What follows belongs to an exercise in optimizing a design on an open flow for small area and a short achievable clock period; a production flow would make more cautious choices. Function was checked by simulation only, so behaviour that the tests miss may differ from the original. Some runs may be left out. An edit can pass the tests and still lose a function that they never use. Power is estimated from default activity; no workload was simulated.

==> design.v <==
`timescale 1ns / 1ps
module Mux2to1(in0, in1, sel, out);
	parameter WIDTH_DATA = 32;
	input [WIDTH_DATA:1] in0;
	input [WIDTH_DATA:1] in1;
	input sel;
	output [WIDTH_DATA:1] out;
	assign out = (sel == 1'b1) ? in1: in0;
endmodule
module Mux3to1(in0, in1, in2, sel, out);
	parameter WIDTH_DATA = 32;
	input [WIDTH_DATA:1] in0;
	input [WIDTH_DATA:1] in1;
	input [WIDTH_DATA:1] in2;
	input [1:0] sel;
	output [WIDTH_DATA:1] out;
	assign out = (sel == 2'b10) ? in2:
					 (sel == 2'b01) ? in1:
											in0;
endmodule
module Mux4to1(in0, in1, in2, in3, sel, out);
	parameter WIDTH_DATA = 32;
	input [WIDTH_DATA:1] in0;
	input [WIDTH_DATA:1] in1;
	input [WIDTH_DATA:1] in2;
	input [WIDTH_DATA:1] in3;
	input [1:0] sel;
	output [WIDTH_DATA:1] out;
	assign out = (sel == 2'b11) ? in3:
					 (sel == 2'b10) ? in2:
					 (sel == 2'b01) ? in1:
											in0;
endmodule
module Mux6to1(in0, in1, in2, in3, in4, in5, sel, out);
	parameter WIDTH_DATA = 32;
	input [WIDTH_DATA:1] in0;
	input [WIDTH_DATA:1] in1;
	input [WIDTH_DATA:1] in2;
	input [WIDTH_DATA:1] in3;
	input [WIDTH_DATA:1] in4;
	input [WIDTH_DATA:1] in5;
	input [2:0] sel;
	output [WIDTH_DATA:1] out;
	assign out = (sel == 3'b101) ? in5:
					 (sel == 3'b100) ? in4:
					 (sel == 3'b011) ? in3:
					 (sel == 3'b010) ? in2:
					 (sel == 3'b001) ? in1:
											 in0;
endmodule
module Mux9to1(in0, in1, in2, in3, in4, in5, in6, in7, in8, sel, out);
	parameter WIDTH_DATA = 32;
	input [WIDTH_DATA:1] in0;
	input [WIDTH_DATA:1] in1;
	input [WIDTH_DATA:1] in2;
	input [WIDTH_DATA:1] in3;
	input [WIDTH_DATA:1] in4;
	input [WIDTH_DATA:1] in5;
	input [WIDTH_DATA:1] in6;
	input [WIDTH_DATA:1] in7;
	input [WIDTH_DATA:1] in8;
	input [3:0] sel;
	output [WIDTH_DATA:1] out;
	assign out = (sel == 4'b1000) ? in8:
					 (sel == 4'b0111) ? in7:
					 (sel == 4'b0110) ? in6:
					 (sel == 4'b0101) ? in5:
					 (sel == 4'b0100) ? in4:
					 (sel == 4'b0011) ? in3:
					 (sel == 4'b0010) ? in2:
					 (sel == 4'b0001) ? in1:
											  in0;
endmodule
module Mux10to1(in0, in1, in2, in3, in4, in5, in6, in7, in8, in9, sel, out);
	parameter WIDTH_DATA = 32;
	input [WIDTH_DATA:1] in0;
	input [WIDTH_DATA:1] in1;
	input [WIDTH_DATA:1] in2;
	input [WIDTH_DATA:1] in3;
	input [WIDTH_DATA:1] in4;
	input [WIDTH_DATA:1] in5;
	input [WIDTH_DATA:1] in6;
	input [WIDTH_DATA:1] in7;
	input [WIDTH_DATA:1] in8;
	input [WIDTH_DATA:1] in9;
	input [3:0] sel;
	output [WIDTH_DATA:1] out;
	assign out = (sel == 4'b1001) ? in9:
					 (sel == 4'b1000) ? in8:
					 (sel == 4'b0111) ? in7:
					 (sel == 4'b0110) ? in6:
					 (sel == 4'b0101) ? in5:
					 (sel == 4'b0100) ? in4:
					 (sel == 4'b0011) ? in3:
					 (sel == 4'b0010) ? in2:
					 (sel == 4'b0001) ? in1:
											  in0;
endmodule
module Mux11to1(in0, in1, in2, in3, in4, in5, in6, in7, in8, in9, in10, sel, out);
	parameter WIDTH_DATA = 32;
	input [WIDTH_DATA:1] in0;
	input [WIDTH_DATA:1] in1;
	input [WIDTH_DATA:1] in2;
	input [WIDTH_DATA:1] in3;
	input [WIDTH_DATA:1] in4;
	input [WIDTH_DATA:1] in5;
	input [WIDTH_DATA:1] in6;
	input [WIDTH_DATA:1] in7;
	input [WIDTH_DATA:1] in8;
	input [WIDTH_DATA:1] in9;
	input [WIDTH_DATA:1] in10;
	input [3:0] sel;
	output [WIDTH_DATA:1] out;
	assign out = (sel == 4'b1010) ? in10:
					 (sel == 4'b1001) ? in9:
					 (sel == 4'b1000) ? in8:
					 (sel == 4'b0111) ? in7:
					 (sel == 4'b0110) ? in6:
					 (sel == 4'b0101) ? in5:
					 (sel == 4'b0100) ? in4:
					 (sel == 4'b0011) ? in3:
					 (sel == 4'b0010) ? in2:
					 (sel == 4'b0001) ? in1:
											  in0;
endmodule
module Mux12to1(in0, in1, in2, in3, in4, in5, in6, in7, in8, in9, in10, in11, sel, out);
	parameter WIDTH_DATA = 32;
	input [WIDTH_DATA:1] in0;
	input [WIDTH_DATA:1] in1;
	input [WIDTH_DATA:1] in2;
	input [WIDTH_DATA:1] in3;
	input [WIDTH_DATA:1] in4;
	input [WIDTH_DATA:1] in5;
	input [WIDTH_DATA:1] in6;
	input [WIDTH_DATA:1] in7;
	input [WIDTH_DATA:1] in8;
	input [WIDTH_DATA:1] in9;
	input [WIDTH_DATA:1] in10;
	input [WIDTH_DATA:1] in11;
	input [3:0] sel;
	output [WIDTH_DATA:1] out;
	assign out = (sel == 4'b1011) ? in11:
					 (sel == 4'b1010) ? in10:
					 (sel == 4'b1001) ? in9:
					 (sel == 4'b1000) ? in8:
					 (sel == 4'b0111) ? in7:
					 (sel == 4'b0110) ? in6:
					 (sel == 4'b0101) ? in5:
					 (sel == 4'b0100) ? in4:
					 (sel == 4'b0011) ? in3:
					 (sel == 4'b0010) ? in2:
					 (sel == 4'b0001) ? in1:
											  in0;
endmodule
`timescale 1ns / 1ps
module R_Pipe(datain, dataout, clk, reset, flush, En);
	parameter WIDTH_DATA = 32;
	input [WIDTH_DATA:1] datain;
	input clk;
	input reset;
	input flush;
	input En;
	output reg [WIDTH_DATA:1] dataout;
	always@(posedge clk)
		begin
			if(reset)
				dataout <= 0;
			else if(flush)
				dataout <= 0;
			else
				begin
					if(En)
						dataout <= datain;
				end
		end
endmodule
module D_R_Pipe(datain, dataout, clk, reset, flush, D_flush, En);
	parameter WIDTH_DATA = 32;
	input [WIDTH_DATA:1] datain;
	input clk;
	input reset;
	input flush;
	input D_flush;
	input En;
	output reg [WIDTH_DATA:1] dataout;
	always@(posedge clk)
		begin
			if(reset)
				dataout <= 0;
			else if(flush)
				dataout <= 0;
			else if(D_flush && En == 1'b1)
				dataout <= 0;
			else
				begin
					if(En)
						dataout <= datain;
				end
		end
endmodule
module E_R_Pipe(datain, dataout, clk, reset, flush, E_reset, En);
	parameter WIDTH_DATA = 32;
	input [WIDTH_DATA:1] datain;
	input clk;
	input reset;
	input flush;
	input E_reset; 
	input En;
	output reg [WIDTH_DATA:1] dataout;
	always@(posedge clk)
		begin
			if(reset)
				dataout <= 0;
			else if(flush)
				dataout <= 0;
			else if(E_reset)
				dataout <= 0;
			else
				begin
					if(En)
						dataout <= datain;
				end
		end
endmodule
`timescale 1ns / 1ps
module PC(
    input clk,
    input reset,
	 input PC_En,
    input [31:0] N_PC,
    output reg [31:0] Current_PC
    );
	always@(posedge clk)
		begin
			if(reset)
				Current_PC <= 32'h00003000;
			else
				if (PC_En)
					begin
						Current_PC <= N_PC[31:0];
					end
		end
endmodule
`timescale 1ns / 1ps
module NPC(imm, PC4, nPC_sel, EPC, NPC);
    input [25:0] imm;  
    input [31:0] PC4;  
	 input [1:0] nPC_sel; 
	 input [31:0] EPC;
    output [31:0] NPC;  
	 wire [31:0] B_Instr;
	 wire [31:0] J_Instr;
	assign B_Instr = {{15{imm[15]}}, imm[14:0], 2'b00} + PC4;
	assign J_Instr = {PC4[31:28], imm, 2'b0}; 
	Mux3to1 MUX_NPC(B_Instr, J_Instr, EPC, nPC_sel, NPC);
	defparam MUX_NPC.WIDTH_DATA = 32;
endmodule
`timescale 1ns / 1ps
module RF(A1, A2, A3, RegData, clk, reset, RegWrite, RD1, RD2);
    input [4:0] A1;  
    input [4:0] A2;  
    input [4:0] A3; 
    input [31:0] RegData; 
	 input clk;  
    input reset; 
    input RegWrite; 
    output [31:0] RD1;  
    output [31:0] RD2;  
	 reg [31:0] RegFile[31:0]; 
	 integer i;
	 assign RD1 = RegFile[A1];
	 assign RD2 = RegFile[A2];
	 always@(posedge clk)
		begin
			if(reset)
				begin
					for(i = 0; i < 32; i = i + 1) RegFile[i] <= 0;
				end
			else
				begin
					if (RegWrite)
						begin
							if(A3 != 0)
								RegFile[A3] <= RegData;
						end
				end
		end
endmodule
`timescale 1ns / 1ps
module EXT(imm16, ExtOp, ExOut);
    input [15:0] imm16;
    input [1:0] ExtOp;
    output [31:0] ExOut;
	 wire [31:0] ori;
	 wire [31:0] lw_sw;
	 wire [31:0] lui;
	 assign ori = {16'b0, imm16}; 
	 assign lw_sw = {{16{imm16[15]}}, imm16}; 
	 assign lui = {imm16, 16'b0}; 
	 Mux3to1 MUX_EXT(ori, lw_sw, lui, ExtOp, ExOut);
	 defparam MUX_EXT.WIDTH_DATA = 32;
endmodule
`timescale 1ns / 1ps
module ALU(IR_E, SrcA, SrcB, ALUctr, ALUResult, Overflow);
    input [31:0] IR_E;
	 input [31:0] SrcA;
    input [31:0] SrcB;
    input [3:0] ALUctr;
    output [31:0] ALUResult;
	 output Overflow;
	 wire [31:0] add_alu;
	 wire [31:0] sub_alu;
	 wire [31:0] or_alu;
	 wire [31:0] and_alu;
	 wire [31:0] xor_alu;
	 wire [31:0] nor_alu;
	 wire [31:0] sllv_alu;
	 wire [31:0] srav_alu;
	 wire [31:0] srlv_alu;
	 wire [31:0] mtc0_alu;
	 wire slt_alu;
	 wire sltu_alu;
	 wire add;
	 wire addi;
	 wire sub;
	 wire add_overflow;
	 wire sub_overflow;
	 wire addi_overflow;
	 wire [32:0] temp_add;
	 wire [32:0] temp_addi;
	 wire [32:0] temp_sub;
	 assign add = ((IR_E[31:26] == 6'b000000) && (IR_E[5:0] == 6'b100000));
	 assign addi = (IR_E[31:26] == 6'b001000);
	 assign sub = ((IR_E[31:26] == 6'b000000) && (IR_E[5:0] == 6'b100010));
	 assign add_alu = SrcA+SrcB;
	 assign sub_alu = SrcA-SrcB;
	 assign or_alu = SrcA|SrcB;
	 assign and_alu = SrcA&SrcB;
	 assign xor_alu = SrcA^SrcB;
	 assign nor_alu = ~(SrcA|SrcB);
	 assign sllv_alu = SrcB << SrcA[4:0];
	 assign srav_alu = $signed($signed(SrcB) >>> SrcA[4:0]);
	 assign srlv_alu = SrcB >> SrcA[4:0];
	 assign slt_alu = ($signed(SrcA) < $signed(SrcB));
	 assign sltu_alu = (SrcA < SrcB);
	 assign mtc0_alu = SrcB;
	 assign temp_add = ({SrcA[31], SrcA[31:0]} + {SrcB[31], SrcB[31:0]});
	 assign temp_addi = ({SrcA[31], SrcA[31:0]} + {SrcB[31], SrcB[31:0]});
	 assign temp_sub = ({SrcA[31], SrcA[31:0]} - {SrcB[31], SrcB[31:0]});
	 assign add_overflow = (add && (temp_add[32] != temp_add[31]))? 1'b1: 1'b0;
	 assign addi_overflow = (addi && (temp_addi[32] != temp_addi[31]))? 1'b1: 1'b0;
	 assign sub_overflow = (sub && (temp_sub[32] != temp_sub[31]))? 1'b1: 1'b0;
	 assign Overflow = add_overflow | sub_overflow | addi_overflow;
	 Mux12to1 MUX_ALU(add_alu, sub_alu, or_alu, and_alu, xor_alu, nor_alu, sllv_alu, srav_alu, srlv_alu, {31'b0, slt_alu}, {31'b0, sltu_alu}, mtc0_alu, ALUctr[3:0] ,ALUResult);
	 defparam MUX_ALU.WIDTH_DATA = 32;
endmodule
`timescale 1ns / 1ps
module CMP(RD1, RD2, Zero, LT0, BG0);
	input [31:0] RD1;
	input [31:0] RD2;
	output Zero;
	output LT0;
	output BG0;
	assign Zero = (RD1 == RD2);
	assign LT0 = ($signed(RD1) < 0);
	assign BG0 = ($signed(RD1) > 0);
endmodule
`timescale 1ns / 1ps
module CP0(
    input clk,
    input reset,
    input [4:0] A1_R,							 
    input [4:0] A2_W,
	 input [31:0] DataIn,
    input [31:0] PC,
	 input [31:0] PC_forward,
    input [6:2] ExcCode_I,
    input [7:2] HWInt,
    input We,
    input ExlSet,
    input ExlClr,
	 input BD_I,
    output IntReq,
    output [31:0] EPC_O,
    output [31:0] DataOut
    );
	reg [31:0] EPC;								 
	reg [31:0] PRId;								
	reg [15:10] Im;								 
	reg Exl;											 
	reg Ie;											
	reg [6:2] ExcCode;							 
	reg [15:10] Ip;											
	reg BD;														
	assign EPC_O = (We && (A2_W == 5'd14))? PC_forward: EPC;							 
	assign DataOut = (A1_R == 5'd12)? {16'b0, Im, 8'b0, Exl, Ie}: 
						  (A1_R == 5'd13)? {BD, 15'b0, Ip, 3'b0, ExcCode, 2'b0}: 
						  (A1_R == 5'd14)? EPC:
						  (A1_R == 5'd15)? PRId:
												32'b0;
	assign IntReq = |(HWInt[7:2] & Im[15:10]) & Ie & !Exl;  
	always@(posedge clk)
		begin
			if(reset)
				begin
					Im <= 6'b000000;
					Exl <= 1'b0;
					Ie <= 1'b0;
					Ip <= 6'b0;
					ExcCode <= 5'b0;
					BD <= 1'b0;	
					PRId <= 32'h16231137;				
					EPC <= 32'b0;
				end
			else
				begin
					Ip <= HWInt[7:2] ;								
					if(ExlSet) 
						begin
							BD <= BD_I;
							ExcCode <= ExcCode_I[6:2];
							Exl <= 1'b1;
							if(BD_I)
								EPC <= PC - 4;				 
							else if(BD_I == 0)
								EPC <= PC;					
						end
					else if(ExlClr)								 
						begin
							Exl <= 1'b0;
							BD <= 1'b0;
						end
					else 
						if(We)
							begin
								case(A2_W)
									5'd12: {Im, Exl, Ie} <= {DataIn[15:10], DataIn[1], DataIn[0]};
									5'd14: EPC <= DataIn;
								default: PRId <= 32'h16231137;
								endcase
							end
				end
		end
endmodule
`timescale 1ns / 1ps
module EI_controller(
    input IntReq,						
    input ExcReq,
	 input [31:0] IR_E,					
	 input [31:0] IR_M,
    input [31:0] IR_W,
	 input [31:0] PC8_D,
	 input [31:0] PC8_E,
	 input [31:0] PC8_M,
    output dp_flush,
    output ExlSet,
    output ExlClr,
	 output BD,								
    output PC_EI,
	 output [31:0] PCWrong				 
    );
	 wire DelaySlot;
	 assign DelaySlot = (IR_W[31:26] == 6'b000010) | (IR_W[31:26] == 6'b000011) | ((IR_W[31:26] == 6'b000000) && (IR_W[5:0] == 6'b001001)) | ((IR_W[31:26] == 6'b000000) && (IR_W[5:0] == 6'b001000)) | (IR_W[31:26] == 6'b000100) | (IR_W[31:26] == 6'b000101) | ((IR_W[31:26] == 6'b000001) && (IR_W[20:16] == 5'b00001)) | (IR_W[31:26] == 6'b000111) | (IR_W[31:26] == 6'b000110) | ((IR_W[31:26] == 6'b000001) && (IR_W[20:16] == 5'b00000));
	 assign BD =  (DelaySlot == 1) && ExlSet;
	 assign dp_flush = IntReq | ExcReq;
	 assign ExlSet = IntReq | ExcReq;
	 assign ExlClr = (((IR_M[31:26] == 6'b010000) && (IR_M[5:0] == 6'b011000)) == 1);
	 assign PC_EI = IntReq | ExcReq;
	 assign PCWrong = (IntReq && ((IR_W[31:26] == 6'b010000) && (IR_W[5:0] == 6'b011000)))? (PC8_E - 8): (PC8_M - 8);  
endmodule
`timescale 1ns / 1ps
module Exc_detector_M(
    input [31:0] IR_M,
    input [31:0] ADDR,
    input HitDM,
    input HitDev,
	 input CP0We,
	 input [4:0] Rd_CP0,
    output S_DataAddrExc,
    output L_DataAddrExc
    );
	 wire S_Exc_1, S_Exc_2, S_Exc_3, S_Exc_4;			
	 wire L_Exc_1, L_Exc_2;
	 assign S_Exc_1 = ((IR_M[31:26] == 6'b101011) && (ADDR[1:0] != 2'b00)) || ((IR_M[31:26] == 6'b101001) && ADDR[0]); 		
	 assign S_Exc_2 = ((IR_M[31:26] == 6'b101011) | (IR_M[31:26] == 6'b101001) | (IR_M[31:26] == 6'b101000)) && ~HitDM && ~HitDev;						 
	 assign S_Exc_3 = ((IR_M[31:26] == 6'b101011) | (IR_M[31:26] == 6'b101001) | (IR_M[31:26] == 6'b101000)) && ((ADDR >= 32'h00007f08 && ADDR <= 32'h00007f0b) );	 
	 assign S_Exc_4 = ((IR_M[31:26] == 6'b101001) | (IR_M[31:26] == 6'b101000)) && HitDev; 
	 assign L_Exc_1 = ((IR_M[31:26] == 6'b100011) && (ADDR[1:0] != 2'b00)) || ((IR_M[31:26] == 6'b100001) && ADDR[0]) || ((IR_M[31:26] == 6'b100101) && ADDR[0]); 		
	 assign L_Exc_2 = ((IR_M[31:26] == 6'b100011) | (IR_M[31:26] == 6'b100001) | (IR_M[31:26] == 6'b100101) | (IR_M[31:26] == 6'b100000) | (IR_M[31:26] == 6'b100100)) && ~HitDM && ~HitDev;		 
	 assign L_Exc_3 = ((IR_M[31:26] == 6'b100001) | (IR_M[31:26] == 6'b100101) | (IR_M[31:26] == 6'b100000) | (IR_M[31:26] == 6'b100100)) && HitDev;							 
	 assign S_DataAddrExc = S_Exc_1 | S_Exc_2 | S_Exc_3 | S_Exc_4;
	 assign L_DataAddrExc = L_Exc_1 | L_Exc_2 | L_Exc_3;
endmodule
`timescale 1ns / 1ps
module BE(Byte_in, S_Instr, Byte_out);
	input [1:0] Byte_in;
	input [2:0] S_Instr;
	output [3:0] Byte_out;
	assign Byte_out[3] = (S_Instr == 3'b010)? Byte_in[1] && Byte_in[0]:
								(S_Instr == 3'b001)? Byte_in[1]:
								(S_Instr == 3'b000)? 1'b1:
															1'b0;
	assign Byte_out[2] = (S_Instr == 3'b010)? Byte_in[1] && ~Byte_in[0]:
								(S_Instr == 3'b001)? Byte_in[1]:
								(S_Instr == 3'b000)? 1'b1:
															1'b0;
	assign Byte_out[1] = (S_Instr == 3'b010)? ~Byte_in[1] && Byte_in[0]:
								(S_Instr == 3'b001)? ~Byte_in[1]:
								(S_Instr == 3'b000)? 1'b1:
															1'b0;
	assign Byte_out[0] = (S_Instr == 3'b010)? ~Byte_in[1] && ~Byte_in[0]:
								(S_Instr == 3'b001)? ~Byte_in[1]:
								(S_Instr == 3'b000)? 1'b1:
															1'b0;
endmodule
`timescale 1ns / 1ps
module DM_EXT(DM_EXT_in, Byte_in, DM_EXT_sel, DM_EXT_out);
	input [31:0] DM_EXT_in; 
	input [1:0] Byte_in; 
	input [2:0] DM_EXT_sel; 
	output [31:0] DM_EXT_out;
	assign DM_EXT_out = (DM_EXT_sel == 3'b100) ? ((Byte_in[1]) ? {{16{DM_EXT_in[31]}}, DM_EXT_in[31:16]}:
																				 {{16{DM_EXT_in[15]}}, DM_EXT_in[15:0]}):
							  (DM_EXT_sel == 3'b011) ? ((Byte_in[1]) ? {16'b0, DM_EXT_in[31:16]}: 
																				  {16'b0, DM_EXT_in[15:0]}):		
							  (DM_EXT_sel == 3'b010) ? ((Byte_in == 3)? {{24{DM_EXT_in[31]}}, DM_EXT_in[31:24]}:
															 (Byte_in == 2)? {{24{DM_EXT_in[23]}}, DM_EXT_in[23:16]}:
															 (Byte_in == 1)? {{24{DM_EXT_in[15]}}, DM_EXT_in[15:8]}:
																				  {{24{DM_EXT_in[7]}}, DM_EXT_in[7:0]}):
							  (DM_EXT_sel == 3'b001) ? ((Byte_in == 3)? {24'b0, DM_EXT_in[31:24]}:
															 (Byte_in == 2)? {24'b0, DM_EXT_in[23:16]}:
															 (Byte_in == 1)? {24'b0, DM_EXT_in[15:8]}:
																				  {24'b0, DM_EXT_in[7:0]}):
							  (DM_EXT_sel == 3'b000) ? DM_EXT_in:
															DM_EXT_in; 
endmodule
`timescale 1ns / 1ps
 module main_control( 
		input [31:0] Instr, 
		input [5:0] Op,
		input [5:0] Funct,
		input [4:0] Rt,
		input Zero,
		input LT0,
		input BG0,
		output [1:0] ExtOp,
		output [1:0] PC_sel,
		output [1:0] nPC_sel,
		output ALU_A_sel,						 
		output ALU_B_sel,
		output [3:0] ALUctr,
		output [1:0] Mem_to_Reg_sel,
		output [1:0] A3_sel,
		output MemWrite,
		output RegWrite,
		output [2:0] S_Instr,				 
		output [2:0] L_Instr,				 
		output CP0_sel,						 
		output D_flush,							 
		output Illegal_Instr					
		);
		wire [4:0] Rs;
		assign Rs = Instr[25:21];
		assign add = !Op && Funct[5] && ~Funct[4] && ~Funct[3] && ~Funct[2] && ~Funct[1] && ~Funct[0];
		assign addu = !Op && Funct[5] && ~Funct[4] && ~Funct[3] && ~Funct[2] && ~Funct[1] && Funct[0];
		assign addi = ~Op[5] && ~Op[4] && Op[3] && ~Op[2] && ~Op[1] && ~Op[0];
		assign sub = !Op && Funct[5] && ~Funct[4] && ~Funct[3] && ~Funct[2] && Funct[1] && ~Funct[0];
		assign subu = !Op && Funct[5] && ~Funct[4] && ~Funct[3] && ~Funct[2] && Funct[1] && Funct[0];
		assign ori = ~Op[5] && ~Op[4] && Op[3] && Op[2] && ~Op[1] && Op[0];
		assign lw = Op[5] && ~Op[4] && ~Op[3] && ~Op[2] && Op[1] && Op[0];
		assign lh = Op[5] && ~Op[4] && ~Op[3] && ~Op[2] && ~Op[1] && Op[0];
		assign lhu = Op[5] && ~Op[4] && ~Op[3] && Op[2] && ~Op[1] && Op[0];
		assign lb = Op[5] && ~Op[4] && ~Op[3] && ~Op[2] && ~Op[1] && ~Op[0];
		assign lbu = Op[5] && ~Op[4] && ~Op[3] && Op[2] && ~Op[1] && ~Op[0];
		assign sw = Op[5] && ~Op[4] && Op[3] && ~Op[2] && Op[1] && Op[0];
		assign sh = Op[5] && ~Op[4] && Op[3] && ~Op[2] && ~Op[1] && Op[0];
		assign sb = Op[5] && ~Op[4] && Op[3] && ~Op[2] && ~Op[1] && ~Op[0];
		assign beq = ~Op[5] && ~Op[4] && ~Op[3] && Op[2] && ~Op[1] && ~Op[0];
		assign bne = ~Op[5] && ~Op[4] && ~Op[3] && Op[2] && ~Op[1] && Op[0];
		assign lui = ~Op[5] && ~Op[4] && Op[3] && Op[2] && Op[1] && Op[0];
		assign j = ~Op[5] && ~Op[4] && ~Op[3] && ~Op[2] && Op[1] && ~Op[0];
		assign jal = ~Op[5] && ~Op[4] && ~Op[3] && ~Op[2] && Op[1] && Op[0];
		assign jr = !Op && ~Funct[5] && ~Funct[4] && Funct[3] && ~Funct[2] && ~Funct[1] && ~Funct[0];
		assign jalr = !Op && ~Funct[5] && ~Funct[4] && Funct[3] && ~Funct[2] && ~Funct[1] && Funct[0];
		assign addiu = ~Op[5] && ~Op[4] && Op[3] && ~Op[2] && ~Op[1] && Op[0];
		assign bgez = ~Op[5] && ~Op[4] && ~Op[3] && ~Op[2] && ~Op[1] && Op[0] && ~Rt[4] && ~Rt[3] && ~Rt[2] && ~Rt[1] && Rt[0];
		assign bgtz = ~Op[5] && ~Op[4] && ~Op[3] && Op[2] && Op[1] && Op[0];
		assign blez = ~Op[5] && ~Op[4] && ~Op[3] && Op[2] && Op[1] && ~Op[0];
		assign bltz = ~Op[5] && ~Op[4] && ~Op[3] && ~Op[2] && ~Op[1] && Op[0] && !Rt;
		assign and_ = !Op && Funct[5] && ~Funct[4] && ~Funct[3] && Funct[2] && ~Funct[1] && ~Funct[0];
		assign andi = ~Op[5] && ~Op[4] && Op[3] && Op[2] && ~Op[1] && ~Op[0];
		assign or_ = !Op && Funct[5] && ~Funct[4] && ~Funct[3] && Funct[2] && ~Funct[1] && Funct[0];
		assign xor_ = !Op && Funct[5] && ~Funct[4] && ~Funct[3] && Funct[2] && Funct[1] && ~Funct[0];
		assign xori = ~Op[5] && ~Op[4] && Op[3] && Op[2] && Op[1] && ~Op[0];
		assign nor_ = !Op && Funct[5] && ~Funct[4] && ~Funct[3] && Funct[2] && Funct[1] && Funct[0];
		assign slt = !Op && Funct[5] && ~Funct[4] && Funct[3] && ~Funct[2] && Funct[1] && ~Funct[0];
		assign sltu = !Op && Funct[5] && ~Funct[4] && Funct[3] && ~Funct[2] && Funct[1] && Funct[0];
		assign slti = ~Op[5] && ~Op[4] && Op[3] && ~Op[2] && Op[1] && ~Op[0];
		assign sltiu = ~Op[5] && ~Op[4] && Op[3] && ~Op[2] && Op[1] && Op[0];
		assign sll = !Op && ~Funct[5] && ~Funct[4] && ~Funct[3] && ~Funct[2] && ~Funct[1] && ~Funct[0];
		assign sra = !Op && ~Funct[5] && ~Funct[4] && ~Funct[3] && ~Funct[2] && Funct[1] && Funct[0];
		assign srl = !Op && ~Funct[5] && ~Funct[4] && ~Funct[3] && ~Funct[2] && Funct[1] && ~Funct[0];
		assign sllv = !Op && ~Funct[5] && ~Funct[4] && ~Funct[3] && Funct[2] && ~Funct[1] && ~Funct[0];
		assign srav = !Op && ~Funct[5] && ~Funct[4] && ~Funct[3] && Funct[2] && Funct[1] && Funct[0];
		assign srlv = !Op && ~Funct[5] && ~Funct[4] && ~Funct[3] && Funct[2] && Funct[1] && ~Funct[0];
		assign eret = ~Op[5] && Op[4] && ~Op[3] && ~Op[2] && ~Op[1] && ~Op[0] && ~Funct[5] && Funct[4] && Funct[3] && ~Funct[2] && ~Funct[1] && ~Funct[0];
		assign mfc0 = ~Op[5] && Op[4] && ~Op[3] && ~Op[2] && ~Op[1] && ~Op[0] && !Rs;
		assign mtc0 = ~Op[5] && Op[4] && ~Op[3] && ~Op[2] && ~Op[1] && ~Op[0] && ~Rs[4] && ~Rs[3] && Rs[2] && ~Rs[1] && ~Rs[0];
		assign PC_sel = 								(jr+jalr)? 2'b10:
									((bgez&!LT0)+(bltz&LT0)+(beq&Zero)+(bne&!Zero)+(bgtz&BG0)+(blez&!BG0)+j+jal+eret)? 2'b01:		
			(and_+or_+xor_+nor_+lw+lh+lhu+lb+lbu+sw+sh+sb+addu+add+addi+subu+sub+ori+andi+xori+lui+(beq&!Zero)+(bne&Zero)+(bgez&LT0)+(bgtz&!BG0)+(bltz&!LT0)+(blez&BG0)+slt+sltu+slti+sltiu+sll+sra+srl+sllv+srav+srlv)? 2'b00:
																			2'b00;
		assign nPC_sel =  eret ? 2'b10:
								(j+jal)? 2'b01: 
											2'b00;
		assign ExtOp =     	lui? 2'b10:
							(lw+sw+sh+sb+lh+lhu+lb+lbu+addi+addiu+slti+sltiu)? 2'b01:
								 (andi+xori+ori)? 2'b00:
										2'b00;
		assign ALU_A_sel = sll + sra + srl;
		assign ALU_B_sel = ori + lw + lh + lhu + lb + lbu + sw + sh + sb + lui + addi + addiu + andi + xori + +slti + sltiu;
		assign ALUctr = 		   (mtc0)? 4'b1011:
									   (sltu + sltiu) ? 4'b1010:
										(slt + slti) ? 4'b1001:
										(srl + srlv) ? 4'b1000:
										(sra + srav) ? 4'b0111:
										(sll + sllv) ? 4'b0110:
												  nor_ ? 4'b0101:
									  (xor_  + xori)? 4'b0100:
										(andi + and_)? 4'b0011:
								(or_ + ori)? 4'b0010:
							  (sub+subu) ? 4'b0001:
										  	   4'b0000;
		assign Mem_to_Reg_sel = 	(jalr+jal)? 2'b10:
											(lw+lh+lhu+lb+lbu+mfc0)?  2'b01:
														2'b00;
		assign A3_sel = 				 (jal)? 2'b10:
						(lh+lw+lhu+lb+lbu+ori+lui+addi+addiu+andi+xori+slti+sltiu+mfc0)? 2'b01:
												2'b00;
		assign MemWrite = sw + sh + sb;
		assign RegWrite = add + addu + sub + subu + ori + addi + lw + lh + lhu + lb + lbu + lui + jal + addiu +and_ + andi + or_ + xor_ + xori + nor_ + jalr + slt + sltu + slti + sltiu + (sll&(Instr != 0)) + sra + srl + sllv + srav + srlv + mfc0;
		assign S_Instr = sb ? 3'b010:
							  sh ? 3'b001:
							  sw ? 3'b000:
									3'b000;
		assign L_Instr = lh ? 3'b100:
							  lhu ? 3'b011:
							  lb ? 3'b010:
							  lbu ? 3'b001:
							  lw ? 3'b000:
									3'b000;
		assign CP0_sel = mfc0;
		assign D_flush = eret;
		assign Illegal_Instr = !(add | addi | addiu| addu|and_|andi | beq|bgez|bgtz|blez|bltz|bne
										|eret|j|jal|jalr|jr|lb|lbu|lh|lhu|lui|lw|mfc0|mtc0
										|nor_|or_|ori|sb|sh|sll|sllv|slt|slti|sltiu|sltu|sra|srav|srl|srlv|sub|subu|sw|xor_|xori);
endmodule
`timescale 1ns / 1ps
module A_T_coder( 
	input [31:0] Instr,
	input [1:0] A3_sel,
	input BG0,
	output [4:0] A1_D,
	output [4:0] A2_D,
	output [4:0] A3_D,
	output [4:0] Rd_CP0,
	output Tuse_RS0,
	output Tuse_RS1,
	output Tuse_RT0,
	output Tuse_RT1,
	output Tuse_RT2,
	output Tuse_CP0_0,
	output Tuse_CP0_2,
	output [1:0] Res_CP0,
	output reg [1:0] Res
	);
	wire [5:0] Op;
	wire [5:0] Funct;
	wire [4:0] Rt;
	wire [4:0] Rs;
	assign Op = Instr[31:26];
	assign Funct = Instr[5:0];
	assign Rs = Instr[25:21];
	assign Rt = Instr[20:16];
	assign Rd_CP0 = Instr[15:11];
	assign A1_D = Instr[25:21]; 
	assign A2_D = Instr[20:16]; 
	Mux3to1 MUX_A3_D(Instr[15:11], Instr[20:16], 5'd31, A3_sel, A3_D);
	defparam MUX_A3_D.WIDTH_DATA = 5; 
	assign add = !Op && Funct[5] && ~Funct[4] && ~Funct[3] && ~Funct[2] && ~Funct[1] && ~Funct[0];
	assign addu = !Op && Funct[5] && ~Funct[4] && ~Funct[3] && ~Funct[2] && ~Funct[1] && Funct[0];
	assign addi = ~Op[5] && ~Op[4] && Op[3] && ~Op[2] && ~Op[1] && ~Op[0];
	assign sub = !Op && Funct[5] && ~Funct[4] && ~Funct[3] && ~Funct[2] && Funct[1] && ~Funct[0];
	assign subu = !Op && Funct[5] && ~Funct[4] && ~Funct[3] && ~Funct[2] && Funct[1] && Funct[0];
	assign ori = ~Op[5] && ~Op[4] && Op[3] && Op[2] && ~Op[1] && Op[0];
	assign lw = Op[5] && ~Op[4] && ~Op[3] && ~Op[2] && Op[1] && Op[0];
	assign lh = Op[5] && ~Op[4] && ~Op[3] && ~Op[2] && ~Op[1] && Op[0];
	assign lhu = Op[5] && ~Op[4] && ~Op[3] && Op[2] && ~Op[1] && Op[0];
	assign lb = Op[5] && ~Op[4] && ~Op[3] && ~Op[2] && ~Op[1] && ~Op[0];
	assign lbu = Op[5] && ~Op[4] && ~Op[3] && Op[2] && ~Op[1] && ~Op[0];
	assign sw = Op[5] && ~Op[4] && Op[3] && ~Op[2] && Op[1] && Op[0];
	assign sh = Op[5] && ~Op[4] && Op[3] && ~Op[2] && ~Op[1] && Op[0];
	assign sb = Op[5] && ~Op[4] && Op[3] && ~Op[2] && ~Op[1] && ~Op[0];
	assign beq = ~Op[5] && ~Op[4] && ~Op[3] && Op[2] && ~Op[1] && ~Op[0];
	assign bne = ~Op[5] && ~Op[4] && ~Op[3] && Op[2] && ~Op[1] && Op[0];
	assign lui = ~Op[5] && ~Op[4] && Op[3] && Op[2] && Op[1] && Op[0];
	assign j = ~Op[5] && ~Op[4] && ~Op[3] && ~Op[2] && Op[1] && ~Op[0];
	assign jal = ~Op[5] && ~Op[4] && ~Op[3] && ~Op[2] && Op[1] && Op[0];
	assign jr = !Op && ~Funct[5] && ~Funct[4] && Funct[3] && ~Funct[2] && ~Funct[1] && ~Funct[0];
	assign jalr = !Op && ~Funct[5] && ~Funct[4] && Funct[3] && ~Funct[2] && ~Funct[1] && Funct[0];
	assign addiu = ~Op[5] && ~Op[4] && Op[3] && ~Op[2] && ~Op[1] && Op[0];
	assign bgez = ~Op[5] && ~Op[4] && ~Op[3] && ~Op[2] && ~Op[1] && Op[0] && ~Rt[4] && ~Rt[3] && ~Rt[2] && ~Rt[1] && Rt[0];
	assign bgtz = ~Op[5] && ~Op[4] && ~Op[3] && Op[2] && Op[1] && Op[0];
	assign blez = ~Op[5] && ~Op[4] && ~Op[3] && Op[2] && Op[1] && ~Op[0];
	assign bltz = ~Op[5] && ~Op[4] && ~Op[3] && ~Op[2] && ~Op[1] && Op[0] && !Rt;
	assign and_ = !Op && Funct[5] && ~Funct[4] && ~Funct[3] && Funct[2] && ~Funct[1] && ~Funct[0];
	assign andi = ~Op[5] && ~Op[4] && Op[3] && Op[2] && ~Op[1] && ~Op[0];
	assign or_ = !Op && Funct[5] && ~Funct[4] && ~Funct[3] && Funct[2] && ~Funct[1] && Funct[0];
	assign xor_ = !Op && Funct[5] && ~Funct[4] && ~Funct[3] && Funct[2] && Funct[1] && ~Funct[0];
	assign xori = ~Op[5] && ~Op[4] && Op[3] && Op[2] && Op[1] && ~Op[0];
	assign nor_ = !Op && Funct[5] && ~Funct[4] && ~Funct[3] && Funct[2] && Funct[1] && Funct[0];
	assign slt = !Op && Funct[5] && ~Funct[4] && Funct[3] && ~Funct[2] && Funct[1] && ~Funct[0];
	assign sltu = !Op && Funct[5] && ~Funct[4] && Funct[3] && ~Funct[2] && Funct[1] && Funct[0];
	assign slti = ~Op[5] && ~Op[4] && Op[3] && ~Op[2] && Op[1] && ~Op[0];
	assign sltiu = ~Op[5] && ~Op[4] && Op[3] && ~Op[2] && Op[1] && Op[0];
	assign sll = !Op && ~Funct[5] && ~Funct[4] && ~Funct[3] && ~Funct[2] && ~Funct[1] && ~Funct[0];
	assign sra = !Op && ~Funct[5] && ~Funct[4] && ~Funct[3] && ~Funct[2] && Funct[1] && Funct[0];
	assign srl = !Op && ~Funct[5] && ~Funct[4] && ~Funct[3] && ~Funct[2] && Funct[1] && ~Funct[0];
	assign sllv = !Op && ~Funct[5] && ~Funct[4] && ~Funct[3] && Funct[2] && ~Funct[1] && ~Funct[0];
	assign srav = !Op && ~Funct[5] && ~Funct[4] && ~Funct[3] && Funct[2] && Funct[1] && Funct[0];
	assign srlv = !Op && ~Funct[5] && ~Funct[4] && ~Funct[3] && Funct[2] && Funct[1] && ~Funct[0];
	assign eret = ~Op[5] && Op[4] && ~Op[3] && ~Op[2] && ~Op[1] && ~Op[0] && ~Funct[5] && Funct[4] && Funct[3] && ~Funct[2] && ~Funct[1] && ~Funct[0];
	assign mfc0 = ~Op[5] && Op[4] && ~Op[3] && ~Op[2] && ~Op[1] && ~Op[0] && !Rs;
	assign mtc0 = ~Op[5] && Op[4] && ~Op[3] && ~Op[2] && ~Op[1] && ~Op[0] && ~Rs[4] && ~Rs[3] && Rs[2] && ~Rs[1] && ~Rs[0];
	assign Tuse_RS0 = beq | bne | jr | bgez | bgtz | blez | bltz | jalr;
	assign Tuse_RS1 = add | addu | addi | sub | subu | and_ | andi | or_ | xor_ | xori | nor_ | ori | lw | lh | lhu | lb | lbu | sw | sh | sb | addiu | slt | sltu | slti | sltiu | sllv | srav | srlv;
	assign Tuse_RT0 = beq | bne;
	assign Tuse_RT1 = add | addu | sub | subu | and_ | or_ | xor_ | nor_ | slt | sltu | sll | sra | srl | sllv | srav | srlv;
	assign Tuse_RT2 = sw | sh | sb | mtc0;
	assign Tuse_CP0_0 = eret;
	assign Tuse_CP0_2 = mfc0;
	assign Res_CP0 = mtc0? 2'b01: 2'b00;
	always@(*)
		begin
			case(Op)
				6'b000000: case(Funct)
								6'b100000: Res <= 2'b01;
								6'b100001: Res <= 2'b01;
								6'b100010: Res <= 2'b01;
								6'b100011: Res <= 2'b01;
								6'b100100: Res <= 2'b01;
								6'b100101: Res <= 2'b01;
								6'b100110: Res <= 2'b01;
								6'b100111: Res <= 2'b01;
								6'b001001: Res <= 2'b11;
								6'b101010: Res <= 2'b01;
								6'b101011: Res <= 2'b01;
								6'b000000: Res <= 2'b01;
								6'b000011: Res <= 2'b01;
								6'b000010: Res <= 2'b01;
								6'b000100: Res <= 2'b01;
								6'b000111: Res <= 2'b01;
								6'b000110: Res <= 2'b01;
								default: Res <= 2'b00;
							 endcase
				6'b010000: case(Rs)
									5'b00000: Res <= 2'b10;
									default: Res <= 2'b00;
								endcase
				6'b001000: Res <= 2'b01;
				6'b001100: Res <= 2'b01;
				6'b001001: Res <= 2'b01;
				6'b001101: Res <= 2'b01;
				6'b001110: Res <= 2'b01;
				6'b001111: Res <= 2'b01;
				6'b001010: Res <= 2'b01;
				6'b001011: Res <= 2'b01;
				6'b100011: Res <= 2'b10;
				6'b100001: Res <= 2'b10;
				6'b100101: Res <= 2'b10;
				6'b100000: Res <= 2'b10;
				6'b100100: Res <= 2'b10;
				6'b000011: Res <= 2'b11;
				default: Res <= 2'b00;
			endcase
		end
endmodule
`timescale 1ns / 1ps
module hazard_detector( 
	input [4:0] A1_D,
	input [4:0] A2_D,
	input [4:0] A3_D,
	input [4:0] A3_E,
	input [4:0] A3_M,
	input [1:0] Res_E,
	input [1:0] Res_M,
	input Tuse_RS0,
	input Tuse_RS1,
	input Tuse_RT0,
	input Tuse_RT1,
	input Tuse_CP0_0,
	input Tuse_CP0_2,
	input [1:0] Res,
	input [1:0] Res_CP0,
	input [1:0] Res_CP0_E,
	input [1:0] Res_CP0_M,
	output Stall
	);
	wire Stall_RS0_E1; 
	wire Stall_RS0_E2; 
	wire Stall_RS0_M1; 
	wire Stall_RS1_E2; 
	wire Stall_RT0_E1;
	wire Stall_RT0_E2;
	wire Stall_RT0_M1;
	wire Stall_RT1_E2;
	wire Stall_RS;
	wire Stall_RT;
	wire Stall_CP0;
	assign Stall_RS0_E1 = Tuse_RS0 & (Res_E == 2'b01) & (A1_D == A3_E) ;
	assign Stall_RS0_E2 = Tuse_RS0 & (Res_E == 2'b10) & (A1_D == A3_E) ;
	assign Stall_RS0_M1 = Tuse_RS0 & (Res_M == 2'b10) & (A1_D == A3_M) ;
	assign Stall_RS1_E2 = Tuse_RS1 & (Res_E == 2'b10) & (A1_D == A3_E) ;
	assign Stall_RS = Stall_RS0_E1 |
							Stall_RS0_E2 |
							Stall_RS0_M1 | 
							Stall_RS1_E2;
	assign Stall_RT0_E1 = Tuse_RT0 & (Res_E == 2'b01) & (A2_D == A3_E) ;
	assign Stall_RT0_E2 = Tuse_RT0 & (Res_E == 2'b10) & (A2_D == A3_E) ;
	assign Stall_RT0_M1 = Tuse_RT0 & (Res_M == 2'b10) & (A2_D == A3_M) ;
	assign Stall_RT1_E2 = Tuse_RT1 & (Res_E == 2'b10) & (A2_D == A3_E) ;
	assign Stall_RT = Stall_RT0_E1 |
							Stall_RT0_E2 |
							Stall_RT0_M1 | 
							Stall_RT1_E2;
	assign Stall_CP0 = Tuse_CP0_0 & (Res_CP0_E == 2'b01) & (A3_E == 5'd14);	 
	assign Stall = Stall_RS | Stall_RT | Stall_CP0;
endmodule
`timescale 1ns / 1ps
module forward_controller(A1_D, A2_D, A1_E, A2_E, A2_M, A3_M, A3_W, Res_M, Res_W, MF_CMP_V1_E_RD1_sel, MF_CMP_V2_E_RD2_sel, MF_ALU_A_sel, MF_ALU_B_V2_M_sel, MF_WD_sel);
	input [4:0] A1_D;
	input [4:0] A2_D;
	input [4:0] A1_E;
	input [4:0] A2_E;
	input [4:0] A2_M;
	input [4:0] A3_M;
	input [4:0] A3_W;
	input [1:0] Res_M; 
	input [1:0] Res_W; 
	output [2:0] MF_CMP_V1_E_RD1_sel;
	output [2:0] MF_CMP_V2_E_RD2_sel;
	output [1:0] MF_ALU_A_sel;
	output [1:0] MF_ALU_B_V2_M_sel;
	output MF_WD_sel;
	assign MF_CMP_V1_E_RD1_sel = (A1_D == A3_M) & (Res_M == 2'b11) &(A3_M != 0)? 3'd5:
									   (A1_D == A3_M) & (Res_M == 2'b01)&(A3_M != 0) ? 3'd3:
										   (A1_D == A3_W) & (Res_W == 2'b11)&(A3_W != 0)? 3'd4:
									   (A1_D == A3_W) & (Res_W == 2'b01)&(A3_W != 0) ? 3'd2:
										  (A1_D == A3_W) & (Res_W == 2'b10)&(A3_W != 0) ? 3'd1:
																								  3'b000;
	assign MF_CMP_V2_E_RD2_sel = (A2_D == A3_M) & (Res_M == 2'b11)&(A3_M != 0)? 3'd5:
									  (A2_D == A3_M) & (Res_M == 2'b01)&(A3_M != 0) ? 3'd3:
									     (A2_D == A3_W) & (Res_W == 2'b11)&(A3_W != 0)? 3'd4:
									  (A2_D == A3_W) & (Res_W == 2'b01)&(A3_W != 0) ? 3'd2:
										 (A2_D == A3_W) & (Res_W == 2'b10)&(A3_W != 0) ? 3'd1:
																						        3'b000;
	assign MF_ALU_A_sel = (A1_E == A3_M)&(Res_M == 2'b01)&(A3_M != 0) ? 2'd3:
								 (A1_E == A3_W)&(Res_W == 2'b01)&(A3_W != 0) ? 2'd2:
									 (A1_E == A3_W)&(Res_W ==2'b10)&(A3_W != 0) ? 2'd1:
													                           2'b00;
	assign MF_ALU_B_V2_M_sel = (A2_E == A3_M)&(Res_M == 2'b01)&(A3_M != 0) ? 2'd3:
										(A2_E == A3_W)&(Res_W == 2'b01)&(A3_W != 0) ? 2'd2:
											(A2_E == A3_W)&(Res_W ==2'b10)&(A3_W != 0) ? 2'd1:
													                           2'b00;
	assign MF_WD_sel = (A2_M == A3_W)&(Res_W == 2'b10)&(A3_W != 0) ? 1'd1: 1'b0;
endmodule
`timescale 1ns / 1ps
module stall_controller( 
	input Stall,
	output PC_En,
	output D_En,
	output E_reset
	);
	assign PC_En = (Stall == 1)? 1'b0: 1'b1;
	assign D_En = (Stall == 1)? 1'b0: 1'b1;
	assign E_reset = (Stall == 1)? 1'b1: 1'b0;
endmodule
`timescale 1ns / 1ps
module controller( 
	input clk,
	input reset,
	input [31:0] Instr,
	input Zero,
	input LT0,
	input BG0,
	input flush,
	output [1:0] ExtOp,
	output [1:0] PC_sel,
	output [1:0] nPC_sel,
	output ALU_A_sel_E,
	output ALU_B_sel_E,
	output [3:0] ALUctr_E,
	output [1:0] Mem_to_Reg_sel_W,
	output MemWrite_M,
	output RegWrite_W,
	output [2:0] S_Instr_M,
	output [2:0] L_Instr_W,
	output [4:0] A3_M,						 
	output [4:0] Rd_CP0_M,
	output PC_En,								 
	output D_En,								 
	output E_reset,							 
	output [2:0] MF_CMP_V1_E_RD1_sel,
	output [2:0] MF_CMP_V2_E_RD2_sel,
	output [1:0] MF_ALU_A_sel,
	output [1:0] MF_ALU_B_V2_M_sel,
	output  MF_WD_sel,
	output CP0_sel_M,							 
	output D_flush,
	output Illegal_Instr
	);
	wire ALU_A_sel;
	wire ALU_B_sel;
	wire [3:0] ALUctr;
	wire [1:0] Mem_to_Reg_sel;
	wire MemWrite;
	wire RegWrite;
	wire [1:0] A3_sel;
	wire [2:0] S_Instr;						 
	wire [2:0] L_Instr;						 
	wire CP0_sel;
	wire [4:0] A1_D;
	wire [4:0] A2_D;
	wire [4:0] A3_D;
	wire [4:0] Rd_CP0;						 
	wire Tuse_RS0;
	wire Tuse_RS1;
	wire Tuse_RT0;
	wire Tuse_RT1;
	wire Tuse_RT2;
	wire Tuse_CP0_0;
	wire Tuse_CP0_2;
	wire [1:0] Res;
	wire [1:0] Res_CP0;
	wire [4:0] A1_E;
	wire [4:0] A2_E;
	wire [4:0] A3_E;
	wire [1:0] Res_E;
	wire [1:0] Res_CP0_E;
	wire MemWrite_E;
	wire RegWrite_E;
	wire [1:0] Mem_to_Reg_sel_E;
	wire [2:0] S_Instr_E;
	wire [2:0] L_Instr_E;
	wire [4:0] Rd_CP0_E;
	wire CP0_sel_E;
	wire [4:0] A2_M;
	wire [1:0] Res_M;
	wire [1:0] Res_CP0_M;
	wire RegWrite_M;
	wire [1:0] Mem_to_Reg_sel_M;
	wire [2:0] L_Instr_M;
	wire [4:0] A3_W;
	wire [1:0] Res_W;
	wire MemWrite_W;
	main_control ctr_main_control (
		.Instr(Instr),
		.Op(Instr[31:26]), 
		.Funct(Instr[5:0]), 
		.Rt(Instr[20:16]),
		.Zero(Zero), 
		.LT0(LT0),
		.BG0(BG0),
		.ExtOp(ExtOp), 
		.PC_sel(PC_sel), 
		.nPC_sel(nPC_sel), 
		.ALU_A_sel(ALU_A_sel),
		.ALU_B_sel(ALU_B_sel), 
		.ALUctr(ALUctr), 
		.Mem_to_Reg_sel(Mem_to_Reg_sel), 
		.A3_sel(A3_sel), 
		.MemWrite(MemWrite), 
		.RegWrite(RegWrite),
		.S_Instr(S_Instr),
		.L_Instr(L_Instr),
		.CP0_sel(CP0_sel),
		.D_flush(D_flush),
		.Illegal_Instr(Illegal_Instr)
	);
	A_T_coder ctr_A_T_coder (
		.Instr(Instr),
		.A3_sel(A3_sel),		
		.BG0(BG0),
		.A1_D(A1_D), 
		.A2_D(A2_D), 
		.A3_D(A3_D), 
		.Rd_CP0(Rd_CP0),
		.Tuse_RS0(Tuse_RS0), 
		.Tuse_RS1(Tuse_RS1), 
		.Tuse_RT0(Tuse_RT0), 
		.Tuse_RT1(Tuse_RT1), 
		.Tuse_RT2(Tuse_RT2), 
		.Tuse_CP0_0(Tuse_CP0_0),
		.Tuse_CP0_2(Tuse_CP0_2),
		.Res(Res),
		.Res_CP0(Res_CP0)
	);
	hazard_detector ctr_hazard_detector (
		.A1_D(A1_D), 
		.A2_D(A2_D), 
		.A3_D(A3_D), 
		.A3_E(A3_E), 
		.A3_M(A3_M), 
		.Res_E(Res_E), 
		.Res_M(Res_M), 
		.Tuse_RS0(Tuse_RS0), 
		.Tuse_RS1(Tuse_RS1), 
		.Tuse_RT0(Tuse_RT0), 
		.Tuse_RT1(Tuse_RT1), 
		.Tuse_CP0_0(Tuse_CP0_0),
		.Tuse_CP0_2(Tuse_CP0_2),
		.Res(Res),
		.Res_CP0(Res_CP0),
		.Res_CP0_E(Res_CP0_E),
		.Res_CP0_M(Res_CP0_M),
		.Stall(Stall)
	);
	stall_controller ctr_stall_controller (
		.Stall(Stall), 
		.PC_En(PC_En), 
		.D_En(D_En), 
		.E_reset(E_reset)
	);
	forward_controller ctr_forward_controller (
		.A1_D(A1_D), 
		.A2_D(A2_D), 
		.A1_E(A1_E), 
		.A2_E(A2_E), 
		.A2_M(A2_M), 
		.A3_M(A3_M), 
		.A3_W(A3_W), 
		.Res_M(Res_M), 
		.Res_W(Res_W), 
		.MF_CMP_V1_E_RD1_sel(MF_CMP_V1_E_RD1_sel), 
		.MF_CMP_V2_E_RD2_sel(MF_CMP_V2_E_RD2_sel), 
		.MF_ALU_A_sel(MF_ALU_A_sel), 
		.MF_ALU_B_V2_M_sel(MF_ALU_B_V2_M_sel), 
		.MF_WD_sel(MF_WD_sel)
	);
	E_R_Pipe R_ALU_A_sel_E(ALU_A_sel, ALU_A_sel_E, clk, reset, flush, E_reset, 1'b1);
	defparam R_ALU_A_sel_E.WIDTH_DATA = 1; 
	E_R_Pipe R_ALU_B_sel_E(ALU_B_sel, ALU_B_sel_E, clk, reset, flush, E_reset, 1'b1);
	defparam R_ALU_B_sel_E.WIDTH_DATA = 1; 
	E_R_Pipe R_ALUctr_E(ALUctr, ALUctr_E, clk, reset, flush, E_reset, 1'b1);
	defparam R_ALUctr_E.WIDTH_DATA = 4; 
	E_R_Pipe R_MemWrite_E(MemWrite, MemWrite_E, clk, reset, flush, E_reset, 1'b1);
	defparam R_MemWrite_E.WIDTH_DATA = 1; 
	E_R_Pipe R_RegWrite_E(RegWrite, RegWrite_E, clk, reset, flush, E_reset, 1'b1);
	defparam R_RegWrite_E.WIDTH_DATA = 1; 
	E_R_Pipe R_Mem_to_Reg_sel_E(Mem_to_Reg_sel, Mem_to_Reg_sel_E, clk, reset, flush, E_reset, 1'b1);
	defparam R_Mem_to_Reg_sel_E.WIDTH_DATA = 2; 
	E_R_Pipe R_A1_E(A1_D, A1_E, clk, reset, flush, E_reset, 1'b1);
	defparam R_A1_E.WIDTH_DATA = 5; 
	E_R_Pipe R_A2_E(A2_D, A2_E, clk, reset, flush, E_reset, 1'b1);
	defparam R_A2_E.WIDTH_DATA = 5; 
	E_R_Pipe R_A3_E(A3_D, A3_E, clk, reset, flush, E_reset, 1'b1);
	defparam R_A3_E.WIDTH_DATA = 5; 
	E_R_Pipe R_Rd_CP0_E(Rd_CP0, Rd_CP0_E, clk, reset, flush, E_reset, 1'b1);
	defparam R_Rd_CP0_E.WIDTH_DATA = 5; 
	E_R_Pipe R_Res_E(Res, Res_E, clk, reset, flush, E_reset, 1'b1);
	defparam R_Res_E.WIDTH_DATA = 2; 
	E_R_Pipe R_Res_CP0_E(Res_CP0, Res_CP0_E, clk, reset, flush, E_reset, 1'b1);
	defparam R_Res_CP0_E.WIDTH_DATA = 2;
	E_R_Pipe R_S_Instr_E(S_Instr, S_Instr_E, clk, reset, flush, E_reset, 1'b1);
	defparam R_S_Instr_E.WIDTH_DATA = 3; 
	E_R_Pipe R_L_Instr_E(L_Instr, L_Instr_E, clk, reset, flush, E_reset, 1'b1);
	defparam R_L_Instr_E.WIDTH_DATA = 3; 
	E_R_Pipe R_CP0_sel_E(CP0_sel, CP0_sel_E, clk, reset, flush, E_reset, 1'b1);
	defparam R_CP0_sel_E.WIDTH_DATA = 1;
	R_Pipe R_MemWrite_M(MemWrite_E, MemWrite_M, clk, reset, flush, 1'b1);
	defparam R_MemWrite_M.WIDTH_DATA = 1; 
	R_Pipe R_RegWrite_M(RegWrite_E, RegWrite_M, clk, reset, flush, 1'b1);
	defparam R_RegWrite_M.WIDTH_DATA = 1; 
	R_Pipe R_Mem_to_Reg_sel_M(Mem_to_Reg_sel_E, Mem_to_Reg_sel_M, clk, reset, flush, 1'b1);
	defparam R_Mem_to_Reg_sel_M.WIDTH_DATA = 2; 
	R_Pipe R_A2_M(A2_E, A2_M, clk, reset, flush, 1'b1);
	defparam R_A2_M.WIDTH_DATA = 5; 
	R_Pipe R_A3_M(A3_E, A3_M, clk, reset, flush, 1'b1);
	defparam R_A3_M.WIDTH_DATA = 5; 
	R_Pipe R_Rd_CP0_M(Rd_CP0_E, Rd_CP0_M, clk, reset, flush, 1'b1);
	defparam R_Rd_CP0_M.WIDTH_DATA = 5;
	R_Pipe R_Res_M(Res_E, Res_M, clk, reset, flush, 1'b1);
	defparam R_Res_M.WIDTH_DATA = 2; 
	R_Pipe R_Res_CP0_M(Res_CP0_E, Res_CP0_M, clk, reset, flush, 1'b1);
	defparam R_Res_CP0_M.WIDTH_DATA = 2;
	R_Pipe R_S_Instr_M(S_Instr_E, S_Instr_M, clk, reset, flush, 1'b1);
	defparam R_S_Instr_M.WIDTH_DATA = 3; 
	R_Pipe R_L_Instr_M(L_Instr_E, L_Instr_M, clk, reset, flush, 1'b1);
	defparam R_L_Instr_M.WIDTH_DATA = 3; 
	R_Pipe R_CP0_sel_M(CP0_sel_E, CP0_sel_M, clk, reset, flush, 1'b1);
	defparam R_CP0_sel_M.WIDTH_DATA = 1;
	R_Pipe R_RegWrite_W(RegWrite_M, RegWrite_W, clk, reset, flush, 1'b1);
	defparam R_RegWrite_W.WIDTH_DATA = 1; 
	R_Pipe R_Mem_to_Reg_sel_W(Mem_to_Reg_sel_M, Mem_to_Reg_sel_W, clk, reset, flush, 1'b1);
	defparam R_Mem_to_Reg_sel_W.WIDTH_DATA = 2; 
	R_Pipe R_A3_W(A3_M, A3_W, clk, reset, flush, 1'b1);
	defparam R_A3_W.WIDTH_DATA = 5; 
	R_Pipe R_Res_W(Res_M, Res_W, clk, reset, flush, 1'b1);
	defparam R_Res_W.WIDTH_DATA = 2; 
	R_Pipe R_L_Instr_W(L_Instr_M, L_Instr_W, clk, reset, flush, 1'b1);
	defparam R_L_Instr_W.WIDTH_DATA = 3; 
endmodule
`timescale 1ns / 1ps
module datapath( 
	input clk,
	input reset,
	output [31:0] imem_addr,
	input [31:0] imem_rdata,
	output dm_we,
	input [31:0] dm_rdata,
	input [1:0] ExtOp,
	input [1:0] PC_sel,
	input [1:0] nPC_sel,
	input ALU_A_sel,
	input ALU_B_sel,
	input [3:0] ALUctr,
	input [1:0] Mem_to_Reg_sel,
	input MemWrite,
	input RegWrite,
	input [2:0] S_Instr,
	input [2:0] L_Instr,						 
	input [4:0] A3_in,						 
	input [4:0] Rd_CP0,						 
	input PC_En,								 
	input D_En,									 
	input E_reset,								 
	input [2:0] MF_CMP_V1_E_RD1_sel,
	input [2:0] MF_CMP_V2_E_RD2_sel,
	input [1:0] MF_ALU_A_sel,
	input [1:0] MF_ALU_B_V2_M_sel,
	input  MF_WD_sel,
	input CP0_sel,
	input D_flush,
	input Illegal_Instr,
	output Zero,
	output LT0,
	output BG0,
	output [31:0] IR_D,						 
	input [31:0] PrRD,						 
	input [7:2] HWInt,						 
	output [31:0] ALUOut_M,
	output [31:0] V2_M_AMF,
	output [3:0] Byte_sel,
	output PrWe,								    
	output dp_flush							
	);
	wire [31:0] NPC;
	wire [31:0] Current_PC;
	wire [31:0] PC4;
	wire [31:0] Instr_Out;
	wire [4:0] A1;
	wire [4:0] A2;
	wire [4:0] A3;
	wire [31:0] RegData;
	wire [31:0] RD1;
	wire [31:0] RD2;
	wire [31:0] SrcA;
	wire [31:0] SrcB;
	wire [31:0] ALUResult;
	wire [31:0] ExOut;
	wire [31:0] MemAddr; 
	wire [31:0] DataIn; 
	wire [31:0] MemOut;
	wire [31:0] ADD4;
	wire [31:0] N_PC;						 
	wire [31:0] N_PC_CP0;				 
	wire PC_EI;								 
	wire [31:0] RF_RD1;
	wire [31:0] RF_RD2;
	wire [31:0] RF_RD1_AM; 
	wire [31:0] RF_RD2_AM; 
	wire [31:0] Current_PC_D, Current_PC_E, Current_PC_M, Current_PC_W;
	wire [31:0] DM_EXT_out; 
	Mux3to1 MUX_PC(
		.in0(ADD4),
		.in1(NPC),
		.in2(RF_RD1_AM),
		.sel(PC_sel),
		.out(N_PC)
	);
	defparam MUX_PC.WIDTH_DATA = 32;
	assign N_PC_CP0 = (PC_EI == 1)? 32'h00004180: N_PC;
	wire ExcReq_PC, ExcReq_D, ExcReq_D_out, ExcReq_E, ExcReq_E_out, ExcReq_M, ExcReq;	 
	wire [6:2] ExcCode_PC;
	wire [6:2] ExcCode_D;									
	wire [6:2] ExcCode_D_out;
	wire [6:2] ExcCode_E;									
	wire [6:2] ExcCode_E_out;
	wire [6:2] ExcCode_M;									
	wire [6:2] ExcCode;
	assign ExcReq_PC = ((Current_PC[1:0] != 2'b00) || (Current_PC > 32'h00004ffc) || (Current_PC < 32'h00003000));
	assign ExcCode_PC = (ExcReq_PC == 1)? 5'd4: 5'b0;
	PC dp_PC (
		.clk(clk), 
		.reset(reset),
		.PC_En(PC_En || (N_PC_CP0 == 32'h00004180)),
		.N_PC(N_PC_CP0), 
		.Current_PC(Current_PC)
	);
	wire [31:0] ADD8;
	assign ADD4 = Current_PC + 4;
	assign ADD8 = Current_PC + 8; 
	assign imem_addr = Current_PC;
	assign Instr_Out = imem_rdata;
	wire [31:0] PC4_D;
	wire [31:0] EPC;
	wire [31:0] PC8_D;
	wire [31:0] PC8_E;
	wire [31:0] PC8_M;
	wire [31:0] PC8_W;
	D_R_Pipe R_IR_D(Instr_Out, IR_D, clk, reset, dp_flush, D_flush, D_En);
	defparam R_IR_D.WIDTH_DATA = 32;
	D_R_Pipe R_PC4_D(ADD4, PC4_D, clk, reset, dp_flush, D_flush, D_En);
	defparam R_PC4_D.WIDTH_DATA = 32;
	D_R_Pipe R_PC8_D(ADD8, PC8_D, clk, reset, dp_flush, D_flush, D_En);
	defparam R_PC8_D.WIDTH_DATA = 32;
	D_R_Pipe R_Current_PC_D(Current_PC, Current_PC_D, clk, reset, dp_flush, D_flush, D_En);
	defparam R_Current_PC_D.WIDTH_DATA = 32;
	D_R_Pipe R_ExcReq_D(ExcReq_PC, ExcReq_D, clk, reset, dp_flush, D_flush, D_En);
	defparam R_ExcReq_D.WIDTH_DATA = 1;
	D_R_Pipe R_ExcCode_D(ExcCode_PC, ExcCode_D, clk, reset, dp_flush, D_flush, D_En);
	defparam R_ExcCode_D.WIDTH_DATA = 5;
	assign ExcReq_D_out = (Illegal_Instr || ExcReq_D);			
	assign ExcCode_D_out = (ExcReq_D)? ExcCode_D:
								  (Illegal_Instr)? 5'd10:
															5'b0;
	NPC dp_NPC (
		.imm(IR_D[25:0]), 
		.EPC(EPC),				
		.PC4(PC4_D),
		.nPC_sel(nPC_sel),
		.NPC(NPC)
	);
	wire [4:0] A3_W;
	RF dp_RF (
		.A1(IR_D[25:21]),
		.A2(IR_D[20:16]),
		.A3(A3_W), 
		.RegData(RegData), 
		.clk(clk), 
		.reset(reset), 
		.RegWrite(RegWrite), 
		.RD1(RF_RD1), 
		.RD2(RF_RD2)
	);
	EXT dp_EXT (
		.imm16(IR_D[15:0]), 
		.ExtOp(ExtOp), 
		.ExOut(ExOut)
	);
	wire [31:0] DR_W;
	wire [31:0] ALUOut_W;
	Mux6to1 MF_CMP_V1_E_RD1(RF_RD1, DM_EXT_out, ALUOut_W, ALUOut_M, PC8_W, PC8_M, MF_CMP_V1_E_RD1_sel, RF_RD1_AM);
	defparam MF_CMP_V1_E_RD1.WIDTH_DATA = 32;
	Mux6to1 MF_CMP_V2_E_RD2(RF_RD2, DM_EXT_out, ALUOut_W, ALUOut_M, PC8_W, PC8_M, MF_CMP_V2_E_RD2_sel, RF_RD2_AM);
	defparam MF_CMP_V2_E_RD2.WIDTH_DATA = 32;
	CMP dp_CMP(
		.RD1(RF_RD1_AM),
		.RD2(RF_RD2_AM),
		.Zero(Zero),
		.LT0(LT0),
		.BG0(BG0)
	);
	wire [31:0] IR_E, IR_M, IR_W;
	wire [31:0] V1_E;
	wire [31:0] V2_E;
	wire [31:0] EXT32_E;
	E_R_Pipe R_IR_E(IR_D, IR_E, clk, reset, dp_flush, E_reset, 1'b1);
	defparam R_IR_E.WIDTH_DATA = 32;
	E_R_Pipe R_V1_E(RF_RD1_AM, V1_E, clk, reset, dp_flush, E_reset, 1'b1);
	defparam R_V1_E.WIDTH_DATA = 32; 
	E_R_Pipe R_V2_E(RF_RD2_AM, V2_E, clk, reset, dp_flush, E_reset, 1'b1);
	defparam R_V2_E.WIDTH_DATA = 32; 
	E_R_Pipe R_EXT32_E(ExOut, EXT32_E, clk, reset, dp_flush, E_reset, 1'b1);
	defparam R_EXT32_E.WIDTH_DATA = 32; 
	E_R_Pipe R_PC8_E(PC8_D, PC8_E, clk, reset, dp_flush,  1'b0, 1'b1);
	defparam R_PC8_E.WIDTH_DATA = 32; 
	E_R_Pipe R_Current_PC_E(Current_PC_D, Current_PC_E, clk, reset, dp_flush, E_reset, 1'b1);
	defparam R_Current_PC_E.WIDTH_DATA = 32; 
	E_R_Pipe R_ExcReq_E(ExcReq_D_out, ExcReq_E, clk, reset, dp_flush, E_reset, 1'b1);
	defparam R_ExcReq_E.WIDTH_DATA = 1;
	E_R_Pipe R_ExcCode_E(ExcCode_D_out, ExcCode_E, clk, reset, dp_flush, E_reset, 1'b1);
	defparam R_ExcCode_E.WIDTH_DATA = 5;
	wire [31:0] V1_E_AMF; 
	Mux4to1 MF_ALU_A(V1_E, DM_EXT_out, ALUOut_W, ALUOut_M, MF_ALU_A_sel, V1_E_AMF);
	defparam MF_ALU_A.WIDTH_DATA = 32;
	wire [31:0] V2_E_AMF; 
	Mux4to1 MF_ALU_B_V2_M(V2_E, DM_EXT_out, ALUOut_W, ALUOut_M, MF_ALU_B_V2_M_sel, V2_E_AMF);
	defparam MF_ALU_B_V2_M.WIDTH_DATA = 32;
	wire [31:0] V1_E_AM; 
	Mux2to1 MUX_ALU_A(V1_E_AMF, {27'b0, IR_E[10:6]}, ALU_A_sel, V1_E_AM);
	defparam MUX_ALU_A.WIDTH_DATA = 32;
	wire [31:0] V2_E_AM; 
	Mux2to1 MUX_ALU_B(V2_E_AMF, EXT32_E, ALU_B_sel, V2_E_AM);
	defparam MUX_ALU_B.WIDTH_DATA = 32;
	wire Overflow;
	assign ExcReq_E_out = (Overflow || ExcReq_E);			
	assign ExcCode_E_out = (ExcReq_E)? ExcCode_E:
										  (Overflow)? 5'd12: 
															5'b0;
	ALU dp_ALU (
		.IR_E(IR_E),
		.SrcA(V1_E_AM), 
		.SrcB(V2_E_AM), 
		.ALUctr(ALUctr), 
		.ALUResult(ALUResult),
		.Overflow(Overflow)
	);
	wire [31:0] V2_M;
	R_Pipe R_IR_M(IR_E, IR_M, clk, reset, dp_flush, 1'b1);
	defparam R_IR_M.WIDTH_DATA = 32;
	R_Pipe R_ALUOut_M(ALUResult, ALUOut_M, clk, reset, dp_flush, 1'b1);
	defparam R_ALUOut_M.WIDTH_DATA = 32; 
	R_Pipe R_V2_M(V2_E_AMF, V2_M, clk, reset, dp_flush, 1'b1);
	defparam R_V2_M.WIDTH_DATA = 32; 
	R_Pipe R_PC8_M(PC8_E, PC8_M, clk, reset, dp_flush, 1'b1);
	defparam R_PC8_M.WIDTH_DATA = 32; 
	R_Pipe R_Current_PC_M(Current_PC_E, Current_PC_M, clk, reset, dp_flush, 1'b1);
	defparam R_Current_PC_M.WIDTH_DATA = 32;
	R_Pipe R_ExcReq_M(ExcReq_E_out, ExcReq_M, clk, reset, dp_flush, 1'b1);
	defparam R_ExcReq_M.WIDTH_DATA = 1;
	R_Pipe R_ExcCode_M(ExcCode_E_out, ExcCode_M, clk, reset, dp_flush, 1'b1);
	defparam R_ExcCode_M.WIDTH_DATA = 5;
	Mux2to1 MF_WD(V2_M, DM_EXT_out, MF_WD_sel, V2_M_AMF);
	defparam MF_WD.WIDTH_DATA = 32;
	BE dp_BE(ALUOut_M[1:0], S_Instr, Byte_sel);
	wire DMWr;											 
	wire HitDM;
	wire HitDev;
	assign HitDev = (((ALUOut_M >= 32'h00007f00) && (ALUOut_M <= 32'h00007f0b)) || ((ALUOut_M >= 32'h00007f10) && (ALUOut_M <= 32'h00007f43)));
	assign HitDM = ((ALUOut_M >= 32'h00000000) && (ALUOut_M < 32'h00003000));
	assign DMWr = MemWrite && HitDM && ~S_DataAddrExc && ~ExlSet;
	assign PrWe = MemWrite && HitDev && ~S_DataAddrExc && ~ExlSet;
	wire ExlSet;
	wire ExlClr;
	wire BD;								 
	wire CP0We;
	wire [31:0] PCWrong;				 
	wire [31:0] CP0Out;				 
	assign CP0We = (IR_M[31:21] == 11'b01000000100); 
	wire S_DataAddrExc;
	wire L_DataAddrExc;
	wire IntReq;
	assign ExcReq = (S_DataAddrExc | L_DataAddrExc | ExcReq_M);
	assign ExcCode = (IntReq)? 5'd0:
						  (ExcReq_M)? ExcCode_M:
						  (S_DataAddrExc)? 5'd5:
						  (L_DataAddrExc)? 5'd4:
													5'b0;
	Exc_detector_M dp_Exc_detector_M (
		.IR_M(IR_M), 
		.ADDR(ALUOut_M), 
		.HitDM(HitDM), 
		.HitDev(HitDev), 
		.CP0We(CP0We), 
		.Rd_CP0(Rd_CP0), 
		.S_DataAddrExc(S_DataAddrExc), 
		.L_DataAddrExc(L_DataAddrExc)
	);
	EI_controller dp_EI_controller(
		.IntReq(IntReq), 
		.ExcReq(ExcReq), 				
		.IR_E(IR_E), 
		.IR_M(IR_M), 
		.IR_W(IR_W), 
		.PC8_D(PC8_D), 
		.PC8_E(PC8_E), 
		.PC8_M(PC8_M), 
		.dp_flush(dp_flush), 		 
		.ExlSet(ExlSet), 
		.ExlClr(ExlClr), 
		.BD(BD), 
		.PC_EI(PC_EI), 
		.PCWrong(PCWrong)
	);
	CP0 dp_CP0(
		.clk(clk), 
		.reset(reset), 
		.A1_R(Rd_CP0), 
		.A2_W(A3_in), 
		.DataIn(ALUOut_M), 
		.PC(PCWrong), 
		.PC_forward(V2_M_AMF),	 
		.ExcCode_I(ExcCode),    
		.HWInt(HWInt), 
		.We(CP0We), 
		.ExlSet(ExlSet), 
		.ExlClr(ExlClr), 
		.BD_I(BD), 					 
		.IntReq(IntReq), 
		.EPC_O(EPC), 
		.DataOut(CP0Out)
	);
	wire [31:0] DMOut;
	assign dm_we = DMWr;
	assign DMOut = dm_rdata;
	wire [31:0] DMOut_Bri_CP0;				 
	assign DMOut_Bri_CP0 = (CP0_sel == 1)? CP0Out:
								  (HitDM)? DMOut:
												PrRD;								  
	R_Pipe R_IR_W(IR_M, IR_W, clk, reset, dp_flush, 1'b1);
	defparam R_IR_W.WIDTH_DATA = 32;
	R_Pipe R_ALUOut_W(ALUOut_M, ALUOut_W, clk, reset, dp_flush, 1'b1);
	defparam R_ALUOut_W.WIDTH_DATA = 32; 
	R_Pipe R_DR_W(DMOut_Bri_CP0, DR_W, clk, reset, dp_flush, 1'b1);
	defparam R_DR_W.WIDTH_DATA = 32; 
	R_Pipe R_PC8_W(PC8_M, PC8_W, clk, reset, dp_flush, 1'b1);
	defparam R_PC8_W.WIDTH_DATA = 32; 
	R_Pipe R_A3_W(A3_in, A3_W, clk, reset, dp_flush, 1'b1);
	defparam R_A3_W.WIDTH_DATA = 5; 
	R_Pipe R_Current_PC_W(Current_PC_M, Current_PC_W, clk, reset, dp_flush, 1'b1);
	defparam R_Current_PC_W.WIDTH_DATA = 32;
	DM_EXT dp_DM_EXT(DR_W, ALUOut_W[1:0], L_Instr, DM_EXT_out);
	Mux3to1 MUX_Mem_to_Reg(ALUOut_W, DM_EXT_out, PC8_W, Mem_to_Reg_sel, RegData);
	defparam MUX_Mem_to_Reg.WIDTH_DATA = 32; 
endmodule
`timescale 1ns / 1ps
module mips_core(
	input clk,
	input reset,
	output [31:0] imem_addr,
	input [31:0] imem_rdata,
	output [31:0] d_addr,
	output [31:0] d_wdata,
	output [3:0] d_be,
	output dm_we,
	input [31:0] dm_rdata,
	output pr_we,
	input [31:0] pr_rdata,
	input [5:0] hwint
	);
	wire [31:0] Instr;
	wire Zero;
	wire LT0;
	wire BG0;
	wire [1:0] ExtOp;
	wire [1:0] PC_sel;
	wire [1:0] nPC_sel;
	wire ALU_A_sel_E;
	wire ALU_B_sel_E;
	wire [3:0] ALUctr_E;
	wire [1:0] Mem_to_Reg_sel_W;
	wire MemWrite_M;
	wire RegWrite_W;
	wire [2:0] S_Instr_M;
	wire [2:0] L_Instr_W;
	wire [4:0] A3_M;
	wire [4:0] Rd_CP0_M;
	wire PC_En;
	wire D_En;
	wire E_reset;
	wire [2:0] MF_CMP_V1_E_RD1_sel;
	wire [2:0] MF_CMP_V2_E_RD2_sel;
	wire [1:0] MF_ALU_A_sel;
	wire [1:0] MF_ALU_B_V2_M_sel;
	wire MF_WD_sel;
	wire CP0_sel_M;
	wire flush;
	wire D_flush;
	wire Illegal_Instr;
	wire [31:0] store_data;
	assign d_wdata = (d_be == 4'b1100 || d_be == 4'b0011) ? {2{store_data[15:0]}} :
	                 (d_be == 4'b1000 || d_be == 4'b0100 ||
	                  d_be == 4'b0010 || d_be == 4'b0001) ? {4{store_data[7:0]}} :
	                                                          store_data;
	datapath mips_datapath (
		.clk(clk),
		.reset(reset),
		.imem_addr(imem_addr),
		.imem_rdata(imem_rdata),
		.dm_we(dm_we),
		.dm_rdata(dm_rdata),
		.ExtOp(ExtOp),
		.PC_sel(PC_sel),
		.nPC_sel(nPC_sel),
		.ALU_A_sel(ALU_A_sel_E),
		.ALU_B_sel(ALU_B_sel_E),
		.ALUctr(ALUctr_E),
		.Mem_to_Reg_sel(Mem_to_Reg_sel_W),
		.MemWrite(MemWrite_M),
		.RegWrite(RegWrite_W),
		.S_Instr(S_Instr_M),
		.L_Instr(L_Instr_W),
		.A3_in(A3_M),
		.Rd_CP0(Rd_CP0_M),
		.PC_En(PC_En),
		.D_En(D_En),
		.E_reset(E_reset),
		.MF_CMP_V1_E_RD1_sel(MF_CMP_V1_E_RD1_sel),
		.MF_CMP_V2_E_RD2_sel(MF_CMP_V2_E_RD2_sel),
		.MF_ALU_A_sel(MF_ALU_A_sel),
		.MF_ALU_B_V2_M_sel(MF_ALU_B_V2_M_sel),
		.MF_WD_sel(MF_WD_sel),
		.CP0_sel(CP0_sel_M),
		.D_flush(D_flush),
		.Illegal_Instr(Illegal_Instr),
		.Zero(Zero),
		.LT0(LT0),
		.BG0(BG0),
		.IR_D(Instr),
		.PrRD(pr_rdata),
		.HWInt(hwint),
		.ALUOut_M(d_addr),
		.V2_M_AMF(store_data),
		.Byte_sel(d_be),
		.PrWe(pr_we),
		.dp_flush(flush)
	);
	controller mips_controller (
		.clk(clk),
		.reset(reset),
		.Instr(Instr),
		.Zero(Zero),
		.LT0(LT0),
		.BG0(BG0),
		.flush(flush),
		.ExtOp(ExtOp),
		.PC_sel(PC_sel),
		.nPC_sel(nPC_sel),
		.ALU_A_sel_E(ALU_A_sel_E),
		.ALU_B_sel_E(ALU_B_sel_E),
		.ALUctr_E(ALUctr_E),
		.Mem_to_Reg_sel_W(Mem_to_Reg_sel_W),
		.MemWrite_M(MemWrite_M),
		.RegWrite_W(RegWrite_W),
		.S_Instr_M(S_Instr_M),
		.L_Instr_W(L_Instr_W),
		.A3_M(A3_M),
		.Rd_CP0_M(Rd_CP0_M),
		.PC_En(PC_En),
		.D_En(D_En),
		.E_reset(E_reset),
		.MF_CMP_V1_E_RD1_sel(MF_CMP_V1_E_RD1_sel),
		.MF_CMP_V2_E_RD2_sel(MF_CMP_V2_E_RD2_sel),
		.MF_ALU_A_sel(MF_ALU_A_sel),
		.MF_ALU_B_V2_M_sel(MF_ALU_B_V2_M_sel),
		.MF_WD_sel(MF_WD_sel),
		.CP0_sel_M(CP0_sel_M),
		.D_flush(D_flush),
		.Illegal_Instr(Illegal_Instr)
	);
endmodule
==> run.sh <==
#!/bin/bash
# synth_recipe.tcl (not shown) runs the flow's synth.tcl, then flattens the netlist and writes it again
# the make line also repeats each setting of config.mk as NAME=value (left out here)
make -C /OpenROAD-flow-scripts/flow DESIGN_CONFIG=/design/flow/config.mk WORK_HOME=/design/flow/orfs CLKGATE_MAP_FILE= SYNTH_SCRIPT=/design/flow/synth_recipe.tcl finish
==> config.mk <==
export PLATFORM = sky130hd
export DESIGN_NAME = mips_core
export DESIGN_NICKNAME = mips_core
export VERILOG_FILES = /design/flow/design.v
export SDC_FILE = /design/flow/constraint.sdc
export NUM_CORES = 4
export LEC_CHECK = 0
export CAP_MARGIN = 20
export CORE_MARGIN = 2
export CORE_UTILIZATION = 40
export SLEW_MARGIN = 20
==> constraint.sdc <==
create_clock -name core_clock -period 10.0 [get_ports {clk}]
set_input_delay 2.0000 -clock core_clock [delete_from_list [all_inputs] [get_ports {clk}]]
set_output_delay 2.0000 -clock core_clock [all_outputs]
set_load 0.01 [all_outputs]
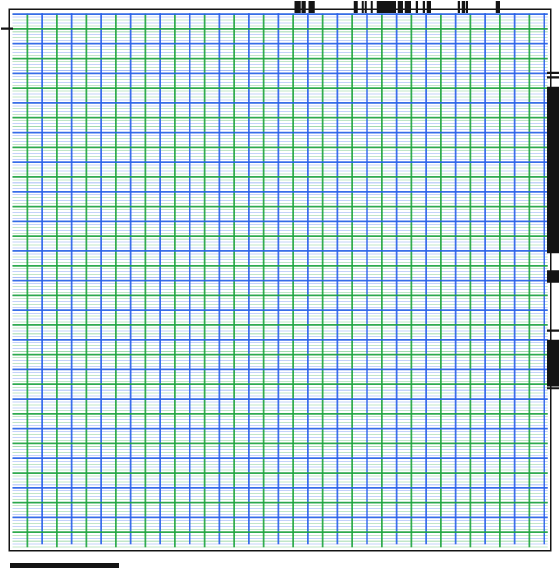
Fig. 1. Supply network (run 1).
Scale bar: 100 um. Pins as bars on the die edge.
[green] VSS
[blue] VDD
rows: 180
met4 straps: 36
signal pins: 206

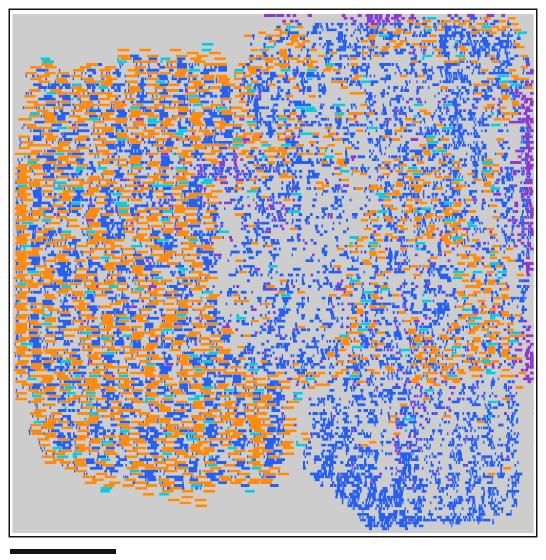
Fig. 2. Placed cells, one colour a class (run 1).
Scale bar: 100 um. Fill, decap, tap and diode cells in grey.
[cyan] clock drivers and dummy loads | cells: 342 | share of their area: 6.0%
[purple] remaining buffers and delay cells | cells: 640 | share of their area: 5.2%
[orange] registers | cells: 1670 | share of their area: 41%
[blue] remaining logic cells | cells: 7210 | share of their area: 48%
Final Core Density: 45.7%
sequential cell area share: 39.7%
Row Count: 180

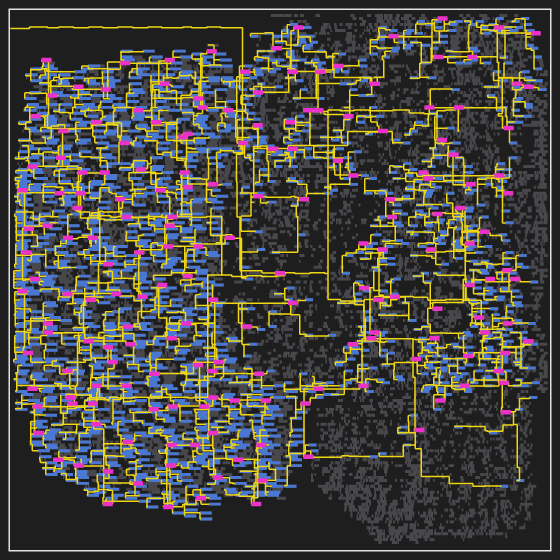
Fig. 3. Routed clock nets over the placement (run 1).
[blue] flip-flops | count: 1670
[yellow] clock wires | length: 23.3 mm
[magenta] clock-net drivers | count: 183
flops lie: widely spread
routed clock nets: 184
Worst-Skew Late Latency: 0.93 ns
Clk. pwr: 7.29 mW
Clk pwr share: 26.4%
clk_skew: 0.114 ns

-- run 1: area by class of cell --
class / instances / area (um2) / share of cell area [%]
multi-input cells: 7058 / 49900 / 45.3
flip-flops and latches: 1670 / 43700 / 39.7
repair buffers: 640 / 5510 / 5.00
clock buffers: 228 / 4930 / 4.48
well taps: 3185 / 3990 / 3.62
clock inverters: 114 / 1420 / 1.29
inverters: 152 / 571 / 0.518
diodes: 19 / 47.5 / 0.0432
-- run 1: power by group through the flow --
stage                     Combinational (mW)  Clock [mW]  Sequential (mW)
after floorplan                         6.23           0             8.40
after global placement                  10.9           0             8.86
after detailed placement                10.9           0             8.86
after CTS                               11.0        7.27             8.73
after global routing                    11.8        7.54             8.80
final                                   11.5        7.29             8.78
-- run 1: flip-flops by register name, indices dropped and copies added, names as in the netlist, 30 cells and up, named ones only --
signal                            cells
mips_datapath.R_ALUOut_M.dataout     32
mips_datapath.R_ALUOut_W.dataout     32
mips_datapath.R_DR_W.dataout         32
mips_datapath.R_EXT32_E.dataout      32
mips_datapath.R_IR_D.dataout         32
mips_datapath.R_IR_E.dataout         32
mips_datapath.R_PC4_D.dataout        30
mips_datapath.R_PC8_D.dataout        32
mips_datapath.R_PC8_E.dataout        32
mips_datapath.R_PC8_M.dataout        32
mips_datapath.R_PC8_W.dataout        32
mips_datapath.R_V1_E.dataout         32
mips_datapath.R_V2_E.dataout         32
mips_datapath.R_V2_M.dataout         32
mips_datapath.dp_CP0.EPC             32
mips_datapath.dp_PC.Current_PC       32
mips_datapath.dp_RF.RegFile        1024
-- run 1: stage by stage --
step	cell area [um2]	hold WS, ns	util (%)
2_1_floorplan	97000	0.406	-
3_3_place_gp	104000	0.421	43.0
3_5_place_dp	104000	0.434	43.0
4_1_cts	110000	0.426	45.7
5_1_grt	110000	0.459	45.7
6_report	110000	0.441	45.7
-- run 1: worst register-to-register path, delay by kind of cell (launching register included) --
| kind | cells | cell delay [ns] |
|---|---|---|
| buffers and inverters | 4 | 1.21 |
| and+or+nand+nor | 9 | 3.05 |
| DFF | 1 | 0.79 |
| AOI/OAI and AO/OA | 6 | 3.10 |
| xor gates and xnor gates | 2 | 0.43 |
| muxes | 2 | 0.48 |
==> flow_summary.json, run 1 <==
{
  "cts_repair_resize_count": 0,
  "route.top_layer_used": "met5",
  "vias": 89700,
  "worst-path-buf-inv": 4,
  "drive_gt1_share_pct": 14.8,
  "cts_sinks": 1670,
  "start_util_pct": 40.2,
  "coreArea_mm2": 0.241,
  "synth_seq_area_share_pct": 45.1,
  "ant_nets": 0,
  "p_seq_share_pct": 31.8,
  "finalSetupViolCount": 0,
  "finalPower_mw": 27.6,
  "slowest_stage": "o31ai_2",
  "finalCritPeriodShare_pct": 91.9,
  "status": "no timing/DRC/antenna violations",
  "synth_ff_type": "edfxtp_1",
  "met3_usage_pct": 13.1,
  "synth-edff-count": 1024,
  "busiest_layer": "met2",
  "worst_pin_slew_ns": 1.28,
  "antenna_found_initial": 38,
  "port_buffers": 205,
  "pre_cts_slack_ns": 1.09,
  "wl_met3_um": 71300,
  "crit_type": "reg -> reg",
  "synth-xor-area-share_pct": 2.56,
  "dr.first_iter.drc_count": 15500,
  "first_global_vias": 84200,
  "reg2reg_from": "mips_datapath.R_IR_D.dataout[25]",
  "rsz0062_at_grt": "no",
  "synth_top_family_by_area": "simple AND/OR/NAND/NOR gates",
  "crit_chain": "xnor2_1 > and4_1 > nand4_1 > buf_4 > a21boi_0 > o21ai_0 > o31ai_2 > xnor2_1 > nor4_1 > nand3_1 > nor4_4 > buf_4 > mux2_4 > nor2_1 > buf_4 > a311oi_1 > a2111oi_0 > nand4_1 > and4bb_1 > and4_4 > a21oi_4 > buf_4 > mux2i_1",
  "irDropWorstVdd_mv": 0.152,
  "area_growth_pct": 13.7,
  "cts_setup_buffers": 0,
  "synth_cell_types": 109,
  "leakage_nw": 40.1,
  "crit_path_end": "mips_datapath.dp_PC.Current_PC[24]",
  "grt_max_degree": 154,
  "cts_tree": "done",
  "min_from": "mips_datapath.R_PC8_D.dataout[4]",
  "comb_power_share_pct": 41.7,
  "h-tree-depth": 4,
  "final_cell_mix": "nor2_1 (1717), edfxtp_1 (1024), nand2_1 (780)",
  "syn_inst": 9725,
  "worst-path-stages": 23,
  "tns_ns": 0
}
==> run 2: a larger rewrite; changed files in full <==
==> design.v <==
`timescale 1ns / 1ps
module mips_core(
	input clk,
	input reset,
	output [31:0] imem_addr,
	input [31:0] imem_rdata,
	output [31:0] d_addr,
	output [31:0] d_wdata,
	output [3:0] d_be,
	output dm_we,
	input [31:0] dm_rdata,
	output pr_we,
	input [31:0] pr_rdata,
	input [5:0] hwint
	);
	localparam R_NW = 2'b00, R_ALU = 2'b01, R_DM = 2'b10, R_PC = 2'b11;
	reg [31:0] PC;
	reg [31:0] IR_D;
	reg [31:0] PC4_D;
	reg        vD;           
	reg [31:0] RD1_D, RD2_D;  
	reg        fMp1, fMa1, fW1, fMp2, fMa2, fW2;  
	reg        excD;         
	reg [31:0] V1_E, V2_E, EXT_E, PC8_E;
	reg        excE, riE;    
	reg        trapE;        
	reg        invE;         
	reg        s_add_E, s_or_E, s_and_E, s_xor_E, s_nor_E, s_sh_E, s_slt_E, s_sltu_E, s_b_E;
	reg        shl_E, sra_E;
	reg [1:0]  fB_E;         
	reg        sA_v, sA_m, sA_w, sA_s;  
	reg        sB_v, sB_m, sB_w, sB_i;  
	reg        fWD_E;        
	reg [1:0]  Res_E;
	reg [4:0]  A3_E;
	reg        mtc0_E, mfc0_E, eret_E, ds_E;
	reg        sw_E, sh_E, sb_E, lw_E, lh_E, lhu_E, lb_E, lbu_E;
	reg [31:0] ALUOut_M, V2_M, PC8_M;
	reg        excM;
	reg [4:0]  codeM;
	reg [4:0]  RdC_M;
	reg        fWD_M;
	reg [1:0]  Res_M;
	reg [4:0]  A3_M;
	reg        mtc0_M, mfc0_M, eret_M, ds_M;
	reg        sw_M, sh_M, sb_M, lw_M, lh_M, lhu_M, lb_M, lbu_M;
	reg [31:0] WD_W;
	reg [4:0]  A3_W;
	reg        we_W;         
	reg        ds_W, eret_W;
	reg [31:0] RF [1:31];
	genvar ri;
	reg [31:0] EPC;
	reg [15:10] Im;
	reg Exl, Ie;
	reg [6:2] ExcCode;
	reg [15:10] Ip;
	reg BD;
	reg [5:0] imask;         
	wire [5:0] Op = IR_D[31:26];
	wire [5:0] Funct = IR_D[5:0];
	wire [4:0] Rs = IR_D[25:21];
	wire [4:0] Rt = IR_D[20:16];
	wire [4:0] Rd = IR_D[15:11];
	wire rtype = (Op == 6'b000000);
	wire add   = rtype && Funct == 6'b100000;
	wire addu  = rtype && Funct == 6'b100001;
	wire sub   = rtype && Funct == 6'b100010;
	wire subu  = rtype && Funct == 6'b100011;
	wire and_  = rtype && Funct == 6'b100100;
	wire or_   = rtype && Funct == 6'b100101;
	wire xor_  = rtype && Funct == 6'b100110;
	wire nor_  = rtype && Funct == 6'b100111;
	wire slt   = rtype && Funct == 6'b101010;
	wire sltu  = rtype && Funct == 6'b101011;
	wire sll   = rtype && Funct == 6'b000000;
	wire srl   = rtype && Funct == 6'b000010;
	wire sra   = rtype && Funct == 6'b000011;
	wire sllv  = rtype && Funct == 6'b000100;
	wire srlv  = rtype && Funct == 6'b000110;
	wire srav  = rtype && Funct == 6'b000111;
	wire jr    = rtype && Funct == 6'b001000;
	wire jalr  = rtype && Funct == 6'b001001;
	wire addi  = Op == 6'b001000;
	wire addiu = Op == 6'b001001;
	wire slti  = Op == 6'b001010;
	wire sltiu = Op == 6'b001011;
	wire andi  = Op == 6'b001100;
	wire ori   = Op == 6'b001101;
	wire xori  = Op == 6'b001110;
	wire lui   = Op == 6'b001111;
	wire lb    = Op == 6'b100000;
	wire lh    = Op == 6'b100001;
	wire lw    = Op == 6'b100011;
	wire lbu   = Op == 6'b100100;
	wire lhu   = Op == 6'b100101;
	wire sb    = Op == 6'b101000;
	wire sh    = Op == 6'b101001;
	wire sw    = Op == 6'b101011;
	wire beq   = Op == 6'b000100;
	wire bne   = Op == 6'b000101;
	wire blez  = Op == 6'b000110;
	wire bgtz  = Op == 6'b000111;
	wire bltz  = Op == 6'b000001 && Rt == 5'b00000;
	wire bgez  = Op == 6'b000001 && Rt == 5'b00001;
	wire j     = Op == 6'b000010;
	wire jal   = Op == 6'b000011;
	wire cop0  = Op == 6'b010000;
	wire eret  = cop0 && Funct == 6'b011000;
	wire mfc0  = cop0 && Rs == 5'b00000;
	wire mtc0  = cop0 && Rs == 5'b00100;
	wire load  = lw | lh | lhu | lb | lbu;
	wire store = sw | sh | sb;
	wire illegal = !(add | addi | addiu | addu | and_ | andi | beq | bgez | bgtz | blez | bltz | bne
	               | eret | j | jal | jalr | jr | lb | lbu | lh | lhu | lui | lw | mfc0 | mtc0
	               | nor_ | or_ | ori | sb | sh | sll | sllv | slt | slti | sltiu | sltu | sra | srav
	               | srl | srlv | sub | subu | sw | xor_ | xori);
	wire res_alu = add | addu | sub | subu | and_ | or_ | xor_ | nor_ | slt | sltu | sll | sra | srl
	             | sllv | srav | srlv | addi | andi | addiu | ori | xori | lui | slti | sltiu;
	wire res_dm  = load | mfc0;
	wire res_pc  = jalr | jal;
	wire [1:0] Res_D = {res_dm | res_pc, res_alu | res_pc};
	wire [4:0] A3_D = jal ? 5'd31 :
	                  (lh | lw | lhu | lb | lbu | ori | lui | addi | addiu | andi | xori | slti | sltiu | mfc0) ? Rt : Rd;
	wire [15:0] imm = IR_D[15:0];
	wire ext_sign = lw | sw | sh | sb | lh | lhu | lb | lbu | addi | addiu | slti | sltiu;
	wire [31:0] ExOut = lui ? {imm, 16'b0} : ext_sign ? {{16{imm[15]}}, imm} : {16'b0, imm};
	wire alu_a_sel = sll | sra | srl;
	wire alu_b_sel = ori | lw | lh | lhu | lb | lbu | sw | sh | sb | lui | addi | addiu | andi | xori | slti | sltiu;
	wire [3:0] ALUctr = mtc0 ? 4'd11 :
	                    (sltu | sltiu) ? 4'd10 :
	                    (slt | slti) ? 4'd9 :
	                    (srl | srlv) ? 4'd8 :
	                    (sra | srav) ? 4'd7 :
	                    (sll | sllv) ? 4'd6 :
	                    nor_ ? 4'd5 :
	                    (xor_ | xori) ? 4'd4 :
	                    (andi | and_) ? 4'd3 :
	                    (or_ | ori) ? 4'd2 :
	                    (sub | subu) ? 4'd1 : 4'd0;
	wire tuse_rs0 = beq | bne | jr | bgez | bgtz | blez | bltz | jalr;
	wire tuse_rs1 = add | addu | addi | sub | subu | and_ | andi | or_ | xor_ | xori | nor_ | ori | load | store
	              | addiu | slt | sltu | slti | sltiu | sllv | srav | srlv;
	wire tuse_rt0 = beq | bne;
	wire tuse_rt1 = add | addu | sub | subu | and_ | or_ | xor_ | nor_ | slt | sltu | sll | sra | srl | sllv | srav | srlv;
	wire delay_slot = j | jal | jalr | jr | beq | bne | bgez | bgtz | blez | bltz;
	wire rs_eqE = (Rs == A3_E);
	wire rt_eqE = (Rt == A3_E);
	wire rs_eqM = (Rs == A3_M);
	wire rt_eqM = (Rt == A3_M);
	wire nzE = (A3_E != 5'd0);
	wire nzM = (A3_M != 5'd0);
	wire stall = (tuse_rs0 & (Res_E == R_ALU | Res_E == R_DM) & rs_eqE)
	           | (tuse_rs0 & (Res_M == R_DM) & rs_eqM)
	           | (tuse_rs1 & (Res_E == R_DM) & rs_eqE)
	           | (tuse_rt0 & (Res_E == R_ALU | Res_E == R_DM) & rt_eqE)
	           | (tuse_rt0 & (Res_M == R_DM) & rt_eqM)
	           | (tuse_rt1 & (Res_E == R_DM) & rt_eqE)
	           | (eret & mtc0_E & (A3_E == 5'd14));
	wire [31:0] rd1 = fMp1 ? PC8_M : fMa1 ? ALUOut_M : fW1 ? WD_W : RD1_D;
	wire [31:0] rd2 = fMp2 ? PC8_M : fMa2 ? ALUOut_M : fW2 ? WD_W : RD2_D;
	wire zero = (rd1 == rd2);
	wire lt0 = rd1[31];
	wire gt0 = !rd1[31] && (rd1 != 32'd0);
	wire taken = (bgez & !lt0) | (bltz & lt0) | (beq & zero) | (bne & !zero) | (bgtz & gt0) | (blez & !gt0)
	           | j | jal | eret;
	wire hit_dev = (ALUOut_M >= 32'h00007f00 && ALUOut_M <= 32'h00007f0b) ||
	               (ALUOut_M >= 32'h00007f10 && ALUOut_M <= 32'h00007f43);
	wire hit_dm  = (ALUOut_M < 32'h00003000);
	wire st_M = sw_M | sh_M | sb_M;
	wire ld_M = lw_M | lh_M | lhu_M | lb_M | lbu_M;
	wire s_exc = (sw_M && ALUOut_M[1:0] != 2'b00) || (sh_M && ALUOut_M[0])
	           || (st_M && !hit_dm && !hit_dev)
	           || (st_M && ALUOut_M >= 32'h00007f08 && ALUOut_M <= 32'h00007f0b)
	           || ((sh_M | sb_M) && hit_dev);
	wire l_exc = (lw_M && ALUOut_M[1:0] != 2'b00) || ((lh_M | lhu_M) && ALUOut_M[0])
	           || (ld_M && !hit_dm && !hit_dev)
	           || ((lh_M | lhu_M | lb_M | lbu_M) && hit_dev);
	wire int_req = (|(hwint & Im)) & Ie & !Exl;
	wire exc_req = s_exc | l_exc | excM;
	wire flush = int_req | exc_req;
	wire [4:0] exc_code = int_req ? 5'd0 : excM ? codeM : s_exc ? 5'd5 : l_exc ? 5'd4 : 5'd0;
	wire [31:0] V2_M_AMF = fWD_M ? WD_W : V2_M;
	wire cp0_we = mtc0_M;
	wire [31:0] EPC_O = (cp0_we && A3_M == 5'd14) ? V2_M_AMF : EPC;
	wire [31:0] B_target = {{14{imm[15]}}, imm, 2'b00} + PC4_D;
	wire [31:0] J_target = {PC4_D[31:28], IR_D[25:0], 2'b00};
	wire [31:0] npc = eret ? EPC_O : (j | jal) ? J_target : B_target;
	wire [31:0] ADD4 = PC + 32'd4;
	wire [31:0] N_PC = (jr | jalr) ? rd1 : taken ? npc : ADD4;
	wire [31:0] N_PC_CP0 = flush ? 32'h00004180 : N_PC;
	wire exc_F = (PC[1:0] != 2'b00) || (PC > 32'h00004ffc) || (PC < 32'h00003000);
	wire npc_vec = eret ? (EPC_O == 32'h00004180) :
	               (j | jal) ? (J_target == 32'h00004180) : (B_target == 32'h00004180);
	wire nxt_vec = (jr | jalr) ? (rd1 == 32'h00004180) :
	               taken ? npc_vec : (PC == 32'h0000417c);
	wire pc_load = !stall || flush || nxt_vec;
	always @(posedge clk) begin
		if (reset)
			PC <= 32'h00003000;
		else if (pc_load)
			PC <= N_PC_CP0;
	end
	assign imem_addr = PC;
	wire d_zero = flush | (eret & !stall);
	always @(posedge clk) begin
		if (reset || d_zero) begin
			IR_D <= 32'd0;
			vD <= 1'b0;
			excD <= 1'b0;
		end else if (!stall) begin
			IR_D <= imem_rdata;
			vD <= 1'b1;
			excD <= exc_F;
		end
	end
	always @(posedge clk)
		if (!stall) PC4_D <= ADD4;
	wire [4:0] rsN = stall ? Rs : imem_rdata[25:21];
	wire [4:0] rtN = stall ? Rt : imem_rdata[20:16];
	wire [31:1] rsel1, rsel2;
	wire [31:0] rterm1 [0:31];
	wire [31:0] rterm2 [0:31];
	assign rterm1[0] = 32'd0;
	assign rterm2[0] = 32'd0;
	generate for (ri = 1; ri < 32; ri = ri + 1) begin : g_rd
		assign rsel1[ri] = (rsN == ri);
		assign rsel2[ri] = (rtN == ri);
		assign rterm1[ri] = rterm1[ri-1] | ({32{rsel1[ri]}} & RF[ri]);
		assign rterm2[ri] = rterm2[ri-1] | ({32{rsel2[ri]}} & RF[ri]);
	end endgenerate
	wire [31:0] rfF1 = rterm1[31];
	wire [31:0] rfF2 = rterm2[31];
	wire [31:0] rdF1 = (we_W && A3_W == rsN) ? WD_W : rfF1;
	wire [31:0] rdF2 = (we_W && A3_W == rtN) ? WD_W : rfF2;
	wire n1E = (rsN == A3_E) & nzE;
	wire n2E = (rtN == A3_E) & nzE;
	wire n1M = (rsN == A3_M) & nzM & (Res_M != R_NW);
	wire n2M = (rtN == A3_M) & nzM & (Res_M != R_NW);
	always @(posedge clk) begin
		if (reset || d_zero) begin
			RD1_D <= 32'd0; RD2_D <= 32'd0;
			fMp1 <= 1'b0; fMa1 <= 1'b0; fW1 <= 1'b0;
			fMp2 <= 1'b0; fMa2 <= 1'b0; fW2 <= 1'b0;
		end else begin
			RD1_D <= rdF1;
			RD2_D <= rdF2;
			fMp1 <= n1E & (Res_E == R_PC); fMa1 <= n1E & (Res_E == R_ALU); fW1 <= n1M;
			fMp2 <= n2E & (Res_E == R_PC); fMa2 <= n2E & (Res_E == R_ALU); fW2 <= n2M;
		end
	end
	wire [31:0] PC8_D = vD ? PC4_D + 32'd4 : 32'd0;
	wire fa_m = rs_eqE & nzE & (Res_E == R_ALU);
	wire fa_w = rs_eqM & nzM & (Res_M == R_ALU | Res_M == R_DM);
	wire fb_m = rt_eqE & nzE & (Res_E == R_ALU);
	wire fb_w = rt_eqM & nzM & (Res_M == R_ALU | Res_M == R_DM);
	wire e_zero = reset | flush | stall;
	always @(posedge clk) begin
		if (e_zero) begin
			V1_E <= 32'd0; V2_E <= 32'd0;
			excE <= 1'b0; riE <= 1'b0; trapE <= 1'b0;
			invE <= 1'b0;
			s_add_E <= 1'b0; s_or_E <= 1'b0; s_and_E <= 1'b0; s_xor_E <= 1'b0; s_nor_E <= 1'b0;
			s_sh_E <= 1'b0; s_slt_E <= 1'b0; s_sltu_E <= 1'b0; s_b_E <= 1'b0;
			shl_E <= 1'b0; sra_E <= 1'b0;
			fB_E <= 2'b00; fWD_E <= 1'b0;
			sA_v <= 1'b0; sA_m <= 1'b0; sA_w <= 1'b0; sA_s <= 1'b0;
			sB_v <= 1'b0; sB_m <= 1'b0; sB_w <= 1'b0; sB_i <= 1'b0;
			Res_E <= R_NW; A3_E <= 5'd0;
			mtc0_E <= 1'b0; mfc0_E <= 1'b0; eret_E <= 1'b0; ds_E <= 1'b0;
			sw_E <= 1'b0; sh_E <= 1'b0; sb_E <= 1'b0;
			lw_E <= 1'b0; lh_E <= 1'b0; lhu_E <= 1'b0; lb_E <= 1'b0; lbu_E <= 1'b0;
		end else begin
			V1_E <= rd1; V2_E <= rd2;
			excE <= excD | illegal; riE <= !excD;
			trapE <= add | addi | sub;
			invE <= (ALUctr == 4'd1) | (ALUctr == 4'd9) | (ALUctr == 4'd10);
			s_add_E <= (ALUctr == 4'd0) | (ALUctr == 4'd1);
			s_or_E <= (ALUctr == 4'd2);
			s_and_E <= (ALUctr == 4'd3);
			s_xor_E <= (ALUctr == 4'd4);
			s_nor_E <= (ALUctr == 4'd5);
			s_sh_E <= (ALUctr == 4'd6) | (ALUctr == 4'd7) | (ALUctr == 4'd8);
			shl_E <= (ALUctr == 4'd6);
			sra_E <= (ALUctr == 4'd7);
			s_slt_E <= (ALUctr == 4'd9);
			s_sltu_E <= (ALUctr == 4'd10);
			s_b_E <= (ALUctr == 4'd11);
			fB_E <= {fb_m, !fb_m & fb_w};
			fWD_E <= rt_eqE & nzE & (Res_E == R_DM);
			sA_s <= alu_a_sel;
			sA_m <= !alu_a_sel & fa_m;
			sA_w <= !alu_a_sel & !fa_m & fa_w;
			sA_v <= !alu_a_sel & !fa_m & !fa_w;
			sB_i <= alu_b_sel;
			sB_m <= !alu_b_sel & fb_m;
			sB_w <= !alu_b_sel & !fb_m & fb_w;
			sB_v <= !alu_b_sel & !fb_m & !fb_w;
			Res_E <= Res_D; A3_E <= A3_D;
			mtc0_E <= mtc0; mfc0_E <= mfc0; eret_E <= eret; ds_E <= delay_slot;
			sw_E <= sw; sh_E <= sh; sb_E <= sb;
			lw_E <= lw; lh_E <= lh; lhu_E <= lhu; lb_E <= lb; lbu_E <= lbu;
		end
	end
	always @(posedge clk)
		EXT_E <= ExOut;
	always @(posedge clk) begin
		if (reset || flush)
			PC8_E <= 32'd0;
		else
			PC8_E <= PC8_D;
	end
	wire [31:0] fwdB = fB_E[1] ? ALUOut_M : fB_E[0] ? WD_W : V2_E;
	wire [31:0] SrcA = ({32{sA_v}} & V1_E) | ({32{sA_m}} & ALUOut_M) | ({32{sA_w}} & WD_W)
	                 | {27'b0, {5{sA_s}} & EXT_E[10:6]};
	wire [31:0] SrcB = ({32{sB_v}} & V2_E) | ({32{sB_m}} & ALUOut_M) | ({32{sB_w}} & WD_W)
	                 | ({32{sB_i}} & EXT_E);
	wire [31:0] Bx = SrcB ^ {32{invE}};
	wire [31:0] pg_p = SrcA ^ Bx;
	wire [31:0] pg_g0 = SrcA & Bx;
	wire [31:0] kg [0:5];
	wire [31:0] kp [0:5];
	assign kg[0] = {pg_g0[31:1], pg_g0[0] | (pg_p[0] & invE)};
	assign kp[0] = pg_p;
	genvar li, bi;
	generate for (li = 0; li < 5; li = li + 1) begin : g_ks
		for (bi = 0; bi < 32; bi = bi + 1) begin : g_b
			if (bi >= (1 << li)) begin : g_op
				assign kg[li+1][bi] = kg[li][bi] | (kp[li][bi] & kg[li][bi - (1 << li)]);
				assign kp[li+1][bi] = kp[li][bi] & kp[li][bi - (1 << li)];
			end else begin : g_pass
				assign kg[li+1][bi] = kg[li][bi];
				assign kp[li+1][bi] = kp[li][bi];
			end
		end
	end endgenerate
	wire [32:0] carry = {kg[5], invE};
	wire [32:0] sum = {carry[32], pg_p ^ carry[31:0]};
	wire ovf = (SrcA[31] == Bx[31]) && (sum[31] != SrcA[31]);
	wire slt_r = (SrcA[31] != SrcB[31]) ? SrcA[31] : sum[31];
	wire sltu_r = !sum[32];
	wire [4:0] shamt = SrcA[4:0];
	wire [31:0] shin;
	wire [31:0] shout;
	genvar gi;
	generate for (gi = 0; gi < 32; gi = gi + 1) begin : g_rev
		assign shin[gi] = shl_E ? SrcB[31 - gi] : SrcB[gi];
	end endgenerate
	wire [31:0] shr = $signed({sra_E & SrcB[31], shin}) >>> shamt;
	generate for (gi = 0; gi < 32; gi = gi + 1) begin : g_rev2
		assign shout[gi] = shl_E ? shr[31 - gi] : shr[gi];
	end endgenerate
	wire [31:0] ALUResult = ({32{s_add_E}} & sum[31:0])
	                      | ({32{s_or_E}} & (SrcA | SrcB))
	                      | ({32{s_and_E}} & (SrcA & SrcB))
	                      | ({32{s_xor_E}} & (SrcA ^ SrcB))
	                      | ({32{s_nor_E}} & ~(SrcA | SrcB))
	                      | ({32{s_sh_E}} & shout)
	                      | {31'd0, s_slt_E & slt_r}
	                      | {31'd0, s_sltu_E & sltu_r}
	                      | ({32{s_b_E}} & SrcB);
	wire overflow = trapE & ovf;
	always @(posedge clk) begin
		if (reset || flush) begin
			ALUOut_M <= 32'd0; V2_M <= 32'd0; PC8_M <= 32'd0;
			excM <= 1'b0; codeM <= 5'd0; fWD_M <= 1'b0;
			Res_M <= R_NW; A3_M <= 5'd0;
			mtc0_M <= 1'b0; mfc0_M <= 1'b0; eret_M <= 1'b0; ds_M <= 1'b0;
			sw_M <= 1'b0; sh_M <= 1'b0; sb_M <= 1'b0;
			lw_M <= 1'b0; lh_M <= 1'b0; lhu_M <= 1'b0; lb_M <= 1'b0; lbu_M <= 1'b0;
		end else begin
			ALUOut_M <= ALUResult; V2_M <= fwdB; PC8_M <= PC8_E;
			excM <= excE | overflow;
			codeM <= excE ? (riE ? 5'd10 : 5'd4) : overflow ? 5'd12 : 5'd0;
			fWD_M <= fWD_E;
			Res_M <= Res_E; A3_M <= A3_E;
			mtc0_M <= mtc0_E; mfc0_M <= mfc0_E; eret_M <= eret_E; ds_M <= ds_E;
			sw_M <= sw_E; sh_M <= sh_E; sb_M <= sb_E;
			lw_M <= lw_E; lh_M <= lh_E; lhu_M <= lhu_E; lb_M <= lb_E; lbu_M <= lbu_E;
		end
	end
	always @(posedge clk)
		RdC_M <= EXT_E[15:11];
	assign d_addr = ALUOut_M;
	assign d_be = sb_M ? (4'b0001 << ALUOut_M[1:0]) :
	              sh_M ? (ALUOut_M[1] ? 4'b1100 : 4'b0011) : 4'b1111;
	assign d_wdata = sh_M ? {2{V2_M_AMF[15:0]}} : sb_M ? {4{V2_M_AMF[7:0]}} : V2_M_AMF;
	wire int_out = |(hwint & imask);
	wire st_ok = st_M && !s_exc && !excM;
	assign dm_we = st_ok && hit_dm && !int_out;
	assign pr_we = st_ok && hit_dev && !int_out;
	wire [31:0] cp0_out = (RdC_M == 5'd12) ? {16'b0, Im, 8'b0, Exl, Ie} :
	                      (RdC_M == 5'd13) ? {BD, 15'b0, Ip, 3'b0, ExcCode, 2'b0} :
	                      (RdC_M == 5'd14) ? EPC :
	                      (RdC_M == 5'd15) ? 32'h16231137 : 32'b0;
	wire [31:0] mem_in = mfc0_M ? cp0_out : hit_dm ? dm_rdata : pr_rdata;
	wire [31:0] mem_ext = lh_M  ? (ALUOut_M[1] ? {{16{mem_in[31]}}, mem_in[31:16]} : {{16{mem_in[15]}}, mem_in[15:0]}) :
	                      lhu_M ? (ALUOut_M[1] ? {16'b0, mem_in[31:16]} : {16'b0, mem_in[15:0]}) :
	                      lb_M  ? ((ALUOut_M[1:0] == 2'd3) ? {{24{mem_in[31]}}, mem_in[31:24]} :
	                               (ALUOut_M[1:0] == 2'd2) ? {{24{mem_in[23]}}, mem_in[23:16]} :
	                               (ALUOut_M[1:0] == 2'd1) ? {{24{mem_in[15]}}, mem_in[15:8]} :
	                                                         {{24{mem_in[7]}}, mem_in[7:0]}) :
	                      lbu_M ? ((ALUOut_M[1:0] == 2'd3) ? {24'b0, mem_in[31:24]} :
	                               (ALUOut_M[1:0] == 2'd2) ? {24'b0, mem_in[23:16]} :
	                               (ALUOut_M[1:0] == 2'd1) ? {24'b0, mem_in[15:8]} :
	                                                         {24'b0, mem_in[7:0]}) :
	                      mem_in;
	wire [31:0] WD_M = (Res_M == R_PC) ? PC8_M : (Res_M == R_DM) ? mem_ext : ALUOut_M;
	wire [31:0] epc_dec = ds_W ? 32'd12 : 32'd8;
	wire [31:0] epc_E = PC8_E - epc_dec;
	wire [31:0] epc_M = PC8_M - epc_dec;
	wire bd_i = ds_W && flush;
	wire epc_from_E = int_req && eret_W;
	wire [31:0] epc_sel = ({32{epc_from_E}} & epc_E) | ({32{!epc_from_E}} & epc_M);
	reg [15:10] Im_n;
	reg Exl_n, Ie_n;
	always @(*) begin
		Im_n = Im; Exl_n = Exl; Ie_n = Ie;
		if (flush)
			Exl_n = 1'b1;
		else if (eret_M)
			Exl_n = 1'b0;
		else if (cp0_we && A3_M == 5'd12)
			{Im_n, Exl_n, Ie_n} = {ALUOut_M[15:10], ALUOut_M[1], ALUOut_M[0]};
	end
	always @(posedge clk) begin
		if (reset) begin
			Im <= 6'b0; Exl <= 1'b0; Ie <= 1'b0; imask <= 6'b0; Ip <= 6'b0;
			ExcCode <= 5'b0; BD <= 1'b0; EPC <= 32'b0;
		end else begin
			Ip <= hwint;
			Im <= Im_n; Exl <= Exl_n; Ie <= Ie_n;
			imask <= Im_n & {6{Ie_n & !Exl_n}};
			if (flush) begin
				BD <= bd_i;
				ExcCode <= exc_code;
				EPC <= epc_sel;
			end else if (eret_M) begin
				BD <= 1'b0;
			end else if (cp0_we && A3_M == 5'd14) begin
				EPC <= ALUOut_M;
			end
		end
	end
	always @(posedge clk) begin
		if (reset || flush) begin
			we_W <= 1'b0; ds_W <= 1'b0; eret_W <= 1'b0;
		end else begin
			we_W <= (Res_M != R_NW) && nzM;
			ds_W <= ds_M; eret_W <= eret_M;
		end
	end
	always @(posedge clk) begin
		WD_W <= WD_M;
		A3_W <= A3_M;
	end
	wire [31:0] rf_wd = WD_W & {32{~reset}};
	generate for (ri = 1; ri < 32; ri = ri + 1) begin : g_rf
		wire rf_we = reset | (we_W & (A3_W == ri));
		always @(posedge clk)
			if (rf_we) RF[ri] <= rf_wd;
	end endgenerate
endmodule
==> config.mk <==
export PLATFORM = sky130hd
export DESIGN_NAME = mips_core
export DESIGN_NICKNAME = mips_core
export VERILOG_FILES = /design/flow/design.v
export SDC_FILE = /design/flow/constraint.sdc
export NUM_CORES = 4
export LEC_CHECK = 0
export CAP_MARGIN = 20
export CORE_MARGIN = 2
export CORE_UTILIZATION = 55
export SETUP_SLACK_MARGIN = 5
export SLEW_MARGIN = 20
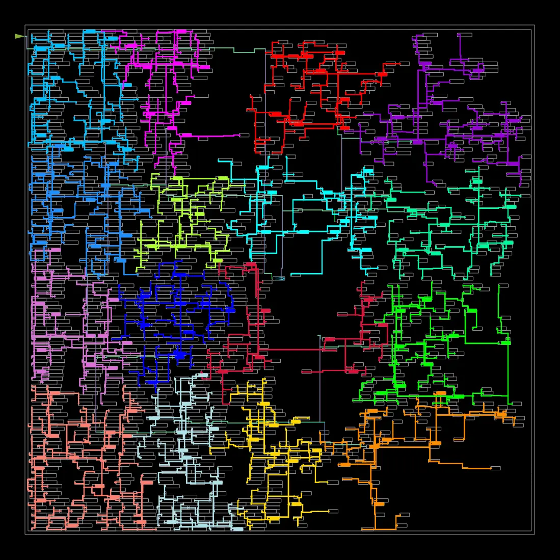
Fig. 4. Clock tree after CTS (run 2).
Root Buffer: clkbuf_16
Num CTS Buffers: 164
H-tree Lvls: 4
Num Clock Sinks: 1555

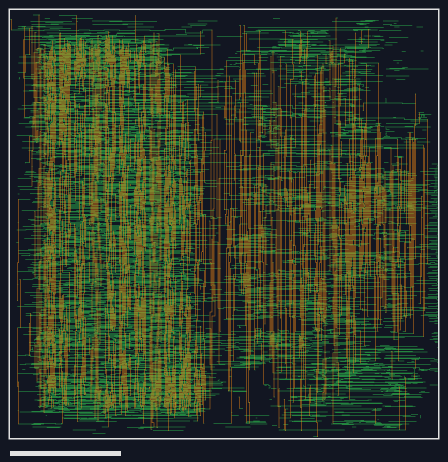
Fig. 5. Signal wires by layer (run 2).
Scale bar: 100 um. Two of the layers only.
[green] M3 | wire length: 71.8 mm
[orange] M4 | wire length: 49.5 mm
total global-route track usage: 53.8%
wire per inst: 42.8 um
Vias: 78200
total wire length: 419000 um

==> flow_summary.json, run 2 <==
{
  "status": "no timing/DRC/antenna violations",
  "syn_inst": 7637,
  "port_buffers": 205,
  "switchingPower_mw": 5.96,
  "antenna_found_initial": 35,
  "grt_max_degree": 76,
  "route.top_layer_used": "met5",
  "first_global_vias": 71300,
  "fp-row-count": 140,
  "finalPower_mw": 18.2,
  "area_growth_pct": 15.5,
  "rsz0062_at_grt": "yes",
  "clkLatencyLatePin_ns": 0.90,
  "dp_cells": 9413,
  "top_register": "RF",
  "leakage_nw": 34.1,
  "reg2reg_from": "ALUOut_M[31]",
  "tns_ns": 0,
  "synth-edff-count": 1024,
  "synth_seq_area_share_pct": 51.3,
  "dr.first_iter.drc_count": 17400,
  "worst_pin_slew_ns": 1.30,
  "crit_chain": "buf_8 > or4_4 > nor3_4 > o211ai_1 > a32oi_2 > o221ai_2 > nor2_2 > nand4_1 > nor2_1 > buf_2",
  "drive_gt1_share_pct": 12.7,
  "finalCritPeriodShare_pct": 52.5,
  "comb_power_share_pct": 20.5,
  "worstHoldEndpoint": "RdC_M[3]",
  "irDropWorstVdd_mv": 0.220,
  "slowest_stage": "or4_4",
  "crit_type": "reg -> out",
  "wl_met3_um": 71800,
  "clkPwrFrac_pct": 35.9,
  "worst-path-buf-inv": 2,
  "synth_ff_type": "edfxtp_1",
  "cts_tree": "done",
  "start_util_pct": 55.4,
  "worstPathRequired_ns": 8.00,
  "min_from": "EXT_E[14]",
  "final_cell_mix": "edfxtp_1 (1024), nor2_1 (597), nand2_1 (550)",
  "finalSetupViolCount": 0,
  "drt-met1-wl_um": 135000,
  "synth_largest_area_cell": "edfxtp_1",
  "pre_cts_slack_ns": 3.97,
  "skew_ns": 0.0720,
  "synth_cell_types": 102
}
-- run 2: repair_timing --
| action | CTS | global route |
|---|---|---|
| resized for setup | 141 | 108 |
| hold buffers | 0 | 0 |
| endpoints found under the setup margin | 253 | 126 |
| pin swaps | 20 | 18 |
| buffers inserted | 26 | 15 |
| cloned | 4 | 5 |
-- run 2: how the worst max path moves through the flow --
stage / endpoint / slack, ns / cells past startpoint
after floorplan: RF[19][0] / 5.35 / 3
after global placement: RD2_D[15] / 3.88 / 13
after detailed placement: PC[2] / 3.97 / 16
after CTS: dm_we / 4.71 / 5
after global routing: dm_we / 4.65 / 10
final: dm_we / 4.75 / 10
-- run 2: power groups by stage --
stage | registers (mW) | clock network (mW) | logic (mW)
2_1_floorplan | 7.74 | 0 | 2.07
3_3_place_gp | 8.03 | 0 | 3.36
3_5_place_dp | 8.03 | 0 | 3.38
4_1_cts | 7.90 | 6.49 | 3.45
5_1_grt | 7.97 | 6.74 | 3.80
6_report | 7.95 | 6.54 | 3.73
-- run 2: area by class of cell --
type / instances / area [um2] / share of cell area, %
Timing Repair Buffer: 569 / 5340 / 5.73
Inverter: 125 / 483 / 0.519
Tap cell: 1917 / 2400 / 2.58
Clock inverter: 95 / 1300 / 1.39
Sequential cell: 1555 / 41400 / 44.5
Multi-Input combinational cell: 5302 / 37600 / 40.4
Clock buffer: 212 / 4490 / 4.82
Antenna cell: 26 / 65.1 / 0.0699
-- run 2: per-stage QoR --
| stage | utilization [%] | instance area [um2] | hold slack, ns |
|---|---|---|---|
| final | 64.0 | 93100 | 0.365 |
| after global routing | 63.9 | 93100 | 0.358 |
| after CTS | 63.4 | 92300 | 0.357 |
| after detailed placement | 58.9 | 85800 | 0.346 |
| after global placement | 58.9 | 85700 | 0.347 |
| after floorplan | - | 80700 | 0.329 |
-- run 2: logic make-up after synthesis --
kind of cell	share of synthesized area (%)
adders and majority gates	2.18
muxes	5.18
buffers and inverters	4.13
and+or+nand+nor	13.0
AOI/OAI and AO/OA	21.5
xor gates and xnor gates	2.74
DFF	51.3
-- run 2: per-layer routing --
| layer | track usage, % | vias up |
|---|---|---|
| met5 | 1.24 | - |
| met4 | 44.7 | 30 |
| met3 | 24.9 | 2935 |
| met2 | 73.6 | 8610 |
| met1 | 64.2 | 36700 |
| li1 | - | 29900 |
--- run 3 (diff from run 2) ---
--- a/design.v
+++ b/design.v
@@ -27,7 +27,7 @@
 	reg        invE;         
 	reg        s_add_E, s_or_E, s_and_E, s_xor_E, s_nor_E, s_sh_E, s_slt_E, s_sltu_E, s_b_E;
 	reg        shl_E, sra_E;
-	reg [1:0]  fB_E;         
+	reg        fB_v, fB_m, fB_w;  
 	reg        sA_v, sA_m, sA_w, sA_s;  
 	reg        sB_v, sB_m, sB_w, sB_i;  
 	reg        fWD_E;        
@@ -39,12 +39,15 @@
 	reg        excM;
 	reg [4:0]  codeM;
 	reg [4:0]  RdC_M;
-	reg        fWD_M;
+	reg        hdm_M, hdev_M, h7f08_M;  
+	reg        wdm_M, wpr_M;    
+	reg [5:0]  zdm_M, zpr_M;    
 	reg [1:0]  Res_M;
 	reg [4:0]  A3_M;
 	reg        mtc0_M, mfc0_M, eret_M, ds_M;
 	reg        sw_M, sh_M, sb_M, lw_M, lh_M, lhu_M, lb_M, lbu_M;
 	reg [31:0] WD_W;
+	wire [31:0] WD_M;        
 	reg [4:0]  A3_W;
 	reg        we_W;         
 	reg        ds_W, eret_W;
@@ -56,7 +59,7 @@
 	reg [6:2] ExcCode;
 	reg [15:10] Ip;
 	reg BD;
-	reg [5:0] imask;         
+	wire [5:0] imask_n;      
 	wire [5:0] Op = IR_D[31:26];
 	wire [5:0] Funct = IR_D[5:0];
 	wire [4:0] Rs = IR_D[25:21];
@@ -164,14 +167,13 @@
 	wire gt0 = !rd1[31] && (rd1 != 32'd0);
 	wire taken = (bgez & !lt0) | (bltz & lt0) | (beq & zero) | (bne & !zero) | (bgtz & gt0) | (blez & !gt0)
 	           | j | jal | eret;
-	wire hit_dev = (ALUOut_M >= 32'h00007f00 && ALUOut_M <= 32'h00007f0b) ||
-	               (ALUOut_M >= 32'h00007f10 && ALUOut_M <= 32'h00007f43);
-	wire hit_dm  = (ALUOut_M < 32'h00003000);
+	wire hit_dev = hdev_M;
+	wire hit_dm  = hdm_M;
 	wire st_M = sw_M | sh_M | sb_M;
 	wire ld_M = lw_M | lh_M | lhu_M | lb_M | lbu_M;
 	wire s_exc = (sw_M && ALUOut_M[1:0] != 2'b00) || (sh_M && ALUOut_M[0])
 	           || (st_M && !hit_dm && !hit_dev)
-	           || (st_M && ALUOut_M >= 32'h00007f08 && ALUOut_M <= 32'h00007f0b)
+	           || (st_M && h7f08_M)
 	           || ((sh_M | sb_M) && hit_dev);
 	wire l_exc = (lw_M && ALUOut_M[1:0] != 2'b00) || ((lh_M | lhu_M) && ALUOut_M[0])
 	           || (ld_M && !hit_dm && !hit_dev)
@@ -180,7 +182,7 @@
 	wire exc_req = s_exc | l_exc | excM;
 	wire flush = int_req | exc_req;
 	wire [4:0] exc_code = int_req ? 5'd0 : excM ? codeM : s_exc ? 5'd5 : l_exc ? 5'd4 : 5'd0;
-	wire [31:0] V2_M_AMF = fWD_M ? WD_W : V2_M;
+	wire [31:0] V2_M_AMF = V2_M;    
 	wire cp0_we = mtc0_M;
 	wire [31:0] EPC_O = (cp0_we && A3_M == 5'd14) ? V2_M_AMF : EPC;
 	wire [31:0] B_target = {{14{imm[15]}}, imm, 2'b00} + PC4_D;
@@ -257,13 +259,12 @@
 	wire e_zero = reset | flush | stall;
 	always @(posedge clk) begin
 		if (e_zero) begin
-			V1_E <= 32'd0; V2_E <= 32'd0;
 			excE <= 1'b0; riE <= 1'b0; trapE <= 1'b0;
 			invE <= 1'b0;
 			s_add_E <= 1'b0; s_or_E <= 1'b0; s_and_E <= 1'b0; s_xor_E <= 1'b0; s_nor_E <= 1'b0;
 			s_sh_E <= 1'b0; s_slt_E <= 1'b0; s_sltu_E <= 1'b0; s_b_E <= 1'b0;
 			shl_E <= 1'b0; sra_E <= 1'b0;
-			fB_E <= 2'b00; fWD_E <= 1'b0;
+			fB_v <= 1'b0; fB_m <= 1'b0; fB_w <= 1'b0; fWD_E <= 1'b0;
 			sA_v <= 1'b0; sA_m <= 1'b0; sA_w <= 1'b0; sA_s <= 1'b0;
 			sB_v <= 1'b0; sB_m <= 1'b0; sB_w <= 1'b0; sB_i <= 1'b0;
 			Res_E <= R_NW; A3_E <= 5'd0;
@@ -271,7 +272,6 @@
 			sw_E <= 1'b0; sh_E <= 1'b0; sb_E <= 1'b0;
 			lw_E <= 1'b0; lh_E <= 1'b0; lhu_E <= 1'b0; lb_E <= 1'b0; lbu_E <= 1'b0;
 		end else begin
-			V1_E <= rd1; V2_E <= rd2;
 			excE <= excD | illegal; riE <= !excD;
 			trapE <= add | addi | sub;
 			invE <= (ALUctr == 4'd1) | (ALUctr == 4'd9) | (ALUctr == 4'd10);
@@ -286,7 +286,7 @@
 			s_slt_E <= (ALUctr == 4'd9);
 			s_sltu_E <= (ALUctr == 4'd10);
 			s_b_E <= (ALUctr == 4'd11);
-			fB_E <= {fb_m, !fb_m & fb_w};
+			fB_m <= fb_m; fB_w <= !fb_m & fb_w; fB_v <= !fb_m & !fb_w;
 			fWD_E <= rt_eqE & nzE & (Res_E == R_DM);
 			sA_s <= alu_a_sel;
 			sA_m <= !alu_a_sel & fa_m;
@@ -302,15 +302,18 @@
 			lw_E <= lw; lh_E <= lh; lhu_E <= lhu; lb_E <= lb; lbu_E <= lbu;
 		end
 	end
-	always @(posedge clk)
+	always @(posedge clk) begin
 		EXT_E <= ExOut;
+		V1_E <= rd1;
+		V2_E <= rd2;
+	end
 	always @(posedge clk) begin
 		if (reset || flush)
 			PC8_E <= 32'd0;
 		else
 			PC8_E <= PC8_D;
 	end
-	wire [31:0] fwdB = fB_E[1] ? ALUOut_M : fB_E[0] ? WD_W : V2_E;
+	wire [31:0] fwdB = ({32{fB_v}} & V2_E) | ({32{fB_m}} & ALUOut_M) | ({32{fB_w}} & WD_W);
 	wire [31:0] SrcA = ({32{sA_v}} & V1_E) | ({32{sA_m}} & ALUOut_M) | ({32{sA_w}} & WD_W)
 	                 | {27'b0, {5{sA_s}} & EXT_E[10:6]};
 	wire [31:0] SrcB = ({32{sB_v}} & V2_E) | ({32{sB_m}} & ALUOut_M) | ({32{sB_w}} & WD_W)
@@ -360,19 +363,52 @@
 	                      | {31'd0, s_sltu_E & sltu_r}
 	                      | ({32{s_b_E}} & SrcB);
 	wire overflow = trapE & ovf;
+	wire [31:0] pg_o = SrcA | Bx;
+	wire [31:0] s_lo = pg_p ^ carry[31:0];
+	wire [31:15] zt;
+	wire [31:9]  kt;
+	generate for (gi = 15; gi < 32; gi = gi + 1) begin : g_zt
+		assign zt[gi] = pg_p[gi] == pg_o[gi-1];
+	end endgenerate
+	generate for (gi = 9; gi < 32; gi = gi + 1) begin : g_kt
+		if (gi <= 14) begin : g_one
+			assign kt[gi] = !pg_p[gi] == pg_g0[gi-1];
+		end else if (gi == 15) begin : g_edge
+			assign kt[gi] = pg_p[gi] == pg_g0[gi-1];
+		end else begin : g_zero
+			assign kt[gi] = pg_p[gi] == pg_o[gi-1];
+		end
+	end endgenerate
+	wire zero_31_14 = (pg_p[14] == carry[14]) & (&zt);
+	wire is_7f_31_8 = (!pg_p[8] == carry[8]) & (&kt);
+	wire hdm_E = zero_31_14 & !(s_lo[13] & s_lo[12]);
+	wire hdev_E = is_7f_31_8 & ((s_lo[7:4] == 4'd0 & !(s_lo[3] & s_lo[2])) |
+	                            (s_lo[7:6] == 2'd0 & s_lo[5:4] != 2'd0) |
+	                            (s_lo[7:2] == 6'b010000));
+	wire h7f08_E = is_7f_31_8 & (s_lo[7:2] == 6'b000010);
+	wire st_E = sw_E | sh_E | sb_E;
+	wire st_mis_E = (sw_E & (s_lo[1] | s_lo[0])) | (sh_E & s_lo[0]);
+	wire exc_E = excE | overflow;
+	wire wdm_E = st_E & hdm_E & !st_mis_E & !exc_E;
+	wire wpr_E = sw_E & hdev_E & !s_lo[1] & !s_lo[0] & !h7f08_E & !exc_E;
 	always @(posedge clk) begin
 		if (reset || flush) begin
 			ALUOut_M <= 32'd0; V2_M <= 32'd0; PC8_M <= 32'd0;
-			excM <= 1'b0; codeM <= 5'd0; fWD_M <= 1'b0;
+			excM <= 1'b0; codeM <= 5'd0;
+			hdm_M <= 1'b0; hdev_M <= 1'b0; h7f08_M <= 1'b0;
+			wdm_M <= 1'b0; wpr_M <= 1'b0;
+			zdm_M <= 6'd0; zpr_M <= 6'd0;
 			Res_M <= R_NW; A3_M <= 5'd0;
 			mtc0_M <= 1'b0; mfc0_M <= 1'b0; eret_M <= 1'b0; ds_M <= 1'b0;
 			sw_M <= 1'b0; sh_M <= 1'b0; sb_M <= 1'b0;
 			lw_M <= 1'b0; lh_M <= 1'b0; lhu_M <= 1'b0; lb_M <= 1'b0; lbu_M <= 1'b0;
 		end else begin
-			ALUOut_M <= ALUResult; V2_M <= fwdB; PC8_M <= PC8_E;
+			ALUOut_M <= ALUResult; V2_M <= fWD_E ? WD_M : fwdB; PC8_M <= PC8_E;
+			hdm_M <= hdm_E; hdev_M <= hdev_E; h7f08_M <= h7f08_E;
+			wdm_M <= wdm_E; wpr_M <= wpr_E;
+			zdm_M <= imask_n & {6{wdm_E}}; zpr_M <= imask_n & {6{wpr_E}};
 			excM <= excE | overflow;
 			codeM <= excE ? (riE ? 5'd10 : 5'd4) : overflow ? 5'd12 : 5'd0;
-			fWD_M <= fWD_E;
 			Res_M <= Res_E; A3_M <= A3_E;
 			mtc0_M <= mtc0_E; mfc0_M <= mfc0_E; eret_M <= eret_E; ds_M <= ds_E;
 			sw_M <= sw_E; sh_M <= sh_E; sb_M <= sb_E;
@@ -385,10 +421,8 @@
 	assign d_be = sb_M ? (4'b0001 << ALUOut_M[1:0]) :
 	              sh_M ? (ALUOut_M[1] ? 4'b1100 : 4'b0011) : 4'b1111;
 	assign d_wdata = sh_M ? {2{V2_M_AMF[15:0]}} : sb_M ? {4{V2_M_AMF[7:0]}} : V2_M_AMF;
-	wire int_out = |(hwint & imask);
-	wire st_ok = st_M && !s_exc && !excM;
-	assign dm_we = st_ok && hit_dm && !int_out;
-	assign pr_we = st_ok && hit_dev && !int_out;
+	assign dm_we = wdm_M && !(|(hwint & zdm_M));
+	assign pr_we = wpr_M && !(|(hwint & zpr_M));
 	wire [31:0] cp0_out = (RdC_M == 5'd12) ? {16'b0, Im, 8'b0, Exl, Ie} :
 	                      (RdC_M == 5'd13) ? {BD, 15'b0, Ip, 3'b0, ExcCode, 2'b0} :
 	                      (RdC_M == 5'd14) ? EPC :
@@ -405,7 +439,7 @@
 	                               (ALUOut_M[1:0] == 2'd1) ? {24'b0, mem_in[15:8]} :
 	                                                         {24'b0, mem_in[7:0]}) :
 	                      mem_in;
-	wire [31:0] WD_M = (Res_M == R_PC) ? PC8_M : (Res_M == R_DM) ? mem_ext : ALUOut_M;
+	assign WD_M = (Res_M == R_PC) ? PC8_M : (Res_M == R_DM) ? mem_ext : ALUOut_M;
 	wire [31:0] epc_dec = ds_W ? 32'd12 : 32'd8;
 	wire [31:0] epc_E = PC8_E - epc_dec;
 	wire [31:0] epc_M = PC8_M - epc_dec;
@@ -423,14 +457,14 @@
 		else if (cp0_we && A3_M == 5'd12)
 			{Im_n, Exl_n, Ie_n} = {ALUOut_M[15:10], ALUOut_M[1], ALUOut_M[0]};
 	end
+	assign imask_n = Im_n & {6{Ie_n & !Exl_n}};
 	always @(posedge clk) begin
 		if (reset) begin
-			Im <= 6'b0; Exl <= 1'b0; Ie <= 1'b0; imask <= 6'b0; Ip <= 6'b0;
+			Im <= 6'b0; Exl <= 1'b0; Ie <= 1'b0; Ip <= 6'b0;
 			ExcCode <= 5'b0; BD <= 1'b0; EPC <= 32'b0;
 		end else begin
 			Ip <= hwint;
 			Im <= Im_n; Exl <= Exl_n; Ie <= Ie_n;
-			imask <= Im_n & {6{Ie_n & !Exl_n}};
 			if (flush) begin
 				BD <= bd_i;
 				ExcCode <= exc_code;
--- a/config.mk
+++ b/config.mk
@@ -7,6 +7,6 @@
 export LEC_CHECK = 0
 export CAP_MARGIN = 20
 export CORE_MARGIN = 2
-export CORE_UTILIZATION = 55
+export CORE_UTILIZATION = 45
 export SETUP_SLACK_MARGIN = 5
 export SLEW_MARGIN = 20
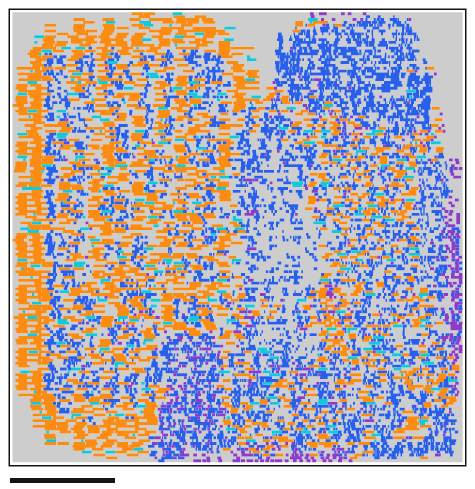
Fig. 6. Placed cells, one colour a class (run 3).
Scale bar: 100 um. Fill, decap, tap and diode cells in grey.
[cyan] clock drivers and dummy loads | cells: 313 | share of their area: 6.4%
[blue] remaining logic cells | cells: 5600 | share of their area: 43%
[orange] registers | cells: 1566 | share of their area: 45%
[purple] remaining buffers and delay cells | cells: 550 | share of their area: 5.5%
Core Area: 0.182 mm2
sequential cell area share: 43.5%

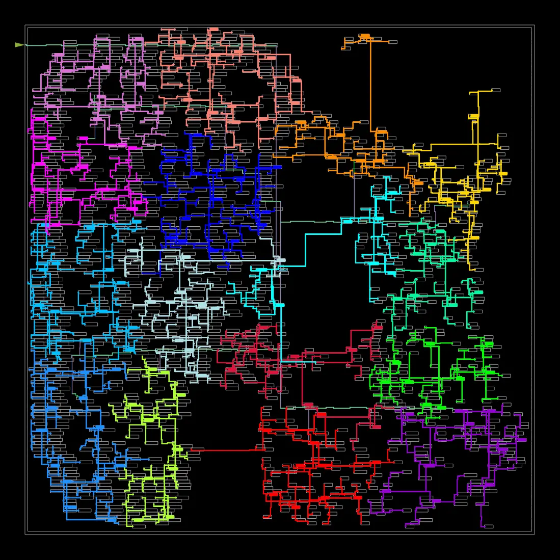
Fig. 7. Clock tree after CTS (run 3).
seq_cells: 1566
Num CTS Buffers: 170
Num Clock Sinks: 1566

==> flow_summary.json, run 3 <==
{
  "finalInstanceArea_mm2": 0.0958,
  "clkPwrFrac_pct": 34.9,
  "slowest_stage": "mux2_2",
  "irDropWorstVdd_mv": 0.163,
  "synth_largest_area_cell": "edfxtp_1",
  "vias": 80900,
  "first_global_vias": 73900,
  "pre_cts_slack_ns": 3.45,
  "crit_chain": "or4_4 > or4_1 > a21o_1 > a41oi_2 > a2111oi_4 > bufbuf_16 > mux2_2 > buf_4 > a22oi_1 > o21ai_0 > nor4_2 > a211oi_1",
  "port_buffers": 205,
  "dr.first_iter.drc_count": 16900,
  "p_seq_mw": 8.25,
  "skew_ns": 0.0602,
  "area_growth_pct": 16.2,
  "crit_type": "reg -> reg",
  "synth_cell_types": 109,
  "wirelength_um": 469000,
  "top_power_group": "sequential cells",
  "worstPathRequired_ns": 10.73,
  "status": "no timing/DRC/antenna violations",
  "p_clk_mw": 6.76,
  "drive_gt1_share_pct": 13.5,
  "syn_inst": 7817,
  "synth_seq_area_share_pct": 50.5,
  "synth-edff-count": 1024,
  "ant_nets": 0,
  "comb_power_share_pct": 22.5,
  "largest_reg_flops": 992,
  "cts_hold_buf": 0,
  "tns_ns": 0,
  "synth_ff_type": "edfxtp_1",
  "finalSetupViolCount": 0,
  "final_cell_mix": "edfxtp_1 (1024), nand2_1 (584), nor2_1 (548)",
  "clkLatencyLatePin_ns": 0.88,
  "rsz0062_at_grt": "no",
  "top_register": "RF",
  "p_comb_mw": 4.35,
  "dp_cells": 10000,
  "leakage_nw": 34.6,
  "holdWs_ns": 0.387,
  "fin_util_pct": 52.5,
  "grt_usage_pct": 48.6,
  "antenna_found_initial": 52,
  "start_util_pct": 45.2
}
-- run 3: changes by cell type in the layout (fill, tap and decap cells not counted), sizes merged, moves of 44 or more --
cell | previous run | this run
a221oi | 343 | 248
nand4 | 182 | 130
a22oi | 417 | 514
nor2 | 609 | 564
a22o | 316 | 230
mux2 | 40 | 84
a211oi | 88 | 146
a222oi | 92 | 155
and2 | 73 | 24
a21oi | 376 | 307
-- run 3: layer usage --
layer	vias up	GRT usage, %	wire [um]
met5	-	1.64	497
met4	30	41.3	52400
met3	2816	20.8	69500
met2	8569	69.2	191000
met1	38700	56.0	155000
li1	30800	-	-
-- run 3: worst paths after layout --
check / slack (ns) / startpoint / depth (start not counted) / to
worst max register to register: 4.84 / IR_D[29] / 12 / RD2_D[18]
worst min-delay path: 0.39 / EXT_E[12] / 0 / RdC_M[1]
worst min register to register: 0.39 / EXT_E[12] / 0 / RdC_M[1]
worst max-delay path: 4.84 / IR_D[29] / 12 / RD2_D[18]
-- run 3: area by class of cell --
| type | instances | area [um2] | area share [%] |
|---|---|---|---|
| multi-input combinational | 5433 | 39400 | 41.1 |
| timing repair buffer | 550 | 5080 | 5.31 |
| tap | 2385 | 2980 | 3.11 |
| clock buffer | 214 | 4690 | 4.89 |
| inverter | 166 | 637 | 0.665 |
| sequential | 1566 | 41700 | 43.5 |
| antenna | 57 | 143 | 0.149 |
| timing repair inverter | 1 | 5.00 | 0.00522 |
| clock inverter | 99 | 1230 | 1.28 |
-- run 3: kinds of logic (layout without fill, tap and decap cells) --
| family | after synthesis | after routing | synth area share, % |
|---|---|---|---|
| multiplexers | 433 | 433 | 5.89 |
| adder cells (fa/ha/maj) | 163 | 163 | 2.55 |
| AND/OR/NAND/NOR | 2085 | 2085 | 12.1 |
| AO/OA/AOI/OAI | 2472 | 2474 | 22.1 |
| flip-flops | 1566 | 1566 | 50.5 |
| other | 0 | 57 | 0 |
| buffers and inverters | 820 | 1030 | 4.00 |
| XOR/XNOR | 278 | 278 | 2.95 |
-- run 3: critical path, delay by kind of cell, from the launching register on --
family / cells / cell delay [ns]
muxes: 1 / 0.84
and+or+nand+nor: 3 / 1.24
DFF: 1 / 0.41
AOI/OAI and AO/OA: 6 / 1.47
buffers and inverters: 2 / 0.98
-- run 3: timing repair --
item                                    4_1_cts  5_1_grt
gates resized for setup                     145      125
endpoints found under the setup margin      124      113
setup buffers                                32       17
pin swaps                                    21       31
cloned                                        6        6

static timing again, ports no longer ideal:
How much do the figures lean on ideal ports? The routed layouts below were timed once more, with nothing changed but the port constraints. Step 1 sets driving cells, clkbuf_16 on the clock port and buf_2 on the other inputs (assumed; they add their load-dependent delay and slew). Step 2 moves the port delays by t, midway between the first and last clock arrival at a register: inputs arrive t later, outputs are due t later. That takes back most of the time a late clock gives input paths. a / b / c = ideal / step 1 / step 2; a / b = the first two.
| run | t, ns | slack for setup (ns) | worst setup path at the end | slew at the worst register clock pin (ns) | worst data-port slew with drivers (ns) |
|---|---|---|---|---|---|
| run 1 | 0.954 | 0.814 / 0.814 / 0.814 | register to register | 0.08 / 0.08 | 0.07 |
| run 2 | 0.952 | 4.751 / 4.658 / 4.078 | input to register | 0.07 / 0.07 | 0.07 |
| run 3 | 0.942 | 4.841 / 4.841 / 4.059 | input to register | 0.07 / 0.07 | 0.07 |
After both steps setup and hold are still met in every run listed. For run 3, which loses most, drivers alone change the setup slack by 0.000 ns; drivers and shift together by -0.782 ns.
